Context: an optimization exercise on an open-source flow, tuned for small area, a short achievable clock period and few clock cycles. The choices shown serve that exercise and are no tape-out recipe. Function was checked by simulation only, so behaviour that the tests miss may differ from the original. The series may have gaps, and a smaller design here may also do less where the tests do not look.

Fig. 1: run 1, power grid
Scale bar: 100 um. Pins as bars on the die edge.
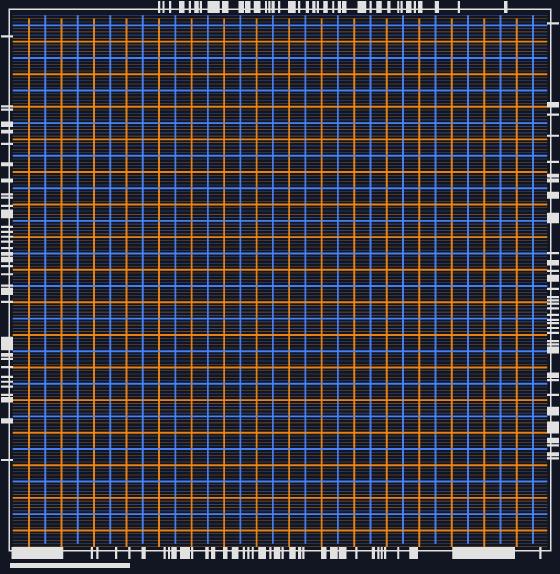
Fig. 2: run 1, cell classes on the final placement
Fill, decap, tap and diode cells in grey.
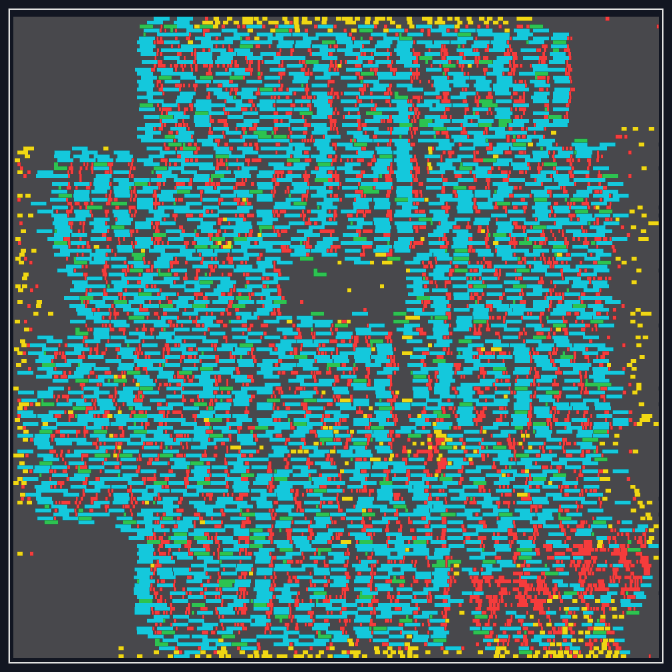
Fig. 3: run 1, clock network drawn from the DEF
Scale bar: 100 um.
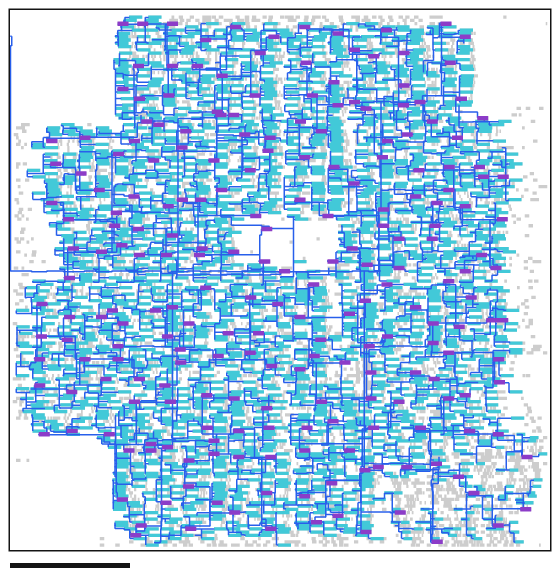
==> design.v <==
`timescale 1 ns / 1 ps
	module axifull_dev_S00_AXI #
	(
		parameter integer C_S_AXI_ID_WIDTH	= 1,
		parameter integer C_S_AXI_DATA_WIDTH	= 128,
		parameter integer C_S_AXI_ADDR_WIDTH	= 10,
		parameter integer C_S_AXI_AWUSER_WIDTH	= 0,
		parameter integer C_S_AXI_ARUSER_WIDTH	= 0,
		parameter integer C_S_AXI_WUSER_WIDTH	= 0,
		parameter integer C_S_AXI_RUSER_WIDTH	= 0,
		parameter integer C_S_AXI_BUSER_WIDTH	= 0
	)
	(
		input wire  S_AXI_ACLK,
		input wire  S_AXI_ARESETN,
		input wire [C_S_AXI_ID_WIDTH-1 : 0] S_AXI_AWID,
		input wire [C_S_AXI_ADDR_WIDTH-1 : 0] S_AXI_AWADDR,
		input wire [7 : 0] S_AXI_AWLEN,
		input wire [2 : 0] S_AXI_AWSIZE,
		input wire [1 : 0] S_AXI_AWBURST,
		input wire  S_AXI_AWLOCK,
		input wire [3 : 0] S_AXI_AWCACHE,
		input wire [2 : 0] S_AXI_AWPROT,
		input wire [3 : 0] S_AXI_AWQOS,
		input wire [3 : 0] S_AXI_AWREGION,
		input wire  S_AXI_AWVALID,
		output wire  S_AXI_AWREADY,
		input wire [C_S_AXI_DATA_WIDTH-1 : 0] S_AXI_WDATA,
		input wire [(C_S_AXI_DATA_WIDTH/8)-1 : 0] S_AXI_WSTRB,
		input wire  S_AXI_WLAST,
		input wire  S_AXI_WVALID,
		output wire  S_AXI_WREADY,
		output wire [C_S_AXI_ID_WIDTH-1 : 0] S_AXI_BID,
		output wire [1 : 0] S_AXI_BRESP,
		output wire  S_AXI_BVALID,
		input wire  S_AXI_BREADY,
		input wire [C_S_AXI_ID_WIDTH-1 : 0] S_AXI_ARID,
		input wire [C_S_AXI_ADDR_WIDTH-1 : 0] S_AXI_ARADDR,
		input wire [7 : 0] S_AXI_ARLEN,
		input wire [2 : 0] S_AXI_ARSIZE,
		input wire [1 : 0] S_AXI_ARBURST,
		input wire  S_AXI_ARLOCK,
		input wire [3 : 0] S_AXI_ARCACHE,
		input wire [2 : 0] S_AXI_ARPROT,
		input wire [3 : 0] S_AXI_ARQOS,
		input wire [3 : 0] S_AXI_ARREGION,
		input wire  S_AXI_ARVALID,
		output wire  S_AXI_ARREADY,
		output wire [C_S_AXI_ID_WIDTH-1 : 0] S_AXI_RID,
		output wire [C_S_AXI_DATA_WIDTH-1 : 0] S_AXI_RDATA,
		output wire [1 : 0] S_AXI_RRESP,
		output wire  S_AXI_RLAST,
		output wire  S_AXI_RVALID,
		input wire  S_AXI_RREADY
	);
	reg [C_S_AXI_ADDR_WIDTH-1 : 0]	axi_awaddr;
	reg	axi_awready;
	reg	axi_wready;
	reg [1 : 0]	axi_bresp;
	reg	axi_bvalid;
	reg [C_S_AXI_ADDR_WIDTH-1 : 0]	axi_araddr;
	reg	axi_arready;
	reg [C_S_AXI_DATA_WIDTH-1 : 0]	axi_rdata;
	reg [1 : 0]	axi_rresp;
	reg	axi_rlast;
	reg	axi_rvalid;
	wire aw_wrap_en;
	wire ar_wrap_en;
	wire [31:0]  aw_wrap_size ;
	wire [31:0]  ar_wrap_size ;
	reg axi_awv_awr_flag;
	reg axi_arv_arr_flag;
	reg [7:0] axi_awlen_cntr;
	reg [7:0] axi_arlen_cntr;
	reg [1:0] axi_arburst;
	reg [1:0] axi_awburst;
	reg [7:0] axi_arlen;
	reg [7:0] axi_awlen;
	localparam integer ADDR_LSB = (C_S_AXI_DATA_WIDTH/32);
	localparam integer OPT_MEM_ADDR_BITS = C_S_AXI_ADDR_WIDTH - ADDR_LSB - 1;
	localparam integer USER_NUM_MEM = 1;
	wire [OPT_MEM_ADDR_BITS:0] mem_address;
	wire [USER_NUM_MEM-1:0] mem_select;
	reg [C_S_AXI_DATA_WIDTH-1:0] mem_data_out;
	reg [C_S_AXI_ID_WIDTH-1 : 0]	axi_bid;
	reg [C_S_AXI_ID_WIDTH-1 : 0]	axi_rid;
	genvar i;
	genvar j;
	genvar mem_byte_index;
	assign S_AXI_AWREADY	= axi_awready;
	assign S_AXI_WREADY	= axi_wready;
	assign S_AXI_BRESP	= axi_bresp;
	assign S_AXI_BVALID	= axi_bvalid;
	assign S_AXI_ARREADY	= axi_arready;
	assign S_AXI_RDATA	= axi_rdata;
	assign S_AXI_RRESP	= axi_rresp;
	assign S_AXI_RLAST	= axi_rlast;
	assign S_AXI_RVALID	= axi_rvalid;
	assign S_AXI_BID = axi_bid;
	assign S_AXI_RID = axi_rid;
	always @( posedge S_AXI_ACLK )
	begin
	  if ( S_AXI_ARESETN == 1'b0 )
	    begin
	      axi_bid <= 0;
	      axi_rid <= 0;
	    end
	  else
	    begin
	      if (axi_awready && S_AXI_AWVALID)
	        axi_bid <= S_AXI_AWID;
	      if (axi_arready && S_AXI_ARVALID)
	        axi_rid <= S_AXI_ARID;
	    end
	end
	assign  aw_wrap_size = (C_S_AXI_DATA_WIDTH/8 * (axi_awlen));
	assign  ar_wrap_size = (C_S_AXI_DATA_WIDTH/8 * (axi_arlen));
	assign  aw_wrap_en = ((axi_awaddr & aw_wrap_size) == aw_wrap_size)? 1'b1: 1'b0;
	assign  ar_wrap_en = ((axi_araddr & ar_wrap_size) == ar_wrap_size)? 1'b1: 1'b0;
	always @( posedge S_AXI_ACLK )
	begin
	  if ( S_AXI_ARESETN == 1'b0 )
	    begin
	      axi_awready <= 1'b0;
	      axi_awv_awr_flag <= 1'b0;
	    end
	  else
	    begin
	      if (~axi_awready && S_AXI_AWVALID && ~axi_awv_awr_flag && ~axi_arv_arr_flag)
	        begin
	          axi_awready <= 1'b1;
	          axi_awv_awr_flag  <= 1'b1;
	        end
	      else if (S_AXI_WLAST && axi_wready)
	        begin
	          axi_awv_awr_flag  <= 1'b0;
	        end
	      else
	        begin
	          axi_awready <= 1'b0;
	        end
	    end
	end
	always @( posedge S_AXI_ACLK )
	begin
	  if ( S_AXI_ARESETN == 1'b0 )
	    begin
	      axi_awaddr <= 0;
	      axi_awlen_cntr <= 0;
	      axi_awburst <= 0;
	      axi_awlen <= 0;
	    end
	  else
	    begin
	      if (~axi_awready && S_AXI_AWVALID && ~axi_awv_awr_flag)
	        begin
	          axi_awaddr <= S_AXI_AWADDR[C_S_AXI_ADDR_WIDTH - 1:0];
	           axi_awburst <= S_AXI_AWBURST;
	           axi_awlen <= S_AXI_AWLEN;
	          axi_awlen_cntr <= 0;
	        end
	      else if((axi_awlen_cntr <= axi_awlen) && axi_wready && S_AXI_WVALID)
	        begin
	          axi_awlen_cntr <= axi_awlen_cntr + 1;
	          case (axi_awburst)
	            2'b00:  
	              begin
	                axi_awaddr <= axi_awaddr;
	              end
	            2'b01:  
	              begin
	                axi_awaddr[C_S_AXI_ADDR_WIDTH - 1:ADDR_LSB] <= axi_awaddr[C_S_AXI_ADDR_WIDTH - 1:ADDR_LSB] + 1;
	                axi_awaddr[ADDR_LSB-1:0]  <= {ADDR_LSB{1'b0}};
	              end
	            2'b10:  
	              if (aw_wrap_en)
	                begin
	                  axi_awaddr <= (axi_awaddr - aw_wrap_size);
	                end
	              else
	                begin
	                  axi_awaddr[C_S_AXI_ADDR_WIDTH - 1:ADDR_LSB] <= axi_awaddr[C_S_AXI_ADDR_WIDTH - 1:ADDR_LSB] + 1;
	                  axi_awaddr[ADDR_LSB-1:0]  <= {ADDR_LSB{1'b0}};
	                end
	            default:  
	              begin
	                axi_awaddr <= axi_awaddr[C_S_AXI_ADDR_WIDTH - 1:ADDR_LSB] + 1;
	              end
	          endcase
	        end
	    end
	end
	always @( posedge S_AXI_ACLK )
	begin
	  if ( S_AXI_ARESETN == 1'b0 )
	    begin
	      axi_wready <= 1'b0;
	    end
	  else
	    begin
	      if ( ~axi_wready && S_AXI_WVALID && axi_awv_awr_flag)
	        begin
	          axi_wready <= 1'b1;
	        end
	      else if (S_AXI_WLAST && axi_wready)
	        begin
	          axi_wready <= 1'b0;
	        end
	    end
	end
	always @( posedge S_AXI_ACLK )
	begin
	  if ( S_AXI_ARESETN == 1'b0 )
	    begin
	      axi_bvalid <= 0;
	      axi_bresp <= 2'b0;
	    end
	  else
	    begin
	      if (axi_awv_awr_flag && axi_wready && S_AXI_WVALID && ~axi_bvalid && S_AXI_WLAST )
	        begin
	          axi_bvalid <= 1'b1;
	          axi_bresp  <= 2'b0;
	        end
	      else
	        begin
	          if (S_AXI_BREADY && axi_bvalid)
	            begin
	              axi_bvalid <= 1'b0; 
	            end
	        end
	    end
	 end
	always @( posedge S_AXI_ACLK )
	begin
	  if ( S_AXI_ARESETN == 1'b0 )
	    begin
	      axi_arready <= 1'b0;
	      axi_arv_arr_flag <= 1'b0;
	    end
	  else
	    begin
	      if (~axi_arready && S_AXI_ARVALID && ~axi_awv_awr_flag && ~axi_arv_arr_flag)
	        begin
	          axi_arready <= 1'b1;
	          axi_arv_arr_flag <= 1'b1;
	        end
	      else if (axi_rvalid && S_AXI_RREADY && axi_arlen_cntr == axi_arlen)
	        begin
	          axi_arv_arr_flag  <= 1'b0;
	        end
	      else
	        begin
	          axi_arready <= 1'b0;
	        end
	    end
	end
	always @( posedge S_AXI_ACLK )
	begin
	  if ( S_AXI_ARESETN == 1'b0 )
	    begin
	      axi_araddr <= 0;
	      axi_arlen_cntr <= 0;
	      axi_arburst <= 0;
	      axi_arlen <= 0;
	      axi_rlast <= 1'b0;
	    end
	  else
	    begin
	      if (~axi_arready && S_AXI_ARVALID && ~axi_arv_arr_flag)
	        begin
	          axi_araddr <= S_AXI_ARADDR[C_S_AXI_ADDR_WIDTH - 1:0];
	          axi_arburst <= S_AXI_ARBURST;
	          axi_arlen <= S_AXI_ARLEN;
	          axi_arlen_cntr <= 0;
	          axi_rlast <= 1'b0;
	        end
	      else if((axi_arlen_cntr <= axi_arlen) && axi_rvalid && S_AXI_RREADY)
	        begin
	          axi_arlen_cntr <= axi_arlen_cntr + 1;
	          axi_rlast <= 1'b0;
	          case (axi_arburst)
	            2'b00:  
	              begin
	                axi_araddr       <= axi_araddr;
	              end
	            2'b01:  
	              begin
	                axi_araddr[C_S_AXI_ADDR_WIDTH - 1:ADDR_LSB] <= axi_araddr[C_S_AXI_ADDR_WIDTH - 1:ADDR_LSB] + 1;
	                axi_araddr[ADDR_LSB-1:0]  <= {ADDR_LSB{1'b0}};
	              end
	            2'b10:  
	              if (ar_wrap_en)
	                begin
	                  axi_araddr <= (axi_araddr - ar_wrap_size); 
	                end
	              else
	                begin
	                axi_araddr[C_S_AXI_ADDR_WIDTH - 1:ADDR_LSB] <= axi_araddr[C_S_AXI_ADDR_WIDTH - 1:ADDR_LSB] + 1;
	                axi_araddr[ADDR_LSB-1:0]  <= {ADDR_LSB{1'b0}};   
	                end
	            default:  
	              begin
	                axi_araddr <= axi_araddr[C_S_AXI_ADDR_WIDTH - 1:ADDR_LSB]+1;
	              end
	          endcase
	        end
	      else if((axi_arlen_cntr == axi_arlen) && ~axi_rlast && axi_arv_arr_flag )
	        begin
	          axi_rlast <= 1'b1;
	        end
	      else if (S_AXI_RREADY)
	        begin
	          axi_rlast <= 1'b0;
	        end
	    end
	end
	always @( posedge S_AXI_ACLK )
	begin
	  if ( S_AXI_ARESETN == 1'b0 )
	    begin
	      axi_rvalid <= 0;
	      axi_rresp  <= 0;
	    end
	  else
	    begin
	      if (axi_arv_arr_flag && ~axi_rvalid)
	        begin
	          axi_rvalid <= 1'b1;
	          axi_rresp  <= 2'b0;
	        end
	      else if (axi_rvalid && S_AXI_RREADY)
	        begin
	          axi_rvalid <= 1'b0;
	        end
	    end
	end
	generate
	  if (USER_NUM_MEM >= 1)
	    begin
	      assign mem_select  = 1;
	      assign mem_address = (axi_arv_arr_flag? axi_araddr[ADDR_LSB+OPT_MEM_ADDR_BITS:ADDR_LSB]:(axi_awv_awr_flag? axi_awaddr[ADDR_LSB+OPT_MEM_ADDR_BITS:ADDR_LSB]:0));
	    end
	endgenerate
	generate 
	  for(i=0; i<= USER_NUM_MEM-1; i=i+1)
	    begin:BRAM_GEN
	      wire mem_rden;
	      wire mem_wren;
	      assign mem_wren = axi_wready && S_AXI_WVALID ;
	      assign mem_rden = axi_arv_arr_flag ;  
	      for(mem_byte_index=0; mem_byte_index<= (C_S_AXI_DATA_WIDTH/8-1); mem_byte_index=mem_byte_index+1)
	      begin:BYTE_BRAM_GEN
	        wire [8-1:0] data_in ;
	        wire [8-1:0] data_out;
	        reg  [8-1:0] byte_ram [0 : (1<<(OPT_MEM_ADDR_BITS+1))-1];
	        integer  j;
	        assign data_in  = S_AXI_WDATA[(mem_byte_index*8+7) -: 8];
	        assign data_out = byte_ram[mem_address];
	        always @( posedge S_AXI_ACLK )
	        begin
	          if (mem_wren && S_AXI_WSTRB[mem_byte_index])
	            begin
	              byte_ram[mem_address] <= data_in;
	            end
	        end
	        always @( posedge S_AXI_ACLK )
	        begin
	          if (mem_rden)
	            begin
	              mem_data_out[(mem_byte_index*8+7) -: 8] <= data_out;
	            end
	        end
	    end
	  end
	endgenerate
	always @( mem_data_out, axi_rvalid)
	begin
	  if (axi_rvalid)
	    begin
	      axi_rdata <= mem_data_out;
	    end
	  else
	    begin
	      axi_rdata <= 32'h00000000;
	    end
	end
	endmodule
`timescale 1 ns / 1 ps
	module axifull_dev #
	(
		parameter integer C_S00_AXI_ID_WIDTH	= 8,
		parameter integer C_S00_AXI_DATA_WIDTH	= 128,
		parameter integer C_S00_AXI_ADDR_WIDTH	= 8,
		parameter integer C_S00_AXI_AWUSER_WIDTH	= 0,
		parameter integer C_S00_AXI_ARUSER_WIDTH	= 0,
		parameter integer C_S00_AXI_WUSER_WIDTH	= 0,
		parameter integer C_S00_AXI_RUSER_WIDTH	= 0,
		parameter integer C_S00_AXI_BUSER_WIDTH	= 0
	)
	(
		input wire  s00_axi_aclk,
		input wire  s00_axi_aresetn,
		input wire [C_S00_AXI_ID_WIDTH-1 : 0] s00_axi_awid,
		input wire [C_S00_AXI_ADDR_WIDTH-1 : 0] s00_axi_awaddr,
		input wire [7 : 0] s00_axi_awlen,
		input wire [2 : 0] s00_axi_awsize,
		input wire [1 : 0] s00_axi_awburst,
		input wire  s00_axi_awlock,
		input wire [3 : 0] s00_axi_awcache,
		input wire [2 : 0] s00_axi_awprot,
		input wire [3 : 0] s00_axi_awqos,
		input wire [3 : 0] s00_axi_awregion,
		input wire  s00_axi_awvalid,
		output wire  s00_axi_awready,
		input wire [C_S00_AXI_DATA_WIDTH-1 : 0] s00_axi_wdata,
		input wire [(C_S00_AXI_DATA_WIDTH/8)-1 : 0] s00_axi_wstrb,
		input wire  s00_axi_wlast,
		input wire  s00_axi_wvalid,
		output wire  s00_axi_wready,
		output wire [C_S00_AXI_ID_WIDTH-1 : 0] s00_axi_bid,
		output wire [1 : 0] s00_axi_bresp,
		output wire  s00_axi_bvalid,
		input wire  s00_axi_bready,
		input wire [C_S00_AXI_ID_WIDTH-1 : 0] s00_axi_arid,
		input wire [C_S00_AXI_ADDR_WIDTH-1 : 0] s00_axi_araddr,
		input wire [7 : 0] s00_axi_arlen,
		input wire [2 : 0] s00_axi_arsize,
		input wire [1 : 0] s00_axi_arburst,
		input wire  s00_axi_arlock,
		input wire [3 : 0] s00_axi_arcache,
		input wire [2 : 0] s00_axi_arprot,
		input wire [3 : 0] s00_axi_arqos,
		input wire [3 : 0] s00_axi_arregion,
		input wire  s00_axi_arvalid,
		output wire  s00_axi_arready,
		output wire [C_S00_AXI_ID_WIDTH-1 : 0] s00_axi_rid,
		output wire [C_S00_AXI_DATA_WIDTH-1 : 0] s00_axi_rdata,
		output wire [1 : 0] s00_axi_rresp,
		output wire  s00_axi_rlast,
		output wire  s00_axi_rvalid,
		input wire  s00_axi_rready
	);
	axifull_dev_S00_AXI # (
		.C_S_AXI_ID_WIDTH(C_S00_AXI_ID_WIDTH),
		.C_S_AXI_DATA_WIDTH(C_S00_AXI_DATA_WIDTH),
		.C_S_AXI_ADDR_WIDTH(C_S00_AXI_ADDR_WIDTH),
		.C_S_AXI_AWUSER_WIDTH(C_S00_AXI_AWUSER_WIDTH),
		.C_S_AXI_ARUSER_WIDTH(C_S00_AXI_ARUSER_WIDTH),
		.C_S_AXI_WUSER_WIDTH(C_S00_AXI_WUSER_WIDTH),
		.C_S_AXI_RUSER_WIDTH(C_S00_AXI_RUSER_WIDTH),
		.C_S_AXI_BUSER_WIDTH(C_S00_AXI_BUSER_WIDTH)
	) axifull_dev_S00_AXI_inst (
		.S_AXI_ACLK(s00_axi_aclk),
		.S_AXI_ARESETN(s00_axi_aresetn),
		.S_AXI_AWID(s00_axi_awid),
		.S_AXI_AWADDR(s00_axi_awaddr),
		.S_AXI_AWLEN(s00_axi_awlen),
		.S_AXI_AWSIZE(s00_axi_awsize),
		.S_AXI_AWBURST(s00_axi_awburst),
		.S_AXI_AWLOCK(s00_axi_awlock),
		.S_AXI_AWCACHE(s00_axi_awcache),
		.S_AXI_AWPROT(s00_axi_awprot),
		.S_AXI_AWQOS(s00_axi_awqos),
		.S_AXI_AWREGION(s00_axi_awregion),
		.S_AXI_AWVALID(s00_axi_awvalid),
		.S_AXI_AWREADY(s00_axi_awready),
		.S_AXI_WDATA(s00_axi_wdata),
		.S_AXI_WSTRB(s00_axi_wstrb),
		.S_AXI_WLAST(s00_axi_wlast),
		.S_AXI_WVALID(s00_axi_wvalid),
		.S_AXI_WREADY(s00_axi_wready),
		.S_AXI_BID(s00_axi_bid),
		.S_AXI_BRESP(s00_axi_bresp),
		.S_AXI_BVALID(s00_axi_bvalid),
		.S_AXI_BREADY(s00_axi_bready),
		.S_AXI_ARID(s00_axi_arid),
		.S_AXI_ARADDR(s00_axi_araddr),
		.S_AXI_ARLEN(s00_axi_arlen),
		.S_AXI_ARSIZE(s00_axi_arsize),
		.S_AXI_ARBURST(s00_axi_arburst),
		.S_AXI_ARLOCK(s00_axi_arlock),
		.S_AXI_ARCACHE(s00_axi_arcache),
		.S_AXI_ARPROT(s00_axi_arprot),
		.S_AXI_ARQOS(s00_axi_arqos),
		.S_AXI_ARREGION(s00_axi_arregion),
		.S_AXI_ARVALID(s00_axi_arvalid),
		.S_AXI_ARREADY(s00_axi_arready),
		.S_AXI_RID(s00_axi_rid),
		.S_AXI_RDATA(s00_axi_rdata),
		.S_AXI_RRESP(s00_axi_rresp),
		.S_AXI_RLAST(s00_axi_rlast),
		.S_AXI_RVALID(s00_axi_rvalid),
		.S_AXI_RREADY(s00_axi_rready)
	);
	endmodule
==> run.sh <==
#!/bin/bash
# synth_recipe.tcl (not shown) runs the flow's synth.tcl, then flattens the netlist and writes it again
# the make line also repeats each setting of config.mk as NAME=value (left out here)
make -C /OpenROAD-flow-scripts/flow DESIGN_CONFIG=/design/flow/config.mk WORK_HOME=/design/flow/orfs CLKGATE_MAP_FILE= SYNTH_SCRIPT=/design/flow/synth_recipe.tcl finish
==> config.mk <==
export PLATFORM = sky130hd
export DESIGN_NAME = axifull_dev
export DESIGN_NICKNAME = axifull_dev
export VERILOG_FILES = /design/flow/design.v
export SDC_FILE = /design/flow/constraint.sdc
export NUM_CORES = 4
export LEC_CHECK = 0
export CAP_MARGIN = 20
export CORE_MARGIN = 2
export CORE_UTILIZATION = 45
export PLACE_DENSITY = 0.6
export SLEW_MARGIN = 20
==> constraint.sdc <==
create_clock -name core_clock -period 5.0 [get_ports {s00_axi_aclk}]
set_input_delay 1.0000 -clock core_clock [delete_from_list [all_inputs] [get_ports {s00_axi_aclk}]]
set_output_delay 1.0000 -clock core_clock [all_outputs]
set_load 0.01 [all_outputs]
==> impl_metrics.tcl, run 1 <==
set metrics [dict create \
    status "no timing/DRC/antenna violations" \
    critPathCaptureType "flip-flop" \
    crit_chain "nand2_4, nand2_8, nand3_2, nor2_1" \
    synthAdderAreaFrac_pct 0.6019 \
    hold_viol_final 0 \
    die_h_um 450.7 \
    cts_setup_buffers 0 \
    htree_levels 4 \
    coreArea_mm2 0.1978 \
    ant_nets 0 \
    synth_edf_count 2176 \
    slew_headroom_pct 24.76 \
    tap_cells 2640 \
    drc_errors 0 \
    finalSetupViolCount 0 \
    multi_input_area_share_pct 20.31 \
    drt_iter0_drc 5643 \
    period_share_pct 84.02 \
    core.rowCount 163 \
    clk_latency_ns 0.87 \
    crit_required_ns 5.47 \
    post_cts_resized 0 \
    synth-compound-area-share_pct 4.237 \
    worst-r2r-cell-count 4 \
    track_usage_pct 21.89 \
    fp.dieArea_mm2 0.2031 \
    holdBufCountCts 0 \
    grt_remaining_overflow 0 \
    wl_per_cell_um 22.56 \
    path_max_fanout 59 \
    hold-worst-slack_ns 0.4663 \
    portBuffers 345 \
    cp.arrival_ns 4.68 \
    synth_mux_area_share_pct 0.03483 \
    tns_ns 0 \
    drtPass1Iterations 6 \
    nNonClkBuffers 449 \
    seq_area_mm2 0.06671 \
    clkbuf_count 285 \
    synthTopCellsByArea "edfxtp_1 (73%), nand2_1 (7.9%), nand3_1 (6.7%)" \
    r2r_setup_slack_ns 0.80 \
    syn2layout_area_growth_pct 14.01 \
    viasPerCell 5.542 \
    crit_start "axifull_dev_S00_AXI_inst.axi_arv_arr_flag" \
    multi_input_gates 4254 \
    maxSlewViolCount 0 \
    fin_crit_ns 4.201 \
    fin_ws_ns 0.7990 \
    final_nets 7495 \
    critPathMaxStageDelay_ns 1.02 \
    antenna_found_initial 18 \
    place_congestion 0.7802 \
    sh_seq_area_pct 65.16 \
    clock_cell_area_share_pct 6.840 \
    largest_class "registers" \
    worst_slew_pin_slew_ns 1.129 \
    final-nonclk-buf-share_pct 4.319 \
    die-width_um 450.7 \
    path_clk_slew_ns 0.06 \
    grt_pass1_vias 53970 \
    synth_top_area_share_pct 72.76 \
    synthSimpleGateAreaFrac_pct 17.98 \
    min_path_cells 2 \
    diodes 7 \
    drive_gt1_share_pct 6.126 \
    clock_skew_ns 0.02899 \
    synth_xor_area_share_pct 0.1463 \
    layout_commonest_cell "edfxtp_1" \
    rsz0062_at_grt "false" \
    synth_warnings 1 \
    multiInputGateArea_mm2 0.02079 \
    critPathKind "flip-flop to flip-flop" \
    flops_and_latches 2244 \
    cts.sinks 2244 \
    initial_utilization_pct 45.39 \
    critPathLaunchType "flip-flop" \
    synthFlopType "edfxtp_1" \
    syn_area_per_cell_um2 12.80 \
    n_fill_cell 16750 \
    async_flop_share_pct 0 \
    r2r_start "axifull_dev_S00_AXI_inst.axi_arv_arr_flag" \
    ioPinCount 396 \
    dp_hpwl_mm 135.1 \
    netlist_area_mm2 0.08980 \
    fmax_ghz 0.2380 \
    yosys_register_bits 2244 \
    synth_top_family_by_area "simple AND/OR/NAND/NOR gates" \
    cts_buffers 227 \
    critPathSlowestCell "nor2_1" \
    vias 55650 \
    wl_mm 226.5 \
    synth.distinct_cells 62 \
    yosysTopAreaCell "edfxtp_1" \
    clk_path_buf_depth 3 \
    netlist_instances 7016 \
    min_path_type "flip-flop to flip-flop" \
    final_cell_mix "edfxtp_1 (2,176), nand2_1 (1,896), nand3_1 (1,185), clkdlybuf4s50_1 (345), nor2_1 (274)" \
    pre_cts_ws_ns 0.7792 \
    yosysSeqAreaShare_pct 74.28 \
    grt_pass1_wl_mm 338.8 \
    cts-root-buf "clkbuf_16" \
    hold_end "axifull_dev_S00_AXI_inst.axi_bid[6]" \
]
Testbench counts for the RTL of run 1, summed over its fixed seeds: cycles 35,333.
Back to the opening pictures, Fig. 1:
blue -> VDD
orange -> VSS
signal pins = 396
met4 straps = 32
rows = 163
met1 rails = 164
met5 straps = 32

Back to the opening pictures, Fig. 2:
cyan -> sequential cells  # cells 2,244
green -> clock drivers and dummy loads  # cells 413
yellow -> remaining buffers and delay cells  # cells 449
red -> remaining logic cells  # cells 4,289

Back to the opening pictures, Fig. 3:
cyan -> flip-flops  # count 2,244
blue -> clock wires  # length 25.3 mm
purple -> clock-net drivers  # count 227
routed clock nets = 228
flops lie = spread over the die

-- run 1: cell usage after synthesis (5+ instances only) --
cell type and n:
a21boi_0 36, a32oi_1 128, a211oi_2 20, clkbuf_1 176, a31oi_1 137, nand3_1 1197
ha_1 40, xnor2_1 11, or3_1 5, buf_1 35, buf_6 18, and2_1 136
nand2_1 1897, buf_2 247, buf_4 10, nor2_1 274, nand2b_1 5, a211oi_1 111
o21ai_0 19, edfxtp_1 2176, a21oi_1 24, and3_1 129, o211ai_1 7, inv_1 35
nor2b_1 5, nand4_1 7, dfxtp_1 68
-- run 1: metrics by stage --
stage / cell area (um^2) / cells / utilization, %
2_1_floorplan: 89810 / 7019 / -
3_3_place_gp: 95350 / 9622 / 48.20
3_5_place_dp: 95360 / 9622 / 48.20
4_1_cts: 102400 / 10040 / 51.74
5_1_grt: 102400 / 10040 / 51.75
6_report: 102400 / 10040 / 51.75
-- run 1: cell families after synthesis --
group / count (synthesis)
simple gates: 3682
flops: 2244
buf+inv: 521
compound gates: 508
fa+ha+maj: 42
xor+xnor: 15
mux: 3
other cells: 1
-- run 1: registers in the layout, indices dropped and copies added (netlist names), 2 cells and up --
signal and count:
axifull_dev_S00_AXI_inst.axi_arlen 8, axifull_dev_S00_AXI_inst.axi_arburst 2, axifull_dev_S00_AXI_inst.axi_rid 8, axifull_dev_S00_AXI_inst.mem_data_out 128, axifull_dev_S00_AXI_inst.axi_awburst 2, axifull_dev_S00_AXI_inst.BRAM_GEN.BYTE_BRAM_GEN.byte_ram 2048, axifull_dev_S00_AXI_inst.axi_awaddr 4, axifull_dev_S00_AXI_inst.axi_awlen_cntr 8
axifull_dev_S00_AXI_inst.axi_araddr 4, axifull_dev_S00_AXI_inst.axi_arlen_cntr 8, axifull_dev_S00_AXI_inst.axi_bid 8, axifull_dev_S00_AXI_inst.axi_awlen 8
-- run 1: metal layers --
layer | vias to the layer above | wire length, um | GRT usage (%)
met3 | 363 | 14060 | 3.229
li1 | 25930 | - | -
met4 | 4 | 6999 | 7.473
met1 | 27580 | 97500 | 30.52
met2 | 1781 | 107900 | 35.25
met5 | - | 28 | 0
-- run 1: critical path: cells and delay by family, from the launching register on --
kind / cells / cell delay (ns)
flops: 1 / 0.63
simple gates: 4 / 3.10
Fig. 4: run 1, signal wires by layer
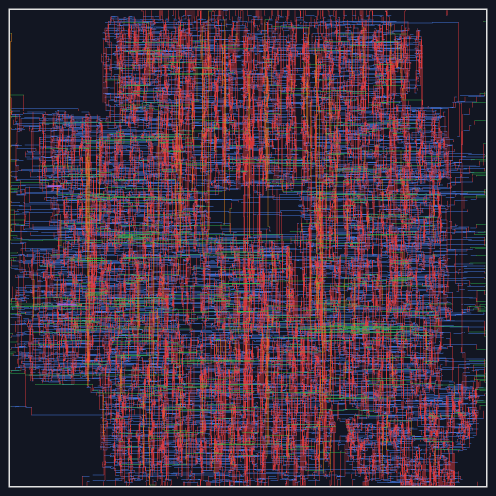

==> run 2: a larger rewrite; changed files in full <==
==> design.v <==
`timescale 1 ns / 1 ps
	module axifull_dev_S00_AXI #
	(
		parameter integer C_S_AXI_ID_WIDTH	= 1,
		parameter integer C_S_AXI_DATA_WIDTH	= 128,
		parameter integer C_S_AXI_ADDR_WIDTH	= 10,
		parameter integer C_S_AXI_AWUSER_WIDTH	= 0,
		parameter integer C_S_AXI_ARUSER_WIDTH	= 0,
		parameter integer C_S_AXI_WUSER_WIDTH	= 0,
		parameter integer C_S_AXI_RUSER_WIDTH	= 0,
		parameter integer C_S_AXI_BUSER_WIDTH	= 0
	)
	(
		input wire  S_AXI_ACLK,
		input wire  S_AXI_ARESETN,
		input wire [C_S_AXI_ID_WIDTH-1 : 0] S_AXI_AWID,
		input wire [C_S_AXI_ADDR_WIDTH-1 : 0] S_AXI_AWADDR,
		input wire [7 : 0] S_AXI_AWLEN,
		input wire [2 : 0] S_AXI_AWSIZE,
		input wire [1 : 0] S_AXI_AWBURST,
		input wire  S_AXI_AWLOCK,
		input wire [3 : 0] S_AXI_AWCACHE,
		input wire [2 : 0] S_AXI_AWPROT,
		input wire [3 : 0] S_AXI_AWQOS,
		input wire [3 : 0] S_AXI_AWREGION,
		input wire  S_AXI_AWVALID,
		output wire  S_AXI_AWREADY,
		input wire [C_S_AXI_DATA_WIDTH-1 : 0] S_AXI_WDATA,
		input wire [(C_S_AXI_DATA_WIDTH/8)-1 : 0] S_AXI_WSTRB,
		input wire  S_AXI_WLAST,
		input wire  S_AXI_WVALID,
		output wire  S_AXI_WREADY,
		output wire [C_S_AXI_ID_WIDTH-1 : 0] S_AXI_BID,
		output wire [1 : 0] S_AXI_BRESP,
		output wire  S_AXI_BVALID,
		input wire  S_AXI_BREADY,
		input wire [C_S_AXI_ID_WIDTH-1 : 0] S_AXI_ARID,
		input wire [C_S_AXI_ADDR_WIDTH-1 : 0] S_AXI_ARADDR,
		input wire [7 : 0] S_AXI_ARLEN,
		input wire [2 : 0] S_AXI_ARSIZE,
		input wire [1 : 0] S_AXI_ARBURST,
		input wire  S_AXI_ARLOCK,
		input wire [3 : 0] S_AXI_ARCACHE,
		input wire [2 : 0] S_AXI_ARPROT,
		input wire [3 : 0] S_AXI_ARQOS,
		input wire [3 : 0] S_AXI_ARREGION,
		input wire  S_AXI_ARVALID,
		output wire  S_AXI_ARREADY,
		output wire [C_S_AXI_ID_WIDTH-1 : 0] S_AXI_RID,
		output wire [C_S_AXI_DATA_WIDTH-1 : 0] S_AXI_RDATA,
		output wire [1 : 0] S_AXI_RRESP,
		output wire  S_AXI_RLAST,
		output wire  S_AXI_RVALID,
		input wire  S_AXI_RREADY
	);
	localparam integer DW = C_S_AXI_DATA_WIDTH;
	localparam integer NB = DW/8;
	localparam integer AW = C_S_AXI_ADDR_WIDTH;
	localparam integer NW = 16;           
	localparam integer KW = 4;            
	localparam integer KR = 8;            
	localparam integer SW = NW/KW;
	localparam integer SR = NW/KR;
	reg  [3:0]      m;
	reg  [3:0]      e;
	reg  [NW*DW-1:0] ring;
	reg             st_idle, st_wr, st_rd;
	reg             acc;                  
	reg             wrdy;                 
	reg             pend;                 
	reg             lastb;                
	reg             fixed;
	reg             wdone;                
	reg  [NB-1:0]   mask;
	reg  [DW-1:0]   dbuf;
	reg  [C_S_AXI_ID_WIDTH-1:0] id;
	reg             bvalid, rvalid, rlast;
	reg  [7:0]      rleft;                
	assign S_AXI_AWREADY = acc;
	assign S_AXI_ARREADY = acc;
	assign S_AXI_WREADY  = wrdy;
	assign S_AXI_BID     = id;
	assign S_AXI_BRESP   = 2'b00;
	assign S_AXI_BVALID  = bvalid;
	assign S_AXI_RID     = id;
	assign S_AXI_RDATA   = dbuf;
	assign S_AXI_RRESP   = 2'b00;
	assign S_AXI_RLAST   = rlast;
	assign S_AXI_RVALID  = rvalid;
	wire al_w = (e % SW) == 0;
	wire al_r = (e % SR) == 0;
	wire commit = pend & al_w & (~fixed | lastb);
	reg [NW*DW-1:0] ring_n;
	integer k, b;
	always @* begin
	  for (k = 0; k < NW; k = k + 1)
	    ring_n[k*DW +: DW] = ring[((k+1)%NW)*DW +: DW];
	  for (k = 0; k < KW; k = k + 1)
	    for (b = 0; b < NB; b = b + 1)
	      if (commit && e == k*SW && mask[b])
	        ring_n[k*SW*DW + b*8 +: 8] = dbuf[b*8 +: 8];
	end
	always @(posedge S_AXI_ACLK)
	  ring <= ring_n;
	reg [DW-1:0] tap;
	always @* begin
	  tap = ring[1*DW +: DW];
	  for (k = 0; k < KR; k = k + 1)
	    if (e == k*SR)
	      tap = ring[((k*SR+1)%NW)*DW +: DW];
	end
	reg n_idle, n_wr, n_rd, n_pend, n_lastb, n_fixed, n_wdone;
	reg [NB-1:0] n_mask;
	reg [DW-1:0] n_dbuf;
	reg [C_S_AXI_ID_WIDTH-1:0] n_id;
	reg n_bvalid, n_rvalid, n_rlast;
	reg [7:0] n_rleft;
	reg [3:0] n_e;
	reg will_commit;
	wire aw_hs = acc & S_AXI_AWVALID;
	wire ar_hs = acc & S_AXI_ARVALID & ~S_AXI_AWVALID;
	wire w_hs  = wrdy & S_AXI_WVALID;
	wire rfree = ~rvalid | (S_AXI_RREADY & ~rlast & ~fixed);
	wire rload = st_rd & al_r & rfree;
	always @* begin
	  n_idle = st_idle; n_wr = st_wr; n_rd = st_rd;
	  n_pend = pend; n_lastb = lastb; n_fixed = fixed; n_wdone = wdone;
	  n_mask = mask; n_dbuf = dbuf; n_id = id;
	  n_bvalid = bvalid; n_rvalid = rvalid; n_rlast = rlast; n_rleft = rleft;
	  n_e = e - 4'd1;
	  if (commit) begin
	    n_pend = 1'b0;
	    if (!fixed) n_e = e;
	  end
	  if (aw_hs) begin
	    n_idle = 1'b0; n_wr = 1'b1; n_wdone = 1'b0;
	    n_id = S_AXI_AWID;
	    n_fixed = (S_AXI_AWBURST == 2'b00);
	    n_e = S_AXI_AWADDR[AW-1:AW-4] + m;
	  end
	  if (ar_hs) begin
	    n_idle = 1'b0; n_rd = 1'b1;
	    n_id = S_AXI_ARID;
	    n_fixed = (S_AXI_ARBURST == 2'b00);
	    n_e = S_AXI_ARADDR[AW-1:AW-4] + m;
	    n_rleft = S_AXI_ARLEN;
	    n_rvalid = 1'b0;
	  end
	  if (st_wr) begin
	    if (!fixed) begin
	      if (wrdy) begin
	        n_dbuf = S_AXI_WDATA;
	        n_mask = S_AXI_WSTRB;
	        n_lastb = S_AXI_WLAST;
	      end
	      if (w_hs) begin
	        n_pend = 1'b1;
	        n_wdone = S_AXI_WLAST;
	      end
	    end else if (w_hs) begin
	      for (b = 0; b < NB; b = b + 1)
	        if (S_AXI_WSTRB[b]) n_dbuf[b*8 +: 8] = S_AXI_WDATA[b*8 +: 8];
	      n_mask = (pend ? mask : {NB{1'b0}}) | S_AXI_WSTRB;
	      n_pend = 1'b1;
	      n_lastb = S_AXI_WLAST;
	      n_wdone = S_AXI_WLAST;
	    end
	  end
	  if (st_rd) begin
	    if (rvalid && S_AXI_RREADY) begin
	      if (rlast) begin
	        n_rvalid = 1'b0; n_rd = 1'b0; n_idle = 1'b1;
	      end else begin
	        n_rleft = rleft - 8'd1;
	        n_rlast = (rleft == 8'd1);
	        if (!fixed && !al_r) n_rvalid = 1'b0;
	      end
	    end
	    if (rload) begin
	      n_dbuf = tap;
	      n_rvalid = 1'b1;
	      if (!rvalid) n_rlast = (rleft == 8'd0);
	      if (!fixed) n_e = e;
	    end
	  end
	  will_commit = n_pend & ((n_e % SW) == 0) & (~n_fixed | n_lastb);
	  if (st_wr && !(bvalid && S_AXI_BREADY) && n_wdone && (!n_pend || will_commit))
	    n_bvalid = 1'b1;
	  if (bvalid && S_AXI_BREADY) begin
	    n_bvalid = 1'b0; n_wr = 1'b0; n_idle = 1'b1;
	  end
	end
	always @(posedge S_AXI_ACLK) begin
	  m     <= m - 4'd1;
	  e     <= n_e;
	  pend  <= n_pend;
	  mask  <= n_mask;
	  dbuf  <= n_dbuf;
	  id    <= n_id;
	  fixed <= n_fixed;
	  rleft <= n_rleft;
	  rlast <= n_rlast;
	  if (S_AXI_ARESETN == 1'b0) begin
	    st_idle <= 1'b1; st_wr <= 1'b0; st_rd <= 1'b0;
	    acc     <= ~n_pend;
	    wrdy    <= 1'b0;
	    bvalid  <= 1'b0;
	    rvalid  <= 1'b0;
	    wdone   <= 1'b0;
	    lastb   <= 1'b1;
	  end else begin
	    st_idle <= n_idle; st_wr <= n_wr; st_rd <= n_rd;
	    acc     <= n_idle & ~n_pend;
	    wrdy    <= n_wr & ~n_wdone & (n_fixed | ~n_pend | will_commit);
	    bvalid  <= n_bvalid;
	    rvalid  <= n_rvalid;
	    wdone   <= n_wdone;
	    lastb   <= n_lastb;
	  end
	end
	endmodule
`timescale 1 ns / 1 ps
	module axifull_dev #
	(
		parameter integer C_S00_AXI_ID_WIDTH	= 8,
		parameter integer C_S00_AXI_DATA_WIDTH	= 128,
		parameter integer C_S00_AXI_ADDR_WIDTH	= 8,
		parameter integer C_S00_AXI_AWUSER_WIDTH	= 0,
		parameter integer C_S00_AXI_ARUSER_WIDTH	= 0,
		parameter integer C_S00_AXI_WUSER_WIDTH	= 0,
		parameter integer C_S00_AXI_RUSER_WIDTH	= 0,
		parameter integer C_S00_AXI_BUSER_WIDTH	= 0
	)
	(
		input wire  s00_axi_aclk,
		input wire  s00_axi_aresetn,
		input wire [C_S00_AXI_ID_WIDTH-1 : 0] s00_axi_awid,
		input wire [C_S00_AXI_ADDR_WIDTH-1 : 0] s00_axi_awaddr,
		input wire [7 : 0] s00_axi_awlen,
		input wire [2 : 0] s00_axi_awsize,
		input wire [1 : 0] s00_axi_awburst,
		input wire  s00_axi_awlock,
		input wire [3 : 0] s00_axi_awcache,
		input wire [2 : 0] s00_axi_awprot,
		input wire [3 : 0] s00_axi_awqos,
		input wire [3 : 0] s00_axi_awregion,
		input wire  s00_axi_awvalid,
		output wire  s00_axi_awready,
		input wire [C_S00_AXI_DATA_WIDTH-1 : 0] s00_axi_wdata,
		input wire [(C_S00_AXI_DATA_WIDTH/8)-1 : 0] s00_axi_wstrb,
		input wire  s00_axi_wlast,
		input wire  s00_axi_wvalid,
		output wire  s00_axi_wready,
		output wire [C_S00_AXI_ID_WIDTH-1 : 0] s00_axi_bid,
		output wire [1 : 0] s00_axi_bresp,
		output wire  s00_axi_bvalid,
		input wire  s00_axi_bready,
		input wire [C_S00_AXI_ID_WIDTH-1 : 0] s00_axi_arid,
		input wire [C_S00_AXI_ADDR_WIDTH-1 : 0] s00_axi_araddr,
		input wire [7 : 0] s00_axi_arlen,
		input wire [2 : 0] s00_axi_arsize,
		input wire [1 : 0] s00_axi_arburst,
		input wire  s00_axi_arlock,
		input wire [3 : 0] s00_axi_arcache,
		input wire [2 : 0] s00_axi_arprot,
		input wire [3 : 0] s00_axi_arqos,
		input wire [3 : 0] s00_axi_arregion,
		input wire  s00_axi_arvalid,
		output wire  s00_axi_arready,
		output wire [C_S00_AXI_ID_WIDTH-1 : 0] s00_axi_rid,
		output wire [C_S00_AXI_DATA_WIDTH-1 : 0] s00_axi_rdata,
		output wire [1 : 0] s00_axi_rresp,
		output wire  s00_axi_rlast,
		output wire  s00_axi_rvalid,
		input wire  s00_axi_rready
	);
	axifull_dev_S00_AXI # (
		.C_S_AXI_ID_WIDTH(C_S00_AXI_ID_WIDTH),
		.C_S_AXI_DATA_WIDTH(C_S00_AXI_DATA_WIDTH),
		.C_S_AXI_ADDR_WIDTH(C_S00_AXI_ADDR_WIDTH),
		.C_S_AXI_AWUSER_WIDTH(C_S00_AXI_AWUSER_WIDTH),
		.C_S_AXI_ARUSER_WIDTH(C_S00_AXI_ARUSER_WIDTH),
		.C_S_AXI_WUSER_WIDTH(C_S00_AXI_WUSER_WIDTH),
		.C_S_AXI_RUSER_WIDTH(C_S00_AXI_RUSER_WIDTH),
		.C_S_AXI_BUSER_WIDTH(C_S00_AXI_BUSER_WIDTH)
	) axifull_dev_S00_AXI_inst (
		.S_AXI_ACLK(s00_axi_aclk),
		.S_AXI_ARESETN(s00_axi_aresetn),
		.S_AXI_AWID(s00_axi_awid),
		.S_AXI_AWADDR(s00_axi_awaddr),
		.S_AXI_AWLEN(s00_axi_awlen),
		.S_AXI_AWSIZE(s00_axi_awsize),
		.S_AXI_AWBURST(s00_axi_awburst),
		.S_AXI_AWLOCK(s00_axi_awlock),
		.S_AXI_AWCACHE(s00_axi_awcache),
		.S_AXI_AWPROT(s00_axi_awprot),
		.S_AXI_AWQOS(s00_axi_awqos),
		.S_AXI_AWREGION(s00_axi_awregion),
		.S_AXI_AWVALID(s00_axi_awvalid),
		.S_AXI_AWREADY(s00_axi_awready),
		.S_AXI_WDATA(s00_axi_wdata),
		.S_AXI_WSTRB(s00_axi_wstrb),
		.S_AXI_WLAST(s00_axi_wlast),
		.S_AXI_WVALID(s00_axi_wvalid),
		.S_AXI_WREADY(s00_axi_wready),
		.S_AXI_BID(s00_axi_bid),
		.S_AXI_BRESP(s00_axi_bresp),
		.S_AXI_BVALID(s00_axi_bvalid),
		.S_AXI_BREADY(s00_axi_bready),
		.S_AXI_ARID(s00_axi_arid),
		.S_AXI_ARADDR(s00_axi_araddr),
		.S_AXI_ARLEN(s00_axi_arlen),
		.S_AXI_ARSIZE(s00_axi_arsize),
		.S_AXI_ARBURST(s00_axi_arburst),
		.S_AXI_ARLOCK(s00_axi_arlock),
		.S_AXI_ARCACHE(s00_axi_arcache),
		.S_AXI_ARPROT(s00_axi_arprot),
		.S_AXI_ARQOS(s00_axi_arqos),
		.S_AXI_ARREGION(s00_axi_arregion),
		.S_AXI_ARVALID(s00_axi_arvalid),
		.S_AXI_ARREADY(s00_axi_arready),
		.S_AXI_RID(s00_axi_rid),
		.S_AXI_RDATA(s00_axi_rdata),
		.S_AXI_RRESP(s00_axi_rresp),
		.S_AXI_RLAST(s00_axi_rlast),
		.S_AXI_RVALID(s00_axi_rvalid),
		.S_AXI_RREADY(s00_axi_rready)
	);
	endmodule
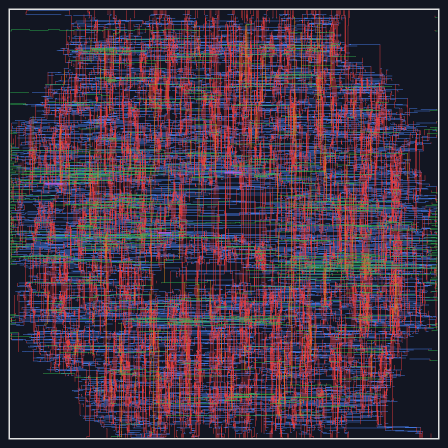
Fig. 5. Signal wires by layer (run 2).
orange -> M4  # wire length 4,590 um
purple -> M5  # wire length 39.6 um
red -> M2  # wire length 82.8 mm
green -> M3  # wire length 14,500 um
blue -> M1  # wire length 84.7 mm

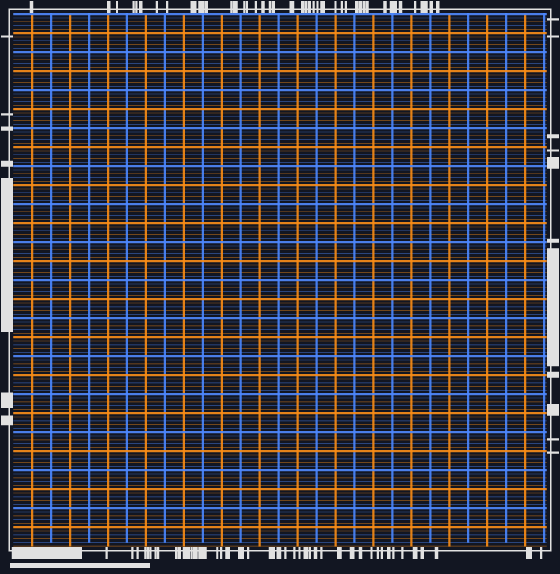
Fig. 6. Power grid (run 2).
Scale bar: 100 um. Pins as bars on the die edge.
orange -> VSS
blue -> VDD
met4 straps = 28
met5 straps = 28
signal pins = 396

==> run 2 against run 1 <==
Critical path depth is 2 higher. Count of clock-buffer cells in the layout up 20. First-iteration DRC count down 43%. Routed wire length shrank 18%. Fmax up 11%. Cell count is 23% lower. Critical path type unchanged.
==> impl_metrics.tcl, run 2 <==
set metrics [dict create \
    status "no timing/DRC/antenna violations" \
    clk_latency_ns 0.86 \
    drive_gt1_share_pct 19.38 \
    drt_iter0_drc 3195 \
    critPathBufInv 1 \
    final_cell_mix "dfxtp_1 (2,200), mux2_2 (572), nand2_1 (357), clkdlybuf4s50_1 (336), a21oi_1 (271)" \
    wl_mm 186.7 \
    syn2layout_area_growth_pct 18.90 \
    crit_start "axifull_dev_S00_AXI_inst.e[0]" \
    cts-root-buf "clkbuf_16" \
    hold-worst-slack_ns 0.2832 \
    netlist_instances 5289 \
    grt_max_degree 125 \
    grt_remaining_overflow 0 \
    track_usage_pct 24.38 \
    min_path_cells 0 \
    worst_slew_pin_slew_ns 1.125 \
    path_max_fanout 43 \
    fin_area_mm2 0.07828 \
    layout_commonest_cell "dfxtp_1" \
    yosys_register_bits 2228 \
    critPathCaptureType "flip-flop" \
    grt_pass1_vias 41210 \
    route.met3.wl_mm 14.52 \
    critPathLaunchType "flip-flop" \
    met2_usage_pct 37.99 \
    largest_register "axifull_dev_S00_AXI_inst.ring" \
    tns_ns 0 \
    maxSlewViolCount 0 \
    m1WireLength_mm 84.74 \
    post_cts_resized 0 \
    vias 42100 \
    largest_register_ffs 2048 \
    cap_violations 0 \
    rsz0062_at_grt "false" \
    slew_headroom_pct 25.02 \
    grt_pass1_wl_mm 273.0 \
    grtUsageMet1_pct 33.90 \
    cts_tree "yes" \
    worst-r2r-cell-count 6 \
    cp.arrival_ns 4.53 \
    drc_errors 0 \
    clk_path_buf_depth 3 \
    initial_utilization_pct 45.29 \
    critPathKind "flip-flop to flip-flop" \
    synthFlopType "dfxtp_1" \
    min_path_type "flip-flop to flip-flop" \
    netlist_area_mm2 0.06584 \
    crit_family "simple AND/OR/NAND/NOR gates" \
    hold_viol_final 0 \
    largestRegisters "axifull_dev_S00_AXI_inst.ring: 2048 flops, axifull_dev_S00_AXI_inst.dbuf: 128 flops, axifull_dev_S00_AXI_inst.mask: 16 flops" \
    placed_cell_area_mm2 0.07118 \
    fmax_ghz 0.2634 \
    r2r_start "axifull_dev_S00_AXI_inst.e[0]" \
    crit_chain "inv_1, ha_4, nand3_1, nor2_4, nand2_1, mux2_2" \
    dp_hpwl_mm 106.9 \
    syn_area_per_cell_um2 12.45 \
    yosysMostFrequentCell "dfxtp_1" \
    synth_edf_count 27 \
    fin_crit_ns 3.797 \
    crit_required_ns 5.73 \
    highest_layer "met5" \
    synth.distinct_cells 67 \
    die-width_um 386.5 \
    yosysTopAreaCell "dfxtp_1" \
    path_clk_slew_ns 0.06 \
    cts_setup_buffers 0 \
    finalSetupViolCount 0 \
    htree_levels 4 \
    core.rowCount 140 \
    drtPass1Iterations 7 \
    dr_wl_met2_mm 82.84 \
    antenna_found_initial 14 \
    yosysSeqAreaShare_pct 68.15 \
    viasPerCell 5.470 \
    die_h_um 386.5 \
    period_share_pct 75.94 \
    critPathSlowestCell "nor2_4" \
    final_nets 5859 \
    synth_warnings 1 \
    coreArea_mm2 0.1454 \
    holdBufCountCts 0 \
    synth_common_cells "dfxtp_1 (2,201), mux2_2 (572), nand2_1 (359), a21oi_1 (273), o21ai_0 (262)" \
    portBuffers 337 \
    ant_nets 0 \
    grtUsageMet3_pct 5.235 \
    synthTopCellsByArea "dfxtp_1 (67%), mux2_2 (9.8%), o22ai_1 (2.4%)" \
    place_congestion 0.7909 \
    fp.dieArea_mm2 0.1494 \
    critPathMaxStageDelay_ns 0.90 \
    async_flop_share_pct 0 \
    worstHoldStart "axifull_dev_S00_AXI_inst.ring[1330]" \
    synth_top_area_share_pct 66.92 \
    grt.busiest_layer "met2" \
    cts_buffers 210 \
    wl_per_cell_um 24.26 \
    cp.depth 6 \
    cts.sinks 2228 \
    ioPinCount 396 \
    clock_skew_ns 0.04574 \
]
Testbench counts for the RTL of run 2, summed over its fixed seeds: cycles 27,433.
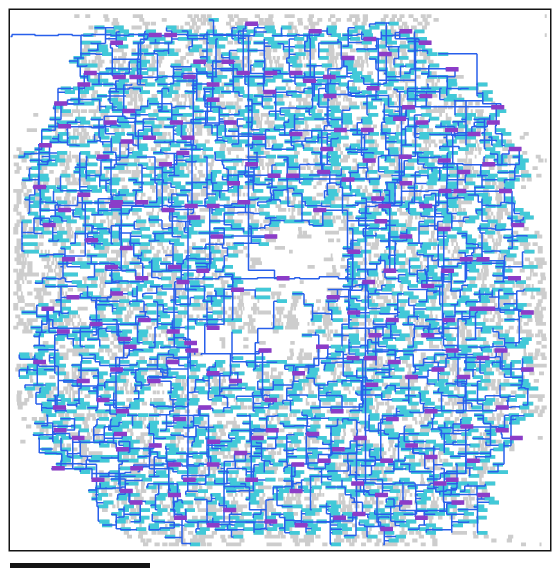
Fig. 7. Clock network drawn from the DEF (run 2).
Scale bar: 100 um.
cyan -> flip-flops  # count 2,228
blue -> clock wires  # length 23.6 mm
purple -> clock-net drivers  # count 210
routed clock nets = 211
flops lie = spread over the die

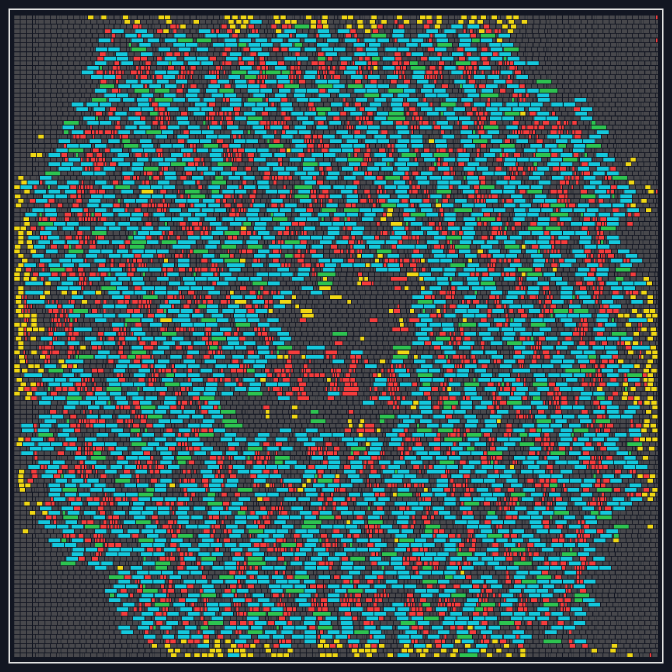
Fig. 8. Cell classes on the final placement (run 2).
Fill, decap, tap and diode cells in grey.
red -> remaining logic cells  # cells 2,755
yellow -> remaining buffers and delay cells  # cells 407
cyan -> sequential cells  # cells 2,228
green -> clock drivers and dummy loads  # cells 385

==> run 2: changes by cell type after synthesis, sizes merged, moves of 129 or more <==
| cell | previous run | this run |
|---|---|---|
| o22ai | 0 | 256 |
| edfxtp | 2176 | 27 |
| dfxtp | 68 | 2201 |
| a31oi | 137 | 2 |
| mux2 | 1 | 595 |
| o21ai | 22 | 264 |
| and2 | 136 | 1 |
| nand3 | 1201 | 9 |
| buf | 310 | 105 |
| nand2 | 1898 | 379 |
| a21oi | 25 | 285 |
| mux2i | 2 | 131 |
==> run 2: path summary, 6_finish.rpt <==
kind / to / slack (ns)
worst max-delay path: axifull_dev_S00_AXI_inst.ring[1539] / 1.20
worst min-delay path: axifull_dev_S00_AXI_inst.ring[1202] / 0.28
worst min register to register: axifull_dev_S00_AXI_inst.ring[1202] / 0.28
worst max register to register: axifull_dev_S00_AXI_inst.ring[1539] / 1.20
==> run 2: logic make-up (layout without fill, tap and decap cells) <==
group | Yosys count | count (layout) | synth area share, %
other | 1 | 8 | 0.005696
AOI/OAI and AO/OA | 1239 | 1239 | 12.32
and+or+nand+nor | 743 | 743 | 4.869
muxes | 726 | 726 | 12.17
buffers and inverters | 327 | 810 | 2.047
DFF | 2228 | 2228 | 68.15
xor gates and xnor gates | 10 | 10 | 0.1330
adders and majority gates | 15 | 15 | 0.3079
==> run 2: per-stage QoR <==
stage / instances / utilization, % / worst slack [ns]
finish: 7696 / 53.84 / 1.203
global route: 7694 / 53.84 / 1.055
CTS: 7692 / 53.83 / 1.180
detailed placement: 7307 / 48.96 / 1.209
global placement: 7307 / 48.96 / 1.159
floorplan: 5292 / - / 2.315
==> run 2: final cells by class <==
type	instances	area [um^2]
diodes	4	10.01
clock buffers	305	6126
clock inverters	80	965.9
fillers	12420	67110
inverters	18	72.57
multi-input cells	2737	19800
flip-flops and latches	2228	44870
well taps	1917	2399
repair buffers	407	4031
==> run 2: worst register-to-register path: stages (launching register included) <==
cell     delay (ns)
dfxtp_1        0.34
inv_1          0.20
ha_4           0.71
nand3_1        0.40
nor2_4         0.90
nand2_1        0.67
mux2_2         0.45
Fig. 9: run 2, congestion heat map
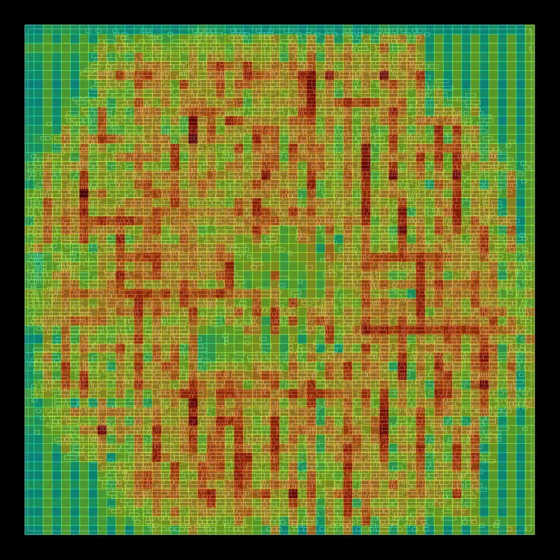

==> run 2 -> run 3 <==
--- a/design.v
+++ b/design.v
@@ -58,7 +58,7 @@
 	localparam integer AW = C_S_AXI_ADDR_WIDTH;
 	localparam integer NW = 16;           
 	localparam integer KW = 4;            
-	localparam integer KR = 8;            
+	localparam integer KR = 4;            
 	localparam integer SW = NW/KW;
 	localparam integer SR = NW/KR;
 	reg  [3:0]      m;
@@ -87,9 +87,12 @@
 	assign S_AXI_RRESP   = 2'b00;
 	assign S_AXI_RLAST   = rlast;
 	assign S_AXI_RVALID  = rvalid;
-	wire al_w = (e % SW) == 0;
-	wire al_r = (e % SR) == 0;
-	wire commit = pend & al_w & (~fixed | lastb);
+	reg  [KW-1:0]   wc;
+	reg  [KR-1:0]   ta, tb;
+	reg             ra, rb;               
+	reg             ldi, ldf;             
+	wire commit = |wc;
+	wire rload  = ra | (rb & S_AXI_RREADY);
 	reg [NW*DW-1:0] ring_n;
 	integer k, b;
 	always @* begin
@@ -97,35 +100,43 @@
 	    ring_n[k*DW +: DW] = ring[((k+1)%NW)*DW +: DW];
 	  for (k = 0; k < KW; k = k + 1)
 	    for (b = 0; b < NB; b = b + 1)
-	      if (commit && e == k*SW && mask[b])
+	      if (wc[k] && mask[b])
 	        ring_n[k*SW*DW + b*8 +: 8] = dbuf[b*8 +: 8];
 	end
 	always @(posedge S_AXI_ACLK)
 	  ring <= ring_n;
-	reg [DW-1:0] tap;
+	wire [NB-1:0] selw = {NB{ldi}} | ({NB{ldf & S_AXI_WVALID}} & S_AXI_WSTRB);
+	wire [NB-1:0] selh = ~selw & {NB{~rload}};
+	reg  [KR-1:0] selt;
+	reg  [DW-1:0] dbuf_n;
 	always @* begin
-	  tap = ring[1*DW +: DW];
 	  for (k = 0; k < KR; k = k + 1)
-	    if (e == k*SR)
-	      tap = ring[((k*SR+1)%NW)*DW +: DW];
+	    selt[k] = ta[k] | (tb[k] & S_AXI_RREADY);
+	  for (b = 0; b < NB; b = b + 1)
+	    dbuf_n[b*8 +: 8] = ({8{selw[b]}} & S_AXI_WDATA[b*8 +: 8]) |
+	                       ({8{selh[b]}} & dbuf[b*8 +: 8]);
+	  for (k = 0; k < KR; k = k + 1)
+	    dbuf_n = dbuf_n | ({DW{selt[k]}} & ring[((k*SR+1)%NW)*DW +: DW]);
 	end
+	always @(posedge S_AXI_ACLK)
+	  dbuf <= dbuf_n;
 	reg n_idle, n_wr, n_rd, n_pend, n_lastb, n_fixed, n_wdone;
 	reg [NB-1:0] n_mask;
-	reg [DW-1:0] n_dbuf;
 	reg [C_S_AXI_ID_WIDTH-1:0] n_id;
 	reg n_bvalid, n_rvalid, n_rlast;
 	reg [7:0] n_rleft;
 	reg [3:0] n_e;
-	reg will_commit;
+	reg n_acc, n_wrdy, n_ra, n_rb, n_ldi, n_ldf;
+	reg [KW-1:0] n_wc;
+	reg [KR-1:0] n_ta, n_tb;
+	reg will_commit, al_r_n;
 	wire aw_hs = acc & S_AXI_AWVALID;
 	wire ar_hs = acc & S_AXI_ARVALID & ~S_AXI_AWVALID;
 	wire w_hs  = wrdy & S_AXI_WVALID;
-	wire rfree = ~rvalid | (S_AXI_RREADY & ~rlast & ~fixed);
-	wire rload = st_rd & al_r & rfree;
 	always @* begin
 	  n_idle = st_idle; n_wr = st_wr; n_rd = st_rd;
 	  n_pend = pend; n_lastb = lastb; n_fixed = fixed; n_wdone = wdone;
-	  n_mask = mask; n_dbuf = dbuf; n_id = id;
+	  n_mask = mask; n_id = id;
 	  n_bvalid = bvalid; n_rvalid = rvalid; n_rlast = rlast; n_rleft = rleft;
 	  n_e = e - 4'd1;
 	  if (commit) begin
@@ -149,7 +160,6 @@
 	  if (st_wr) begin
 	    if (!fixed) begin
 	      if (wrdy) begin
-	        n_dbuf = S_AXI_WDATA;
 	        n_mask = S_AXI_WSTRB;
 	        n_lastb = S_AXI_WLAST;
 	      end
@@ -158,8 +168,6 @@
 	        n_wdone = S_AXI_WLAST;
 	      end
 	    end else if (w_hs) begin
-	      for (b = 0; b < NB; b = b + 1)
-	        if (S_AXI_WSTRB[b]) n_dbuf[b*8 +: 8] = S_AXI_WDATA[b*8 +: 8];
 	      n_mask = (pend ? mask : {NB{1'b0}}) | S_AXI_WSTRB;
 	      n_pend = 1'b1;
 	      n_lastb = S_AXI_WLAST;
@@ -173,11 +181,10 @@
 	      end else begin
 	        n_rleft = rleft - 8'd1;
 	        n_rlast = (rleft == 8'd1);
-	        if (!fixed && !al_r) n_rvalid = 1'b0;
+	        if (!rload && !fixed) n_rvalid = 1'b0;
 	      end
 	    end
 	    if (rload) begin
-	      n_dbuf = tap;
 	      n_rvalid = 1'b1;
 	      if (!rvalid) n_rlast = (rleft == 8'd0);
 	      if (!fixed) n_e = e;
@@ -189,35 +196,52 @@
 	  if (bvalid && S_AXI_BREADY) begin
 	    n_bvalid = 1'b0; n_wr = 1'b0; n_idle = 1'b1;
 	  end
-	end
-	always @(posedge S_AXI_ACLK) begin
-	  m     <= m - 4'd1;
-	  e     <= n_e;
-	  pend  <= n_pend;
-	  mask  <= n_mask;
-	  dbuf  <= n_dbuf;
-	  id    <= n_id;
-	  fixed <= n_fixed;
-	  rleft <= n_rleft;
-	  rlast <= n_rlast;
 	  if (S_AXI_ARESETN == 1'b0) begin
-	    st_idle <= 1'b1; st_wr <= 1'b0; st_rd <= 1'b0;
-	    acc     <= ~n_pend;
-	    wrdy    <= 1'b0;
-	    bvalid  <= 1'b0;
-	    rvalid  <= 1'b0;
-	    wdone   <= 1'b0;
-	    lastb   <= 1'b1;
-	  end else begin
-	    st_idle <= n_idle; st_wr <= n_wr; st_rd <= n_rd;
-	    acc     <= n_idle & ~n_pend;
-	    wrdy    <= n_wr & ~n_wdone & (n_fixed | ~n_pend | will_commit);
-	    bvalid  <= n_bvalid;
-	    rvalid  <= n_rvalid;
-	    wdone   <= n_wdone;
-	    lastb   <= n_lastb;
+	    n_idle = 1'b1; n_wr = 1'b0; n_rd = 1'b0;
+	    n_bvalid = 1'b0; n_rvalid = 1'b0; n_wdone = 1'b0;
+	    n_lastb = 1'b1;
+	    will_commit = n_pend & ((n_e % SW) == 0);
+	  end
+	  n_acc  = n_idle & ~n_pend;
+	  n_wrdy = n_wr & ~n_wdone & (n_fixed | ~n_pend | will_commit);
+	  n_ldi  = n_wr & ~n_fixed & n_wrdy;
+	  n_ldf  = n_wr & n_fixed & n_wrdy;
+	  for (k = 0; k < KW; k = k + 1)
+	    n_wc[k] = will_commit & (n_e == k*SW);
+	  al_r_n = (n_e % SR) == 0;
+	  n_ra = n_rd & al_r_n & ~n_rvalid;
+	  n_rb = n_rd & al_r_n & n_rvalid & ~n_rlast & ~n_fixed;
+	  for (k = 0; k < KR; k = k + 1) begin
+	    n_ta[k] = n_ra & (n_e == k*SR);
+	    n_tb[k] = n_rb & (n_e == k*SR);
 	  end
 	end
+	always @(posedge S_AXI_ACLK) begin
+	  m       <= m - 4'd1;
+	  e       <= n_e;
+	  pend    <= n_pend;
+	  mask    <= n_mask;
+	  id      <= n_id;
+	  fixed   <= n_fixed;
+	  rleft   <= n_rleft;
+	  rlast   <= n_rlast;
+	  st_idle <= n_idle;
+	  st_wr   <= n_wr;
+	  st_rd   <= n_rd;
+	  acc     <= n_acc;
+	  wrdy    <= n_wrdy;
+	  bvalid  <= n_bvalid;
+	  rvalid  <= n_rvalid;
+	  wdone   <= n_wdone;
+	  lastb   <= n_lastb;
+	  wc      <= n_wc;
+	  ta      <= n_ta;
+	  tb      <= n_tb;
+	  ra      <= n_ra;
+	  rb      <= n_rb;
+	  ldi     <= n_ldi;
+	  ldf     <= n_ldf;
+	end
 	endmodule
 `timescale 1 ns / 1 ps
 	module axifull_dev #
--- a/config.mk
+++ b/config.mk
@@ -9,4 +9,5 @@
 export CORE_MARGIN = 2
 export CORE_UTILIZATION = 45
 export PLACE_DENSITY = 0.6
+export SETUP_SLACK_MARGIN = 2.5
 export SLEW_MARGIN = 20
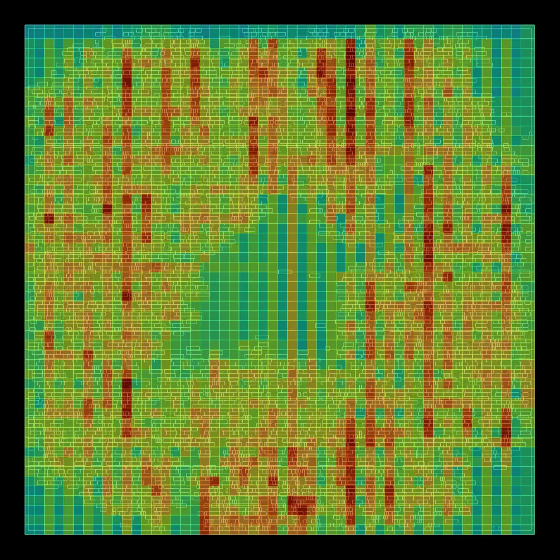
Fig. 10. Congestion heat map (run 3).
Most Crowded Layer GR: met2
met3 Use GR: 4.125%

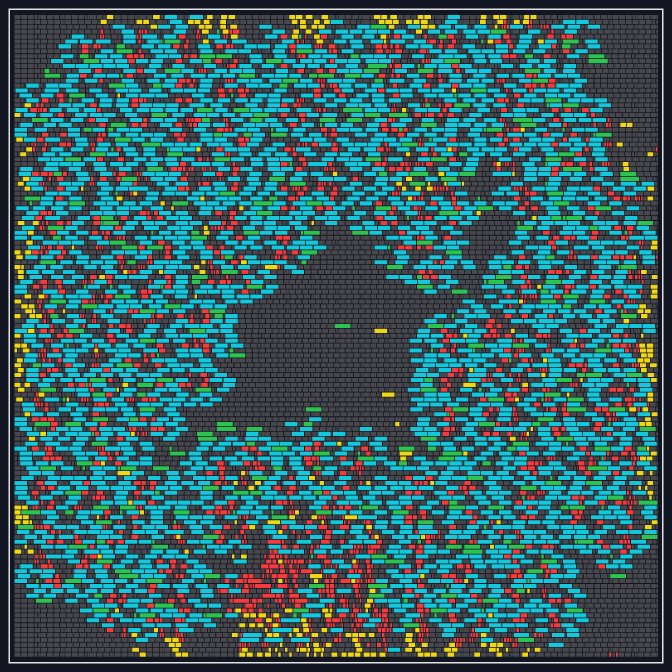
Fig. 11. Cell classes on the final placement (run 3).
Fill, decap, tap and diode cells in grey.
yellow -> remaining buffers and delay cells  # cells 397
cyan -> sequential cells  # cells 2,244
red -> remaining logic cells  # cells 1,608
green -> clock drivers and dummy loads  # cells 386

==> run 3 against run 2 <==
Synthesized cell count decreased by 25%. First-iteration DRC count decreased by 48%. Fmax increased by 53%. Still clean on timing, DRC and antenna. Utilization increased by 1.6 points. Synthesized area decreased by 13%. Flip-flop and latch count increased by 16. Global-route usage decreased by 6.3 points. Setup slack improved by 1.3 ns.
==> impl_metrics.tcl, run 3 <==
set metrics [dict create \
    status "no timing/DRC/antenna violations" \
    synth.distinct_cells 62 \
    hold-worst-slack_ns 0.2751 \
    critPathLaunchType "input port" \
    die-width_um 361.5 \
    htree_levels 4 \
    drt_iter0_drc 1666 \
    yosysMostFrequentCell "dfxtp_1" \
    largest_register_ffs 2048 \
    final_nets 4711 \
    synth_common_cells "dfxtp_1 (2,220), mux2_2 (512), nand2_1 (370), a22oi_1 (256), o21ai_0 (140)" \
    dp_hpwl_mm 69.03 \
    rsz0062_at_grt "true" \
    synth_edf_count 24 \
    grt_max_degree 110 \
    grt_remaining_overflow 0 \
    dp_cells 5880 \
    hold_viol_final 0 \
    clock_skew_ns 0.06094 \
    wl_per_cell_um 18.90 \
    netlist_instances 3987 \
    coreArea_mm2 0.1272 \
    vias 30030 \
    maxSlewViolCount 0 \
    fin_crit_ns 2.487 \
    initial_utilization_pct 45.23 \
    crit_required_ns 5.73 \
    worst-r2r-cell-count 7 \
    drive_gt1_share_pct 26.52 \
    synth_top_area_share_pct 77.26 \
    cts.sinks 2244 \
    portBuffers 337 \
    critPathSlowestCell "clkdlybuf4s50_1" \
    track_usage_pct 18.12 \
    wl_mm 119.1 \
    clk_latency_ns 0.82 \
    pre_cts_ws_ns 1.412 \
    min_path_cells 0 \
    cts_tree "yes" \
    ant_nets 0 \
    largest_register "axifull_dev_S00_AXI_inst.ring" \
    yosys_register_bits 2244 \
    cts-root-buf "clkbuf_16" \
    slew_headroom_pct 41.52 \
    fin_ws_ns 2.513 \
    critPathMaxStageDelay_ns 0.51 \
    yosysTopAreaCell "dfxtp_1" \
    crit_family "buffers and inverters" \
    final_cell_mix "dfxtp_1 (2,087), mux2_2 (512), nand2_1 (369), a22oi_1 (256), clkbuf_16 (208)" \
    tns_ns 0 \
    largestRegisters "axifull_dev_S00_AXI_inst.ring: 2048 flops, axifull_dev_S00_AXI_inst.dbuf: 128 flops, axifull_dev_S00_AXI_inst.mask: 16 flops" \
    antenna_found_initial 12 \
    fp.dieArea_mm2 0.1307 \
    place_congestion 0.7674 \
    viasPerCell 4.765 \
    ioPinCount 396 \
    drtPass1Iterations 7 \
    path_clk_slew_ns 0.06 \
    cts_buffers 206 \
    cp.arrival_ns 3.22 \
    crit_chain "clkdlybuf4s50_1, ha_4, inv_2, fa_2, xor2_1, nand2_1, a31o_1, a32oi_2, nand4_1, buf_4, nor3_2" \
    syn_area_per_cell_um2 14.43 \
    cap_violations 0 \
    synthFlopType "dfxtp_1" \
    min_path_type "flip-flop to flip-flop" \
    critPathCaptureType "flip-flop" \
    yosysSeqAreaShare_pct 78.51 \
    period_share_pct 49.75 \
    critPathKind "input port to flip-flop" \
    fmax_ghz 0.4020 \
    critPathBufInv 3 \
    synth_warnings 1 \
    worst_slew_pin_slew_ns 0.8772 \
    netlist_area_mm2 0.05752 \
    finalSetupViolCount 0 \
    drc_errors 0 \
    syn2layout_area_growth_pct 22.61 \
    core.rowCount 131 \
    clk_path_buf_depth 3 \
    async_flop_share_pct 0 \
    die_h_um 361.5 \
    synthTopCellsByArea "dfxtp_1 (77%), mux2_2 (10%), a22oi_1 (3.3%)" \
    layout_commonest_cell "dfxtp_1" \
    cp.depth 11 \
    final_cell_count_no_fill 6303 \
    grt_pass1_wl_mm 180.3 \
    path_max_fanout 6 \
    grt_pass1_vias 30300 \
]
Testbench counts for the RTL of run 3, summed over its fixed seeds: cycles 28,633.
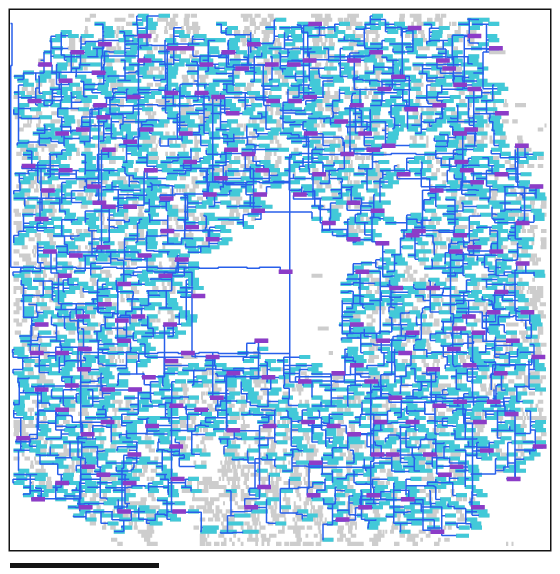
Fig. 12. Clock network drawn from the DEF (run 3).
Scale bar: 100 um.
purple -> clock-net drivers  # count 206
blue -> clock wires  # length 22.5 mm
cyan -> flip-flops  # count 2,244
routed clock nets = 207
flops lie = spread over the die

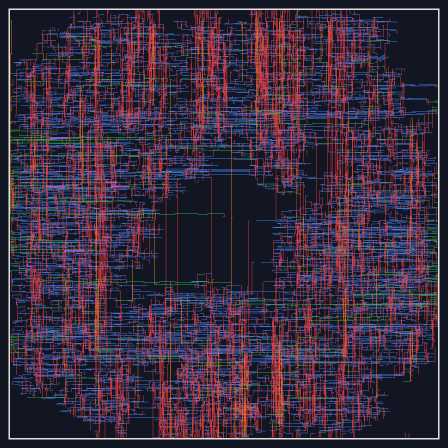
Fig. 13. Signal wires by layer (run 3).
green -> M3  # wire length 5,710 um
red -> M2  # wire length 54.5 mm
blue -> M1  # wire length 55.0 mm
orange -> M4  # wire length 3,790 um
purple -> M5  # wire length 65.3 um

-- run 3: cell types whose count changed after synthesis, moves of 72 or more --
cell and change:
o21ai_0 -122, nor2_1 -171, o21ba_2 -82, nor3_1 -72
nand3_1 +124, clkbuf_1 -93, o22ai_1 -256, o221ai_1 -83
a22oi_1 +211, a21oi_1 -244, a211oi_1 -85, mux2i_1 -128
-- run 3: path summary, 6_finish.rpt --
| kind | from | end | slack [ns] |
|---|---|---|---|
| setup / recovery | s00_axi_araddr[4] | axifull_dev_S00_AXI_inst.wc[0] | 2.51 |
| hold / removal | axifull_dev_S00_AXI_inst.ring[257] | axifull_dev_S00_AXI_inst.ring[129] | 0.28 |
| setup reg to reg | axifull_dev_S00_AXI_inst.wc[1] | axifull_dev_S00_AXI_inst.ta[1] | 2.67 |
| hold reg to reg | axifull_dev_S00_AXI_inst.ring[257] | axifull_dev_S00_AXI_inst.ring[129] | 0.28 |
-- run 3: repair_timing --
action | in CTS | in global routing
hold buffers | 0 | 0
pin swaps | 1 | 4
setup buffers | 26 | 5
gates resized for setup | 713 | 39
setup endpoints to repair | 173 | 45
-- run 3: through the flow --
stage	cell area, um^2	utilization [%]
2_1_floorplan	57590	-
3_3_place_gp	62840	49.40
3_5_place_dp	62840	49.41
4_1_cts	70420	55.36
5_1_grt	70530	55.45
6_report	70530	55.45
-- run 3: final cells by class --
cell class              count  area [um^2]
inverters                  23        86.33
multi-input cells        1585        11860
fillers                 10390        56660
diodes                      6        15.01
clock buffers             303         6102
well taps                1662         2079
repair buffers            397         3720
flip-flops and latches   2244        45550
clock inverters            83         1120
-- run 3: routing by layer --
layer	track usage, %	vias to the layer above	part of all wire, %
li1	-	14600	-
met1	23.88	14540	46
met2	28.80	646	46
met3	4.125	243	4.8
met4	7.435	10	3.2
met5	0	-	0.055
-- run 3: cells by family (layout without fill, tap and decap cells) --
group | count (synthesis) | in the layout | synth area share [%]
and+or+nand+nor | 567 | 567 | 4.261
muxes | 515 | 515 | 10.08
other | 1 | 10 | 0.006519
adders and majority gates | 12 | 12 | 0.2871
DFF | 2244 | 2244 | 78.51
buffers and inverters | 161 | 806 | 1.164
xor gates and xnor gates | 8 | 8 | 0.1218
AOI/OAI and AO/OA | 479 | 479 | 5.573
Fig. 14: run 3, power grid
Scale bar: 100 um. Pins as bars on the die edge.
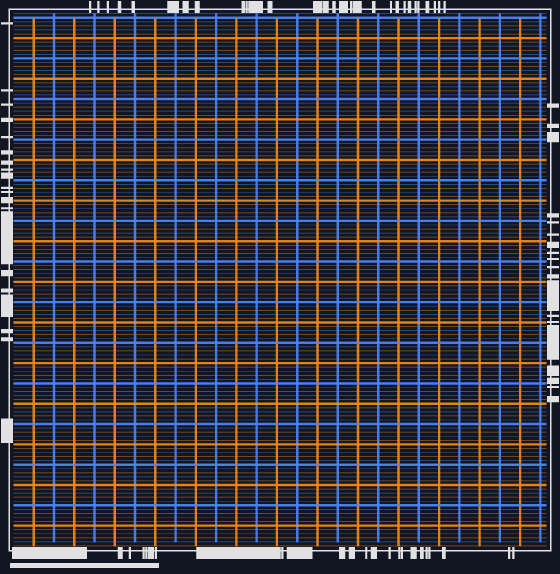

==> run 3 -> run 4 <==
--- a/design.v
+++ b/design.v
@@ -64,6 +64,7 @@
 	reg  [3:0]      m;
 	reg  [3:0]      e;
 	reg  [NW*DW-1:0] ring;
+	integer k, b;
 	reg             st_idle, st_wr, st_rd;
 	reg             acc;                  
 	reg             wrdy;                 
@@ -91,10 +92,22 @@
 	reg  [KR-1:0]   ta, tb;
 	reg             ra, rb;               
 	reg             ldi, ldf;             
+	wire aw_hs = acc & S_AXI_AWVALID;
+	wire ar_hs = acc & S_AXI_ARVALID & ~S_AXI_AWVALID;
+	wire w_hs  = wrdy & S_AXI_WVALID;
+	reg  [KR-1:0]   tm;
+	reg  [3:0]      tw;
+	always @* begin
+	  for (k = 0; k < KR; k = k + 1) begin
+	    tw = k*SR;
+	    tw = tw - m - 4'd1;
+	    tm[k] = ar_hs & (S_AXI_ARADDR[AW-1:AW-4] == tw);
+	  end
+	end
+	wire tm_any = |tm;
 	wire commit = |wc;
 	wire rload  = ra | (rb & S_AXI_RREADY);
 	reg [NW*DW-1:0] ring_n;
-	integer k, b;
 	always @* begin
 	  for (k = 0; k < NW; k = k + 1)
 	    ring_n[k*DW +: DW] = ring[((k+1)%NW)*DW +: DW];
@@ -106,12 +119,12 @@
 	always @(posedge S_AXI_ACLK)
 	  ring <= ring_n;
 	wire [NB-1:0] selw = {NB{ldi}} | ({NB{ldf & S_AXI_WVALID}} & S_AXI_WSTRB);
-	wire [NB-1:0] selh = ~selw & {NB{~rload}};
+	wire [NB-1:0] selh = ~selw & {NB{~rload & ~tm_any}};
 	reg  [KR-1:0] selt;
 	reg  [DW-1:0] dbuf_n;
 	always @* begin
 	  for (k = 0; k < KR; k = k + 1)
-	    selt[k] = ta[k] | (tb[k] & S_AXI_RREADY);
+	    selt[k] = ta[k] | (tb[k] & S_AXI_RREADY) | tm[k];
 	  for (b = 0; b < NB; b = b + 1)
 	    dbuf_n[b*8 +: 8] = ({8{selw[b]}} & S_AXI_WDATA[b*8 +: 8]) |
 	                       ({8{selh[b]}} & dbuf[b*8 +: 8]);
@@ -125,37 +138,37 @@
 	reg [C_S_AXI_ID_WIDTH-1:0] n_id;
 	reg n_bvalid, n_rvalid, n_rlast;
 	reg [7:0] n_rleft;
-	reg [3:0] n_e;
+	reg [3:0] n_e, n_ei;
 	reg n_acc, n_wrdy, n_ra, n_rb, n_ldi, n_ldf;
 	reg [KW-1:0] n_wc;
 	reg [KR-1:0] n_ta, n_tb;
 	reg will_commit, al_r_n;
-	wire aw_hs = acc & S_AXI_AWVALID;
-	wire ar_hs = acc & S_AXI_ARVALID & ~S_AXI_AWVALID;
-	wire w_hs  = wrdy & S_AXI_WVALID;
+	reg [3:0] tw2;
 	always @* begin
 	  n_idle = st_idle; n_wr = st_wr; n_rd = st_rd;
 	  n_pend = pend; n_lastb = lastb; n_fixed = fixed; n_wdone = wdone;
 	  n_mask = mask; n_id = id;
 	  n_bvalid = bvalid; n_rvalid = rvalid; n_rlast = rlast; n_rleft = rleft;
-	  n_e = e - 4'd1;
+	  n_ei = e - 4'd1;
 	  if (commit) begin
 	    n_pend = 1'b0;
-	    if (!fixed) n_e = e;
+	    if (!fixed) n_ei = e;
 	  end
 	  if (aw_hs) begin
 	    n_idle = 1'b0; n_wr = 1'b1; n_wdone = 1'b0;
 	    n_id = S_AXI_AWID;
 	    n_fixed = (S_AXI_AWBURST == 2'b00);
-	    n_e = S_AXI_AWADDR[AW-1:AW-4] + m;
 	  end
 	  if (ar_hs) begin
 	    n_idle = 1'b0; n_rd = 1'b1;
 	    n_id = S_AXI_ARID;
 	    n_fixed = (S_AXI_ARBURST == 2'b00);
-	    n_e = S_AXI_ARADDR[AW-1:AW-4] + m;
 	    n_rleft = S_AXI_ARLEN;
 	    n_rvalid = 1'b0;
+	    if (tm_any) begin
+	      n_rvalid = 1'b1;
+	      n_rlast = (S_AXI_ARLEN == 8'd0);
+	    end
 	  end
 	  if (st_wr) begin
 	    if (!fixed) begin
@@ -187,10 +200,10 @@
 	    if (rload) begin
 	      n_rvalid = 1'b1;
 	      if (!rvalid) n_rlast = (rleft == 8'd0);
-	      if (!fixed) n_e = e;
+	      if (!fixed) n_ei = e;
 	    end
 	  end
-	  will_commit = n_pend & ((n_e % SW) == 0) & (~n_fixed | n_lastb);
+	  will_commit = n_pend & ((n_ei % SW) == 0) & (~n_fixed | n_lastb);
 	  if (st_wr && !(bvalid && S_AXI_BREADY) && n_wdone && (!n_pend || will_commit))
 	    n_bvalid = 1'b1;
 	  if (bvalid && S_AXI_BREADY) begin
@@ -200,20 +213,35 @@
 	    n_idle = 1'b1; n_wr = 1'b0; n_rd = 1'b0;
 	    n_bvalid = 1'b0; n_rvalid = 1'b0; n_wdone = 1'b0;
 	    n_lastb = 1'b1;
-	    will_commit = n_pend & ((n_e % SW) == 0);
+	    will_commit = n_pend & ((n_ei % SW) == 0);
 	  end
 	  n_acc  = n_idle & ~n_pend;
 	  n_wrdy = n_wr & ~n_wdone & (n_fixed | ~n_pend | will_commit);
 	  n_ldi  = n_wr & ~n_fixed & n_wrdy;
 	  n_ldf  = n_wr & n_fixed & n_wrdy;
 	  for (k = 0; k < KW; k = k + 1)
-	    n_wc[k] = will_commit & (n_e == k*SW);
-	  al_r_n = (n_e % SR) == 0;
+	    n_wc[k] = will_commit & (n_ei == k*SW);
+	  al_r_n = (n_ei % SR) == 0;
 	  n_ra = n_rd & al_r_n & ~n_rvalid;
 	  n_rb = n_rd & al_r_n & n_rvalid & ~n_rlast & ~n_fixed;
 	  for (k = 0; k < KR; k = k + 1) begin
-	    n_ta[k] = n_ra & (n_e == k*SR);
-	    n_tb[k] = n_rb & (n_e == k*SR);
+	    n_ta[k] = n_ra & (n_ei == k*SR);
+	    n_tb[k] = n_rb & (n_ei == k*SR);
+	  end
+	  n_e = n_ei;
+	  if (aw_hs && S_AXI_ARESETN)
+	    n_e = S_AXI_AWADDR[AW-1:AW-4] + m;
+	  if (ar_hs && S_AXI_ARESETN) begin
+	    n_e = S_AXI_ARADDR[AW-1:AW-4] + m;
+	    if (tm_any) n_e = n_e + 4'd1;
+	    for (k = 0; k < KR; k = k + 1) begin
+	      tw2 = k*SR;
+	      tw2 = tw2 - m;
+	      n_ta[k] = ~tm_any & (S_AXI_ARADDR[AW-1:AW-4] == tw2);
+	      n_tb[k] = tm[k] & (S_AXI_ARBURST != 2'b00) & (S_AXI_ARLEN != 8'd0);
+	    end
+	    n_ra = |n_ta;
+	    n_rb = |n_tb;
 	  end
 	end
 	always @(posedge S_AXI_ACLK) begin
--- a/config.mk
+++ b/config.mk
@@ -8,6 +8,8 @@
 export CAP_MARGIN = 20
 export CORE_MARGIN = 2
 export CORE_UTILIZATION = 45
+export CTS_CLUSTER_DIAMETER = 100
+export CTS_CLUSTER_SIZE = 25
 export PLACE_DENSITY = 0.6
 export SETUP_SLACK_MARGIN = 2.5
 export SLEW_MARGIN = 20
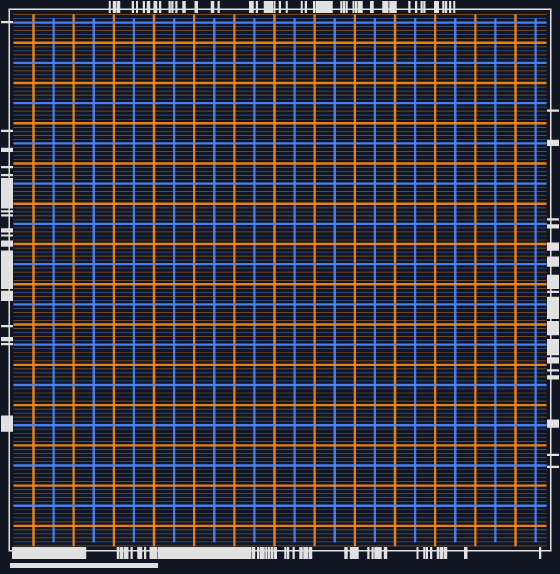
Fig. 15. Power grid (run 4).
Scale bar: 100 um. Pins as bars on the die edge.
blue -> VDD
orange -> VSS
signal pins = 396
met1 rails = 133
met5 straps = 26

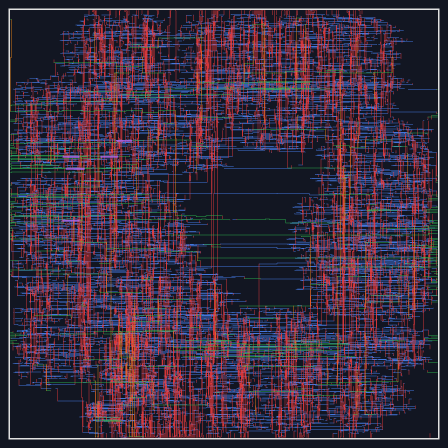
Fig. 16. Signal wires by layer (run 4).
purple -> M5  # wire length 66.2 um
blue -> M1  # wire length 59.2 mm
orange -> M4  # wire length 2,990 um
red -> M2  # wire length 59.0 mm
green -> M3  # wire length 6,860 um

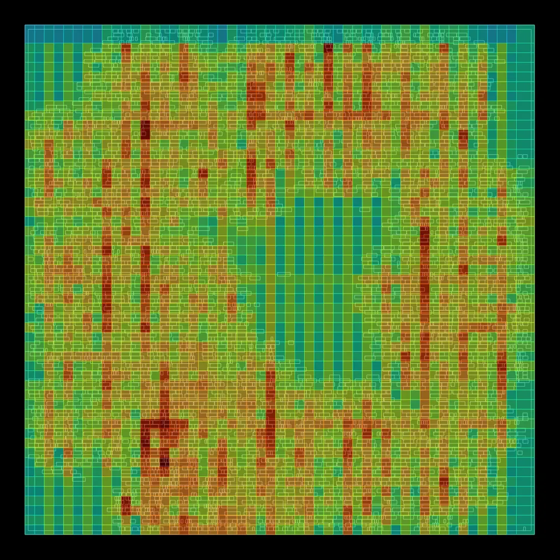
Fig. 17. Congestion heat map (run 4).
met1 usage: 24.97%
Total GRT Usage: 18.13%
routed len/inst: 20.55 um

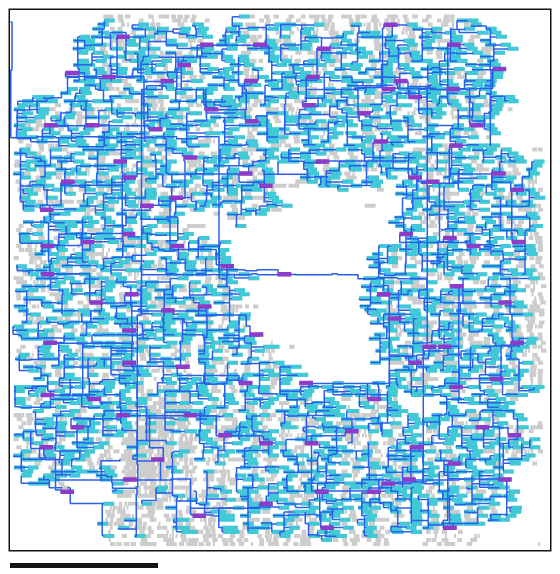
Fig. 18. Clock network drawn from the DEF (run 4).
Scale bar: 100 um.
cyan -> flip-flops  # count 2,244
blue -> clock wires  # length 20.5 mm
purple -> clock-net drivers  # count 100
flops lie = spread over the die
routed clock nets = 101

==> run 4 against run 3 <==
Setup slack got worse by 0.055 ns. Flip-flop and latch count unchanged. Sequential share of layout area increased by 0.82 points. Count of clock-buffer cells in the layout decreased by 185. Cell area decreased by 1.5%. Still clean on timing, DRC and antenna. Highest routed layer unchanged. Synthesized area increased by 1.9%. First-iteration DRC count increased by 8.9%. Fmax decreased by 2.1%. Register-to-register slack got worse by 0.19 ns.
==> impl_metrics.tcl, run 4 <==
set metrics [dict create \
    drt_iter0_drc 1815 \
    final_cell_mix "dfxtp_1 (2,085), mux2_2 (513), nand2_1 (368), clkdlybuf4s50_1 (181), nor2_1 (143)" \
    worst-r2r-cell-count 10 \
    cp.arrival_ns 3.15 \
    status "no timing/DRC/antenna violations" \
    fin_ws_ns 2.458 \
    synthTopCellsByArea "dfxtp_1 (76%), mux2_2 (9.9%), a221oi_2 (2.7%)" \
    syn2layout_area_growth_pct 18.56 \
    post_cts_resized 502 \
    async_flop_share_pct 0 \
    cts_tree "yes" \
    worst_slew_pin_slew_ns 0.9651 \
    yosysTopAreaCell "dfxtp_1" \
    drc_errors 0 \
    fmax_ghz 0.3934 \
    netlist_area_mm2 0.05859 \
    die-width_um 364.8 \
    critPathKind "input port to flip-flop" \
    wl_mm 128.2 \
    fp.dieArea_mm2 0.1331 \
    cts_setup_buffers 31 \
    clk_latency_ns 0.76 \
    drive_gt1_share_pct 25.93 \
    multiInputGateArea_mm2 0.01376 \
    place_congestion 0.7750 \
    r2r_setup_slack_ns 2.48 \
    yosys_register_bits 2244 \
    holdBufCountCts 0 \
    cts-root-buf "clkbuf_16" \
    tns_ns 0 \
    ant_nets 0 \
    pre_cts_ws_ns 0.8475 \
    fin_area_mm2 0.06947 \
    portBuffers 337 \
    slew_headroom_pct 35.66 \
    final_nets 4723 \
    initial_utilization_pct 45.31 \
    grt_pass1_wl_mm 182.3 \
    grt_remaining_overflow 0 \
    critPathLaunchType "input port" \
    vias 29900 \
    synth_warnings 1 \
    crit_required_ns 5.61 \
    antenna_found_initial 13 \
    seq_area_mm2 0.04543 \
    cts.sinks 2244 \
    yosysSeqAreaShare_pct 77.08 \
    syn_area_per_cell_um2 14.57 \
    dp_hpwl_mm 72.24 \
    grt_max_degree 52 \
    drtPass1Iterations 5 \
    n_fill_cell 10750 \
    placed_cell_area_mm2 0.06412 \
    viasPerCell 4.795 \
    largestRegisters "axifull_dev_S00_AXI_inst.ring: 2048 flops, axifull_dev_S00_AXI_inst.dbuf: 128 flops, axifull_dev_S00_AXI_inst.mask: 16 flops" \
    netlist_instances 4021 \
    cts_buffers 100 \
    die_h_um 364.8 \
    final_core_util_pct 53.72 \
    ioPinCount 396 \
    min_path_type "flip-flop to flip-flop" \
    largest_register "axifull_dev_S00_AXI_inst.ring" \
    critPathCaptureType "flip-flop" \
    finalSetupViolCount 0 \
    path_clk_slew_ns 0.11 \
    cap_violations 0 \
    synthFlopType "dfxtp_1" \
    grt_pass1_vias 29380 \
    core.rowCount 132 \
    hold_viol_final 0 \
    path_max_fanout 8 \
    clock_skew_ns 0.04098 \
    synth_top_area_share_pct 75.85 \
    synth.distinct_cells 58 \
    maxSlewViolCount 0 \
    clk_path_buf_depth 3 \
    layout_commonest_cell "dfxtp_1" \
    synth_common_cells "dfxtp_1 (2,220), mux2_2 (513), nand2_1 (368), a21oi_1 (160), nor2_1 (144)" \
    coreArea_mm2 0.1293 \
    largest_register_ffs 2048 \
    htree_levels 3 \
    min_path_cells 0 \
    fin_crit_ns 2.542 \
    rsz0062_at_grt "true" \
    period_share_pct 50.84 \
    synth_edf_count 24 \
    yosysMostFrequentCell "dfxtp_1" \
]
Testbench counts for the RTL of run 4, summed over its fixed seeds: cycles 27,385.
==> run 4: cell type report <==
cell class / count / share of cell area, %
diodes: 2 / 0.007204
clock buffers: 118 / 3.791
clock inverters: 8 / 0.1621
inverters: 17 / 0.1027
multi-input cells: 1631 / 19.80
flip-flops and latches: 2244 / 65.40
well taps: 1742 / 3.138
repair buffers: 474 / 7.595
==> run 4: cell families (layout without fill, tap and decap cells) <==
kind of cell / count (synthesis) / in the layout / synth area share, %
xor gates and xnor gates: 23 / 23 / 0.3822
DFF: 2244 / 2244 / 77.08
other: 1 / 6 / 0.006400
buffers and inverters: 153 / 617 / 1.358
adders and majority gates: 13 / 13 / 0.3032
and+or+nand+nor: 582 / 582 / 4.021
AOI/OAI and AO/OA: 486 / 490 / 6.891
muxes: 519 / 519 / 9.961
==> run 4: worst paths after layout <==
kind	from	endpoint
worst max-delay path	s00_axi_araddr[7]	axifull_dev_S00_AXI_inst.dbuf[45]
worst min register to register	axifull_dev_S00_AXI_inst.ring[1407]	axifull_dev_S00_AXI_inst.ring[1279]
worst min-delay path	axifull_dev_S00_AXI_inst.ring[1407]	axifull_dev_S00_AXI_inst.ring[1279]
worst max register to register	axifull_dev_S00_AXI_inst.m[0]	axifull_dev_S00_AXI_inst.dbuf[45]
==> run 4: metrics by stage <==
step	hold slack [ns]	instances
floorplan	0.3096	4024
global placement	0.3097	6016
detailed placement	0.3121	6016
CTS	0.3174	6180
global route	0.3181	6235
finish	0.3145	6236
==> run 4: layer usage <==
layer	wire (um)	up-vias	GRT usage, %
li1	-	14570	-
met1	59240	14630	24.97
met2	59000	520	29.15
met3	6855	182	3.506
met4	2988	10	4.975
met5	66	-	0
==> run 4: critical path: stages <==
cell             delay (ns)
clkdlybuf4s15_1        0.26
xor2_4                 0.20
buf_12                 0.16
xor2_4                 0.20
xnor2_4                0.15
a221o_4                0.45
buf_12                 0.17
clkbuf_16              0.21
a221oi_2               0.22
nand2_1                0.08
Fig. 19: run 4, cell classes on the final placement
Fill, decap, tap and diode cells in grey.
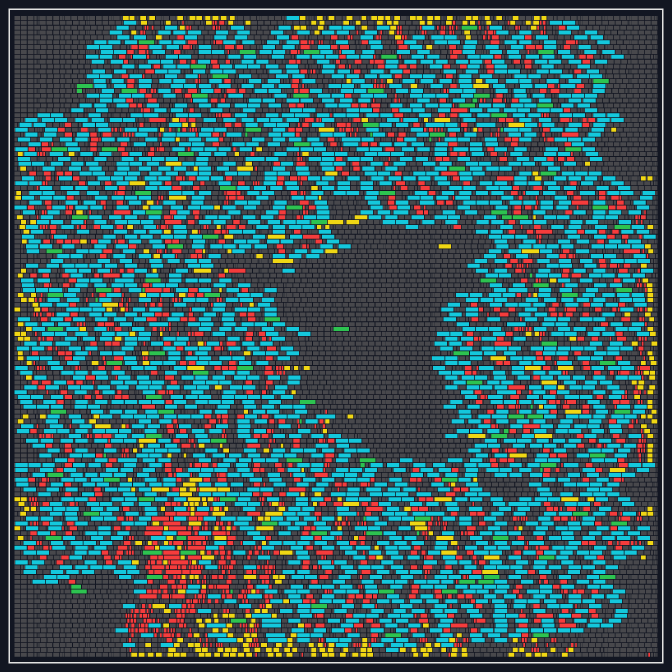

==> run 4 -> run 5 <==
--- a/config.mk
+++ b/config.mk
@@ -9,7 +9,7 @@
 export CORE_MARGIN = 2
 export CORE_UTILIZATION = 45
 export CTS_CLUSTER_DIAMETER = 100
-export CTS_CLUSTER_SIZE = 25
+export CTS_CLUSTER_SIZE = 30
 export PLACE_DENSITY = 0.6
 export SETUP_SLACK_MARGIN = 2.5
 export SLEW_MARGIN = 20
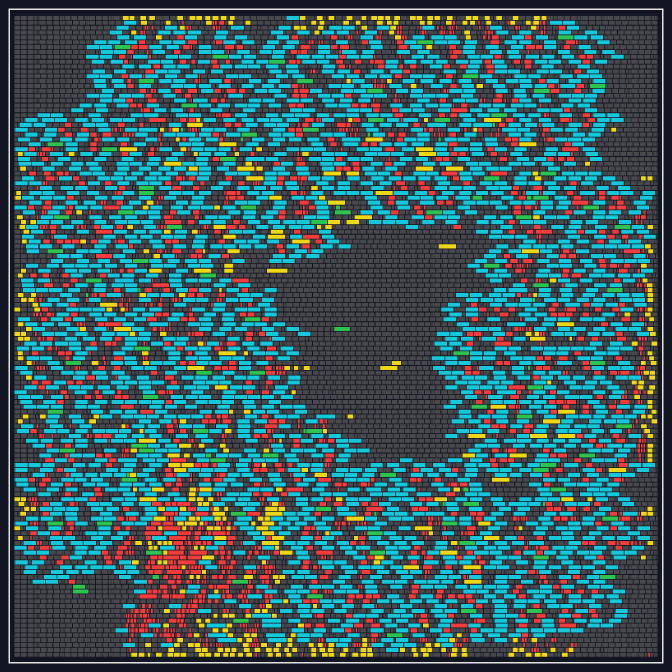
Fig. 20. Cell classes on the final placement (run 5).
Fill, decap, tap and diode cells in grey.
cyan -> sequential cells  # cells 2,244
red -> remaining logic cells  # cells 1,648
green -> clock drivers and dummy loads  # cells 110
yellow -> remaining buffers and delay cells  # cells 501

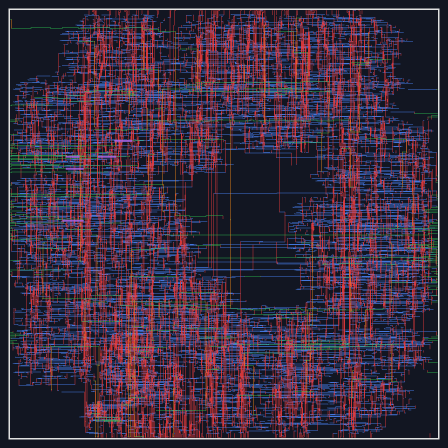
Fig. 21. Signal wires by layer (run 5).
blue -> M1  # wire length 60.9 mm
red -> M2  # wire length 59.6 mm
orange -> M4  # wire length 2,490 um
green -> M3  # wire length 5,350 um
purple -> M5  # wire length 68.1 um

==> run 5 against run 4 <==
First-iteration DRC count decreased by 8.8%. Highest routed layer unchanged. Synthesized area unchanged. Setup slack got worse by 0.21 ns. Critical endpoint is now axifull_dev_S00_AXI_inst.dbuf[38]. Fmax decreased by 7.6%. Global-route usage increased by 0.81 points. Die area unchanged. Register-to-register slack got worse by 0.23 ns.
==> impl_metrics.tcl, run 5 <==
set metrics [dict create \
    status "no timing/DRC/antenna violations" \
    hold_viol_final 0 \
    tns_ns 0 \
    fp.dieArea_mm2 0.1331 \
    slew_headroom_pct 35.68 \
    coreArea_mm2 0.1293 \
    yosysTopAreaCell "dfxtp_1" \
    die-width_um 364.8 \
    viasPerCell 4.800 \
    path_clk_slew_ns 0.11 \
    critPathLaunchType "flip-flop" \
    crit_chain "clkinvlp_4, ha_4, xor3_2, nand3_4, nor2b_4, a221o_4, buf_6, buf_12, clkbuf_16, a221oi_2, nand2_1" \
    drtPass1Iterations 5 \
    drt_iter0_drc 1656 \
    crit_family "compound AO/OA/AOI/OAI gates" \
    synth_common_cells "dfxtp_1 (2,220), mux2_2 (513), nand2_1 (368), a21oi_1 (160), nor2_1 (144)" \
    final_cell_mix "dfxtp_1 (2,082), mux2_2 (513), nand2_1 (367), clkdlybuf4s50_1 (183), a21oi_1 (152)" \
    htree_levels 3 \
    holdBufCountCts 0 \
    seq_area_mm2 0.04545 \
    syn2layout_area_growth_pct 19.36 \
    synthFlopType "dfxtp_1" \
    cts_tree "yes" \
    synthTopCellsByArea "dfxtp_1 (76%), mux2_2 (9.9%), a221oi_2 (2.7%)" \
    clk_latency_ns 0.70 \
    cts_buffers 85 \
    portBuffers 337 \
    grt_pass1_wl_mm 188.9 \
    hold-worst-slack_ns 0.3115 \
    netlist_area_mm2 0.05859 \
    yosys_register_bits 2244 \
    ant_nets 0 \
    cp.arrival_ns 3.34 \
    wl_mm 128.4 \
    grt_remaining_overflow 0 \
    critPathBufInv 4 \
    clock_skew_ns 0.02596 \
    die_h_um 364.8 \
    syn_area_per_cell_um2 14.57 \
    fin_ws_ns 2.250 \
    largest_register_ffs 2048 \
    post_cts_resized 614 \
    synth_warnings 1 \
    layout_commonest_cell "dfxtp_1" \
    synth_top_area_share_pct 75.85 \
    critPathKind "flip-flop to flip-flop" \
    antenna_found_initial 11 \
    core.rowCount 132 \
    critPathCaptureType "flip-flop" \
    period_share_pct 54.99 \
    finalSetupViolCount 0 \
    grt_pass1_vias 29740 \
    drive_gt1_share_pct 26.58 \
    track_usage_pct 18.94 \
    path_max_fanout 12 \
    clk_path_buf_depth 3 \
    rsz0062_at_grt "true" \
]
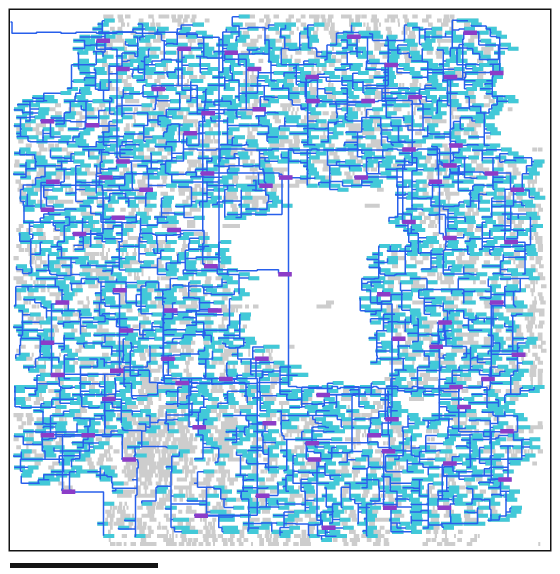
Fig. 22. Clock network drawn from the DEF (run 5).
Scale bar: 100 um.
purple -> clock-net drivers  # count 85
cyan -> flip-flops  # count 2,244
blue -> clock wires  # length 20.0 mm
flops lie = spread over the die
routed clock nets = 86

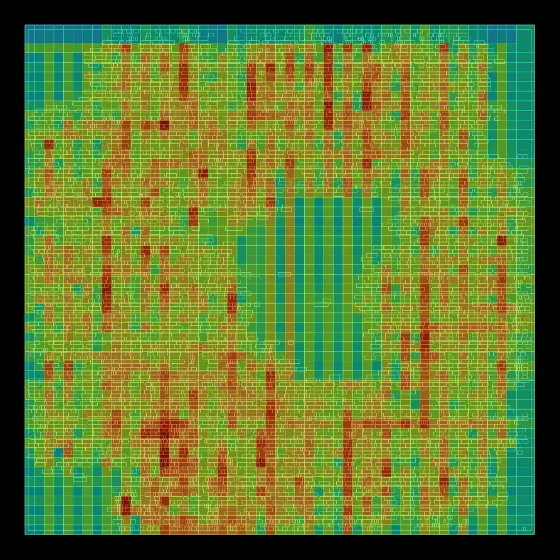
Fig. 23. Congestion heat map (run 5).
final core occ: 54.08%
routed len/inst: 20.56 um

==> run 5: cell count changes in the layout (fill, tap and decap cells not counted), sizes merged, moves of 3 or more <==
cell           delta
buf              +36
clkbuf           -28
clkdlybuf4s15    -21
clkinv            -3
dlygate4sd2      +23
==> run 5: metrics by stage <==
step	instance area [um^2]	util [%]	cells
after global placement	64120	49.58	6016
after CTS	69210	53.52	6228
after detailed placement	64120	49.58	6016
final	69940	54.08	6247
after floorplan	58740	-	4024
after global routing	69930	54.08	6246
==> run 5: cell type report <==
type,instances,share of cell area (%)
flip-flops and latches,2244,64.99
well taps,1742,3.117
clock buffers,103,3.260
repair buffers,501,8.586
clock inverters,7,0.1163
inverters,17,0.09661
diodes,2,0.007156
multi-input cells,1631,19.83
==> run 5: cell families after synthesis <==
group | synth area share, %
xor gates and xnor gates | 0.3822
adders and majority gates | 0.3032
AOI/OAI and AO/OA | 6.891
muxes | 9.961
other | 0.006400
and+or+nand+nor | 4.021
DFF | 77.08
buffers and inverters | 1.358
==> run 5: worst paths after layout <==
| kind | cells past startpoint | slack [ns] | start | endpoint |
|---|---|---|---|---|
| max reg2reg | 11 | 2.25 | axifull_dev_S00_AXI_inst.m[0] | axifull_dev_S00_AXI_inst.dbuf[38] |
| min reg2reg | 0 | 0.31 | axifull_dev_S00_AXI_inst.ring[889] | axifull_dev_S00_AXI_inst.ring[761] |
| max | 11 | 2.25 | axifull_dev_S00_AXI_inst.m[0] | axifull_dev_S00_AXI_inst.dbuf[38] |
| min | 0 | 0.31 | axifull_dev_S00_AXI_inst.ring[889] | axifull_dev_S00_AXI_inst.ring[761] |
==> run 5: metal layers <==
metal  wire, um  share of wire, %  track usage, %  vias to the layer above
met2      59560                46           30.92                      445
met4       2493               1.9           4.408                       10
li1           -                 -               -                    14590
met3       5348               4.2           3.379                      150
met1      60940                47           26.16                    14790
met5         68             0.053               0                        -
==> run 5 -> run 6 <==
--- a/design.v
+++ b/design.v
@@ -95,13 +95,19 @@
 	wire aw_hs = acc & S_AXI_AWVALID;
 	wire ar_hs = acc & S_AXI_ARVALID & ~S_AXI_AWVALID;
 	wire w_hs  = wrdy & S_AXI_WVALID;
-	reg  [KR-1:0]   tm;
-	reg  [3:0]      tw;
+	localparam integer LS = (SR >= 16) ? 4 : (SR >= 8) ? 3 : (SR >= 4) ? 2 : (SR >= 2) ? 1 : 0;
+	wire [3:0]      ara = S_AXI_ARADDR[AW-1:AW-4];
+	wire [3:0]      w0  = ~m;
+	wire [3:0]      w1  = ~m + 4'd1;
+	wire            lo0 = (ara[LS-1:0] == w0[LS-1:0]);
+	wire            lo1 = (ara[LS-1:0] == w1[LS-1:0]);
+	reg  [KR-1:0]   tm, tn;
+	reg  [3-LS:0]   kk;
 	always @* begin
 	  for (k = 0; k < KR; k = k + 1) begin
-	    tw = k*SR;
-	    tw = tw - m - 4'd1;
-	    tm[k] = ar_hs & (S_AXI_ARADDR[AW-1:AW-4] == tw);
+	    kk = k;
+	    tm[k] = ar_hs & lo0 & (ara[3:LS] == w0[3:LS] + kk);
+	    tn[k] = lo1 & (ara[3:LS] == w1[3:LS] + kk);
 	  end
 	end
 	wire tm_any = |tm;
@@ -143,7 +149,6 @@
 	reg [KW-1:0] n_wc;
 	reg [KR-1:0] n_ta, n_tb;
 	reg will_commit, al_r_n;
-	reg [3:0] tw2;
 	always @* begin
 	  n_idle = st_idle; n_wr = st_wr; n_rd = st_rd;
 	  n_pend = pend; n_lastb = lastb; n_fixed = fixed; n_wdone = wdone;
@@ -235,9 +240,7 @@
 	    n_e = S_AXI_ARADDR[AW-1:AW-4] + m;
 	    if (tm_any) n_e = n_e + 4'd1;
 	    for (k = 0; k < KR; k = k + 1) begin
-	      tw2 = k*SR;
-	      tw2 = tw2 - m;
-	      n_ta[k] = ~tm_any & (S_AXI_ARADDR[AW-1:AW-4] == tw2);
+	      n_ta[k] = ~tm_any & tn[k];
 	      n_tb[k] = tm[k] & (S_AXI_ARBURST != 2'b00) & (S_AXI_ARLEN != 8'd0);
 	    end
 	    n_ra = |n_ta;
--- a/config.mk
+++ b/config.mk
@@ -9,7 +9,7 @@
 export CORE_MARGIN = 2
 export CORE_UTILIZATION = 45
 export CTS_CLUSTER_DIAMETER = 100
-export CTS_CLUSTER_SIZE = 30
+export CTS_CLUSTER_SIZE = 25
 export PLACE_DENSITY = 0.6
 export SETUP_SLACK_MARGIN = 2.5
 export SLEW_MARGIN = 20
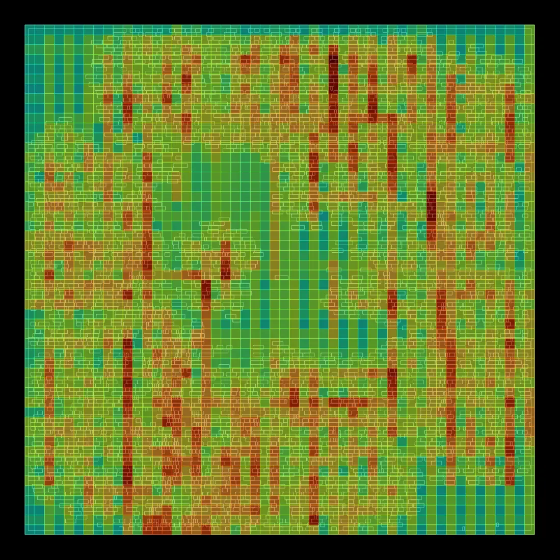
Fig. 24. Congestion heat map (run 6).
met1 usage: 25.44%
Total GRT Usage: 18.58%
met3 Use GR: 3.554%
final core occ: 52.31%
routed len/inst: 21.39 um

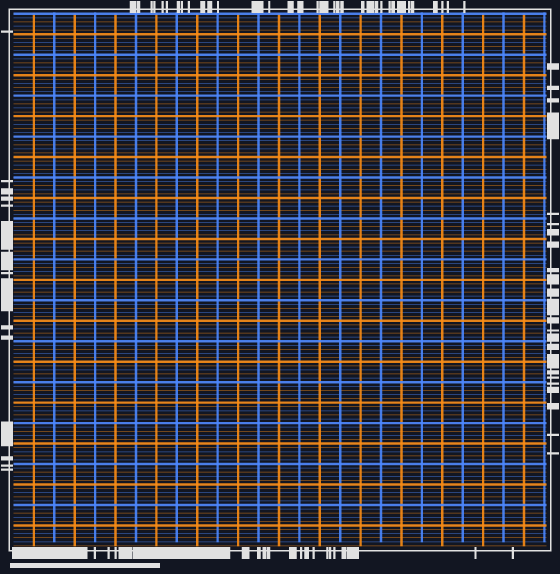
Fig. 25. Power grid (run 6).
Scale bar: 100 um. Pins as bars on the die edge.
blue -> VDD
orange -> VSS
met4 straps = 26
met1 rails = 131
signal pins = 396
rows = 130
met5 straps = 26

==> run 6 against run 5 <==
Still clean on timing, DRC and antenna. Setup slack improved by 0.29 ns. Synthesized cell count fell by 9.3%. Hold slack better by 0.0082 ns. Flip-flop and latch count stayed put. Die area down 3.3%. Routed wire length fell by 5.1%. Highest routed layer unchanged.
==> impl_metrics.tcl, run 6 <==
set metrics [dict create \
    status "no timing/DRC/antenna violations" \
    synth_warnings 1 \
    path_max_fanout 9 \
    grt_pass1_vias 28180 \
    final_nets 4274 \
    tns_ns 0 \
    largest_register_ffs 2048 \
    cap_violations 0 \
    vias 28420 \
    cts-root-buf "clkbuf_16" \
    rsz0062_at_grt "false" \
    holdBufCountCts 0 \
    maxSlewViolCount 0 \
    coreArea_mm2 0.1252 \
    worst-r2r-cell-count 9 \
    wl_mm 121.8 \
    fin_area_mm2 0.06551 \
    highest_layer "met5" \
    async_flop_share_pct 0 \
    r2r_end "axifull_dev_S00_AXI_inst.dbuf[19]" \
    largestRegisters "axifull_dev_S00_AXI_inst.ring: 2048 flops, axifull_dev_S00_AXI_inst.dbuf: 128 flops, axifull_dev_S00_AXI_inst.mask: 16 flops" \
    crit_required_ns 5.57 \
    core.rowCount 130 \
    critPathBufInv 1 \
    critPathLaunchType "input port" \
    m1WireLength_mm 56.26 \
    clock_skew_ns 0.02542 \
    pre_cts_ws_ns 1.018 \
    layout_commonest_cell "dfxtp_1" \
    slew_headroom_pct 38.77 \
    cts.sinks 2244 \
    dp_hpwl_mm 69.07 \
    yosysSeqAreaShare_pct 79.71 \
    route.met3.wl_mm 6.408 \
    crit_chain "clkdlybuf4s50_1, and2_4, a21o_1, nor2_2, a222oi_1, nand2_1" \
    path_clk_slew_ns 0.09 \
    largest_register "axifull_dev_S00_AXI_inst.ring" \
    dr_wl_met2_mm 56.01 \
    initial_utilization_pct 45.24 \
    post_cts_resized 446 \
    fin_ws_ns 2.541 \
    clk_path_buf_depth 3 \
    met2_usage_pct 30.08 \
    placed_cell_area_mm2 0.06186 \
    r2r_start "axifull_dev_S00_AXI_inst.m[3]" \
    synthTopCellsByArea "dfxtp_1 (78%), mux2_2 (10%), a222oi_1 (4.2%)" \
    ioPinCount 396 \
    critPathCaptureType "flip-flop" \
    critPathSlowestCell "clkdlybuf4s50_1" \
    grt_pass1_wl_mm 180.3 \
    cts_buffers 100 \
    ant_nets 0 \
    synth_common_cells "dfxtp_1 (2,220), mux2_2 (512), nand2_1 (242), a222oi_1 (240), clkbuf_1 (58)" \
    synth_edf_count 24 \
    drc_errors 0 \
    yosys_register_bits 2244 \
    drtPass1Iterations 8 \
    hold_end "axifull_dev_S00_AXI_inst.ring[413]" \
    synthFlopType "dfxtp_1" \
    die_h_um 358.8 \
    worstHoldStart "axifull_dev_S00_AXI_inst.ring[541]" \
    synth.distinct_cells 51 \
    clk_latency_ns 0.70 \
    r2r_setup_slack_ns 2.63 \
    cts_setup_buffers 23 \
    netlist_area_mm2 0.05666 \
    yosysTopAreaCell "dfxtp_1" \
    n_fill_cell 10520 \
    fin_crit_ns 2.459 \
    syn2layout_area_growth_pct 15.62 \
    synth_top_area_share_pct 78.43 \
    min_path_type "flip-flop to flip-flop" \
    grt.busiest_layer "met2" \
    yosysMostFrequentCell "dfxtp_1" \
    crit_family "compound AO/OA/AOI/OAI gates" \
    worst_slew_pin_slew_ns 0.9184 \
    cp.arrival_ns 3.03 \
    viasPerCell 4.990 \
    critPathMaxStageDelay_ns 0.55 \
    hold_viol_final 0 \
    grt_max_degree 94 \
    syn_area_per_cell_um2 15.54 \
    grt_remaining_overflow 0 \
    drt_iter0_drc 2442 \
    netlist_instances 3646 \
    drive_gt1_share_pct 22.67 \
    finalSetupViolCount 0 \
    antenna_found_initial 13 \
    portBuffers 337 \
    period_share_pct 49.17 \
    fmax_ghz 0.4067 \
    min_path_cells 0 \
    critPathKind "input port to flip-flop" \
    cts_tree "yes" \
    htree_levels 3 \
    final_cell_mix "dfxtp_1 (2,096), mux2_2 (512), a222oi_1 (240), nand2_1 (239), clkdlybuf4s50_1 (181)" \
    place_congestion 0.7594 \
    fp.dieArea_mm2 0.1288 \
    die-width_um 358.8 \
]
Testbench counts for the RTL of run 6, summed over its fixed seeds: cycles 27,385.
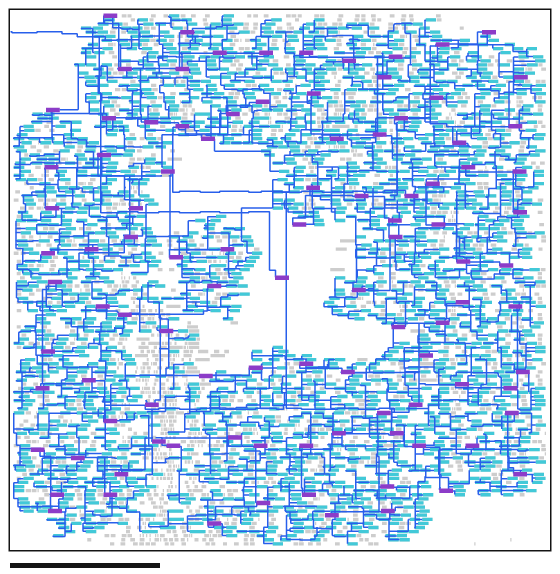
Fig. 26. Clock network drawn from the DEF (run 6).
Scale bar: 100 um.
purple -> clock-net drivers  # count 100
blue -> clock wires  # length 20,000 um
cyan -> flip-flops  # count 2,244
flops lie = spread over the die
routed clock nets = 101

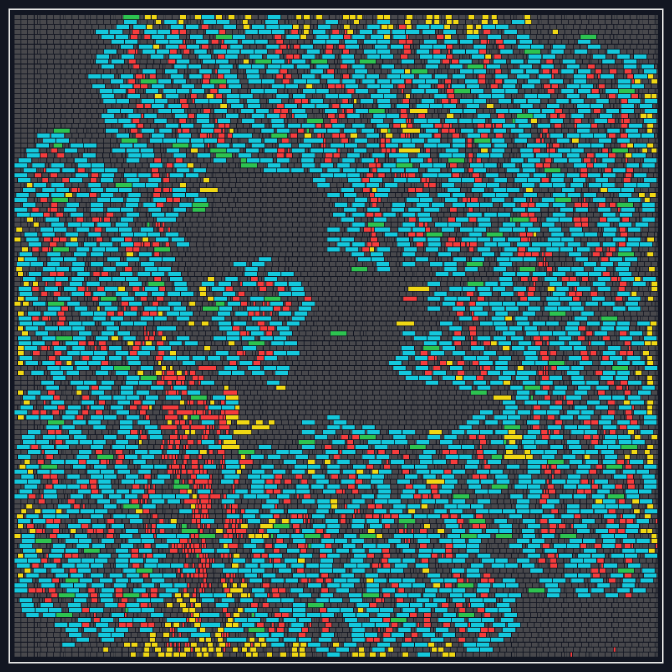
Fig. 27. Cell classes on the final placement (run 6).
Fill, decap, tap and diode cells in grey.
red -> remaining logic cells  # cells 1,285
cyan -> sequential cells  # cells 2,244
yellow -> remaining buffers and delay cells  # cells 388
green -> clock drivers and dummy loads  # cells 124

==> run 6: cell count changes after synthesis, sizes merged, moves of 7 or more <==
cell    before  now
clkbuf      73   58
nand2      368  242
a21oi      160   19
a21o        19   35
nor2b        8    1
a222oi       0  240
a221oi     128    2
nor2       144   39
a22oi      130   25
==> run 6: area by class of cell <==
class,count,area [um^2],area share (%)
Antenna cell,4,10.01,0.01528
Clock buffer,118,2643,4.034
Clock inverter,6,82.58,0.1260
Inverter,20,75.07,0.1146
Multi-Input combinational cell,1265,11250,17.17
Sequential cell,2244,45340,69.21
Tap cell,1650,2064,3.151
Timing Repair Buffer,388,4050,6.182
==> run 6: worst max path at each step <==
| stage | cells past startpoint | slack [ns] | end | startpoint |
|---|---|---|---|---|
| after global routing | 1 | 2.50 | s00_axi_rdata[82] | axifull_dev_S00_AXI_inst.dbuf[82] |
| final | 6 | 2.54 | axifull_dev_S00_AXI_inst.dbuf[26] | s00_axi_wvalid |
| after CTS | 1 | 2.50 | s00_axi_rdata[3] | axifull_dev_S00_AXI_inst.dbuf[3] |
| after detailed placement | 9 | 1.02 | axifull_dev_S00_AXI_inst.dbuf[66] | s00_axi_araddr[5] |
| after global placement | 9 | 1.03 | axifull_dev_S00_AXI_inst.dbuf[70] | s00_axi_araddr[5] |
| after floorplan | 9 | 2.42 | axifull_dev_S00_AXI_inst.dbuf[118] | s00_axi_araddr[5] |
==> run 6: logic make-up (layout without fill, tap and decap cells) <==
group                      count (synthesis)  count (layout)  share of synthesized area, %
AOI/OAI and AO/OA                        369             371                         5.785
other                                      1               8                      0.006618
DFF                                     2244            2244                         79.71
and+or+nand+nor                          343             343                         2.515
xor gates and xnor gates                  15              15                        0.2694
buffers and inverters                    142             532                         1.104
muxes                                    519             519                         10.30
adders and majority gates                 13              13                        0.3136
==> run 6: through the flow <==
stage / hold slack (ns) / instances / util [%]
final: 0.3197 / 5695 / 52.31
after global routing: 0.3183 / 5694 / 52.31
after CTS: 0.3171 / 5690 / 52.26
after detailed placement: 0.3121 / 5532 / 49.39
after global placement: 0.3095 / 5532 / 49.39
after floorplan: 0.3096 / 3649 / -
Fig. 28: run 6, signal wires by layer
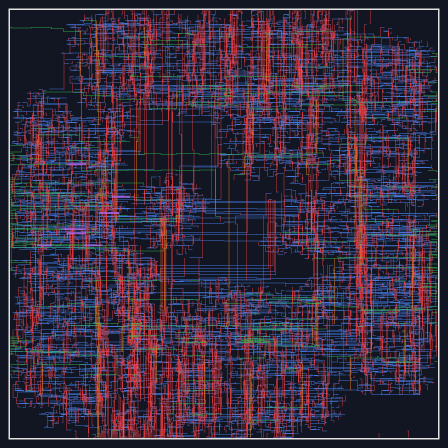

==> run 6 -> run 7 <==
--- a/config.mk
+++ b/config.mk
@@ -11,5 +11,5 @@
 export CTS_CLUSTER_DIAMETER = 100
 export CTS_CLUSTER_SIZE = 25
 export PLACE_DENSITY = 0.6
-export SETUP_SLACK_MARGIN = 2.5
+export SETUP_SLACK_MARGIN = 2.8
 export SLEW_MARGIN = 20
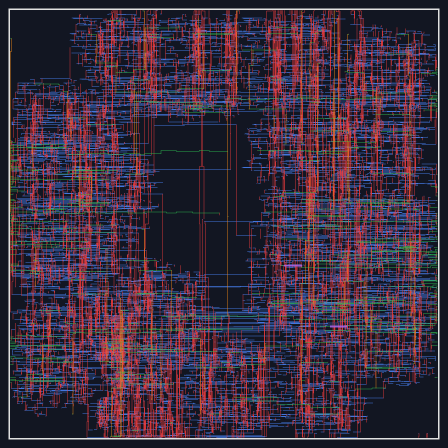
Fig. 29. Signal wires by layer (run 7).
green -> M3  # wire length 7,310 um
red -> M2  # wire length 59.6 mm
orange -> M4  # wire length 3,590 um
purple -> M5  # wire length 26.7 um
blue -> M1  # wire length 58.1 mm

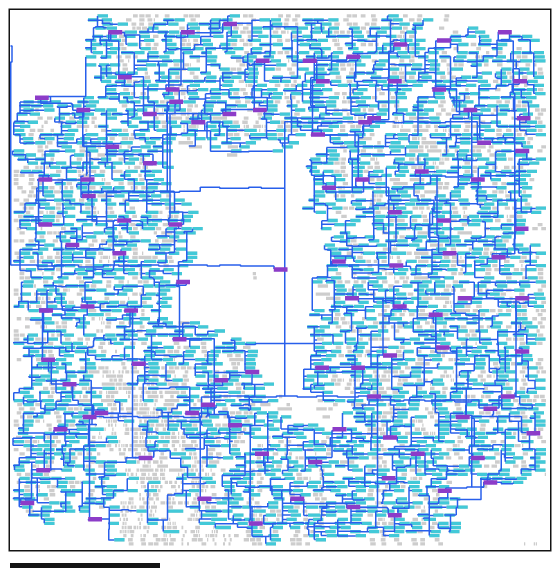
Fig. 30. Clock network drawn from the DEF (run 7).
Scale bar: 100 um.
cyan -> flip-flops  # count 2,244
blue -> clock wires  # length 20.2 mm
purple -> clock-net drivers  # count 100
flops lie = spread over the die

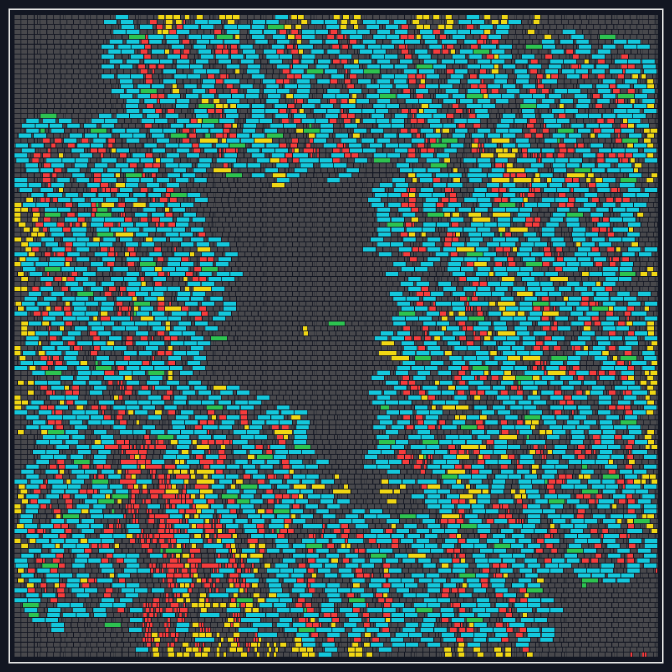
Fig. 31. Cell classes on the final placement (run 7).
Fill, decap, tap and diode cells in grey.
cyan -> sequential cells  # cells 2,244
red -> remaining logic cells  # cells 1,288
yellow -> remaining buffers and delay cells  # cells 597
green -> clock drivers and dummy loads  # cells 128

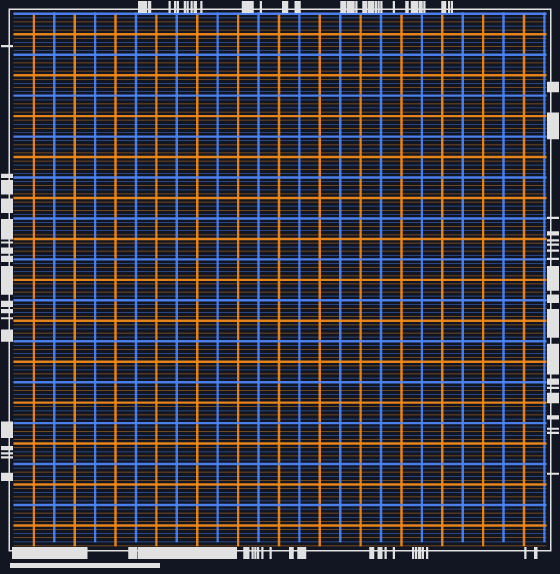
Fig. 32. Power grid (run 7).
Scale bar: 100 um. Pins as bars on the die edge.
blue -> VDD
orange -> VSS
met5 straps = 26
signal pins = 396
met1 rails = 131
rows = 130

==> run 7 against run 6 <==
Still clean. Register-to-register slack lost 0.04 ns. Cell count is 3.7% higher. Die area unchanged. Synthesized cell count is the same. Critical endpoint is now axifull_dev_S00_AXI_inst.dbuf[56].
==> impl_metrics.tcl, run 7 <==
set metrics [dict create \
    synth_edf_count 24 \
    highest_layer "met5" \
    slew_headroom_pct 33.09 \
    coreArea_mm2 0.1252 \
    yosysMostFrequentCell "dfxtp_1" \
    grt_remaining_overflow 0 \
    drc_errors 0 \
    ant_nets 0 \
    r2r_start "axifull_dev_S00_AXI_inst.m[1]" \
    fmax_ghz 0.4038 \
    grt_max_degree 35 \
    cp.arrival_ns 3.09 \
    async_flop_share_pct 0 \
    syn2layout_area_growth_pct 20.88 \
    critPathLaunchType "input port" \
    die-width_um 358.8 \
    path_max_fanout 8 \
    placed_cell_area_mm2 0.06199 \
    initial_utilization_pct 45.24 \
    r2r_setup_slack_ns 2.59 \
    syn_area_per_cell_um2 15.54 \
    antenna_found_initial 5 \
    min_path_type "flip-flop to flip-flop" \
    htree_levels 3 \
    clk_path_buf_depth 3 \
    portBuffers 337 \
    maxSlewViolCount 0 \
    fin_area_mm2 0.06849 \
    drive_gt1_share_pct 29.72 \
    synthTopCellsByArea "dfxtp_1 (78%), mux2_2 (10%), a222oi_1 (4.2%)" \
    synth.distinct_cells 51 \
    drt_iter0_drc 2647 \
    yosysSeqAreaShare_pct 79.71 \
    place_congestion 0.7682 \
    largest_register_ffs 2048 \
    fin_crit_ns 2.476 \
    dp_hpwl_mm 69.51 \
    finalSetupViolCount 0 \
    crit_start "s00_axi_araddr[4]" \
    viasPerCell 4.976 \
    r2r_end "axifull_dev_S00_AXI_inst.dbuf[56]" \
    drtPass1Iterations 9 \
    final_core_util_pct 54.69 \
    dr_wl_met2_mm 59.58 \
    fp.dieArea_mm2 0.1288 \
    yosys_register_bits 2244 \
    synthFlopType "dfxtp_1" \
    met2_usage_pct 31.90 \
    track_usage_pct 19.46 \
    rsz0062_at_grt "true" \
    grtUsageMet3_pct 3.519 \
    clk_latency_ns 0.74 \
    vias 29400 \
    wl_mm 128.6 \
    largestRegisters "axifull_dev_S00_AXI_inst.ring: 2048 flops, axifull_dev_S00_AXI_inst.dbuf: 128 flops, axifull_dev_S00_AXI_inst.mask: 16 flops" \
    route.met3.wl_mm 7.311 \
    hold-worst-slack_ns 0.3115 \
    worst_slew_pin_slew_ns 1.004 \
    netlist_area_mm2 0.05666 \
    critPathKind "input port to flip-flop" \
    grt.busiest_layer "met2" \
    tns_ns 0 \
    crit_required_ns 5.61 \
    path_clk_slew_ns 0.09 \
    worst-r2r-cell-count 10 \
    status "no timing/DRC/antenna violations" \
    cts-root-buf "clkbuf_16" \
    critPathCaptureType "flip-flop" \
    yosysTopAreaCell "dfxtp_1" \
    core.rowCount 130 \
    cts.sinks 2244 \
    cts_tree "yes" \
    synth_common_cells "dfxtp_1 (2,220), mux2_2 (512), nand2_1 (242), a222oi_1 (240), clkbuf_1 (58)" \
    grt_pass1_wl_mm 188.2 \
    period_share_pct 49.53 \
    grtUsageMet1_pct 26.30 \
    cap_violations 0 \
    final_cell_count_no_fill 5908 \
    die_h_um 358.8 \
    layout_commonest_cell "dfxtp_1" \
    grt_pass1_vias 29140 \
    synth_warnings 1 \
    synth_top_area_share_pct 78.43 \
    ioPinCount 396 \
    largest_register "axifull_dev_S00_AXI_inst.ring" \
    netlist_instances 3646 \
    final_nets 4486 \
    cts_buffers 100 \
    clock_skew_ns 0.03098 \
    endpoint "axifull_dev_S00_AXI_inst.dbuf[56]" \
    hold_viol_final 0 \
    m1WireLength_mm 58.13 \
    wl_per_cell_um 21.77 \
    dp_cells 5534 \
    final_cell_mix "dfxtp_1 (2,079), mux2_2 (512), a222oi_1 (240), nand2_1 (237), buf_4 (190)" \
]
-- run 7: area by class of cell --
| class | count | area, um^2 |
|---|---|---|
| flip-flops and latches | 2244 | 45680 |
| multi-input cells | 1268 | 11460 |
| fillers | 10160 | 56750 |
| repair buffers | 597 | 6477 |
| well taps | 1650 | 2064 |
| inverters | 20 | 75.07 |
| clock inverters | 7 | 85.08 |
| clock buffers | 121 | 2655 |
| diodes | 1 | 2.502 |
-- run 7: worst max-delay path: stages --
cell and delay [ns]:
buf_2 0.15, ha_4 0.25, and2_4 0.16, nand2_4 0.09
nor2_4 0.05, a221o_4 0.45, buf_16 0.20, buf_12 0.16
buf_16 0.14, a222oi_1 0.30, nand2_1 0.08
-- run 7: what timing repair did --
action | CTS | global route
endpoints found under the setup margin | 358 | 289
setup buffers | 188 | 23
hold buffers | 0 | 0
pin swaps | 60 | 41
cloned | 30 | 4
resized for setup | 1214 | 31
-- run 7: kinds of logic after synthesis --
kind of cell / share of synthesized area, %
adders and majority gates: 0.3136
muxes: 10.30
other: 0.006618
DFF: 79.71
buffers and inverters: 1.104
AOI/OAI and AO/OA: 5.785
and+or+nand+nor: 2.515
xor gates and xnor gates: 0.2694
-- run 7: per-stage QoR --
step                      setup WS, ns
after CTS                        2.508
after global routing             2.492
after detailed placement        0.9474
final                            2.524
after floorplan                  2.417
after global placement          0.9384
-- run 7: how the worst min path moves through the flow --
stage	cells past startpoint	endpoint	slack (ns)	start
finish	0	axifull_dev_S00_AXI_inst.ring[1829]	0.31	axifull_dev_S00_AXI_inst.ring[1957]
global route	0	axifull_dev_S00_AXI_inst.ring[933]	0.32	axifull_dev_S00_AXI_inst.ring[1061]
CTS	0	axifull_dev_S00_AXI_inst.ring[1829]	0.31	axifull_dev_S00_AXI_inst.ring[1957]
detailed placement	0	axifull_dev_S00_AXI_inst.ring[1460]	0.31	axifull_dev_S00_AXI_inst.ring[1588]
global placement	0	axifull_dev_S00_AXI_inst.ring[921]	0.31	axifull_dev_S00_AXI_inst.ring[1049]
floorplan	0	axifull_dev_S00_AXI_inst.ring[1000]	0.31	axifull_dev_S00_AXI_inst.ring[1128]

[port drivers added, routing unchanged]
No port has a modelled driver above. Below, the same layouts with a new extraction and two added sets of constraints. Step 1 (the two cells are an assumption about what drives the block):
set clk [get_ports {s00_axi_aclk}]
set_driving_cell -lib_cell sky130_fd_sc_hd__clkbuf_16 $clk
set_driving_cell -lib_cell sky130_fd_sc_hd__buf_2 [delete_from_list [all_inputs] $clk]
Step 2 also shifts input and output timing later by t, the mid clock arrival at the registers, as if the neighbouring blocks saw the same clock. Three values: no drivers, after step 1, after step 2; two values: the first two.
| run | t (ns) | slack for setup (ns) | hold WS [ns] | worst slew at a driven data input, ns | cell pins on the clock port's net |
|---|---|---|---|---|---|
| run 1 | 0.936 | 0.799 / 0.799 / 0.799 | 0.466 / 0.466 / 0.466 | 0.18 | 1 |
| run 2 | 0.913 | 1.203 / 1.203 / 1.195 | 0.283 / 0.283 / 0.283 | 0.23 | 1 |
| run 3 | 0.860 | 2.513 / 2.462 / 1.685 | 0.275 / 0.275 / 0.275 | 0.15 | 1 |
| run 4 | 0.805 | 2.458 / 2.480 / 1.702 | 0.315 / 0.315 / 0.315 | 0.20 | 1 |
| run 5 | 0.764 | 2.250 / 2.250 / 1.544 | 0.312 / 0.312 / 0.312 | 0.20 | 1 |
| run 6 | 0.763 | 2.541 / 2.457 / 1.694 | 0.320 / 0.320 / 0.320 | 0.18 | 1 |
| run 7 | 0.791 | 2.524 / 2.521 / 1.730 | 0.311 / 0.311 / 0.311 | 0.14 | 1 |
After both steps every run listed still meets setup and hold. The setup slack of run 6, which loses most, moves by -0.084 ns with the drivers and by -0.847 ns with both steps.
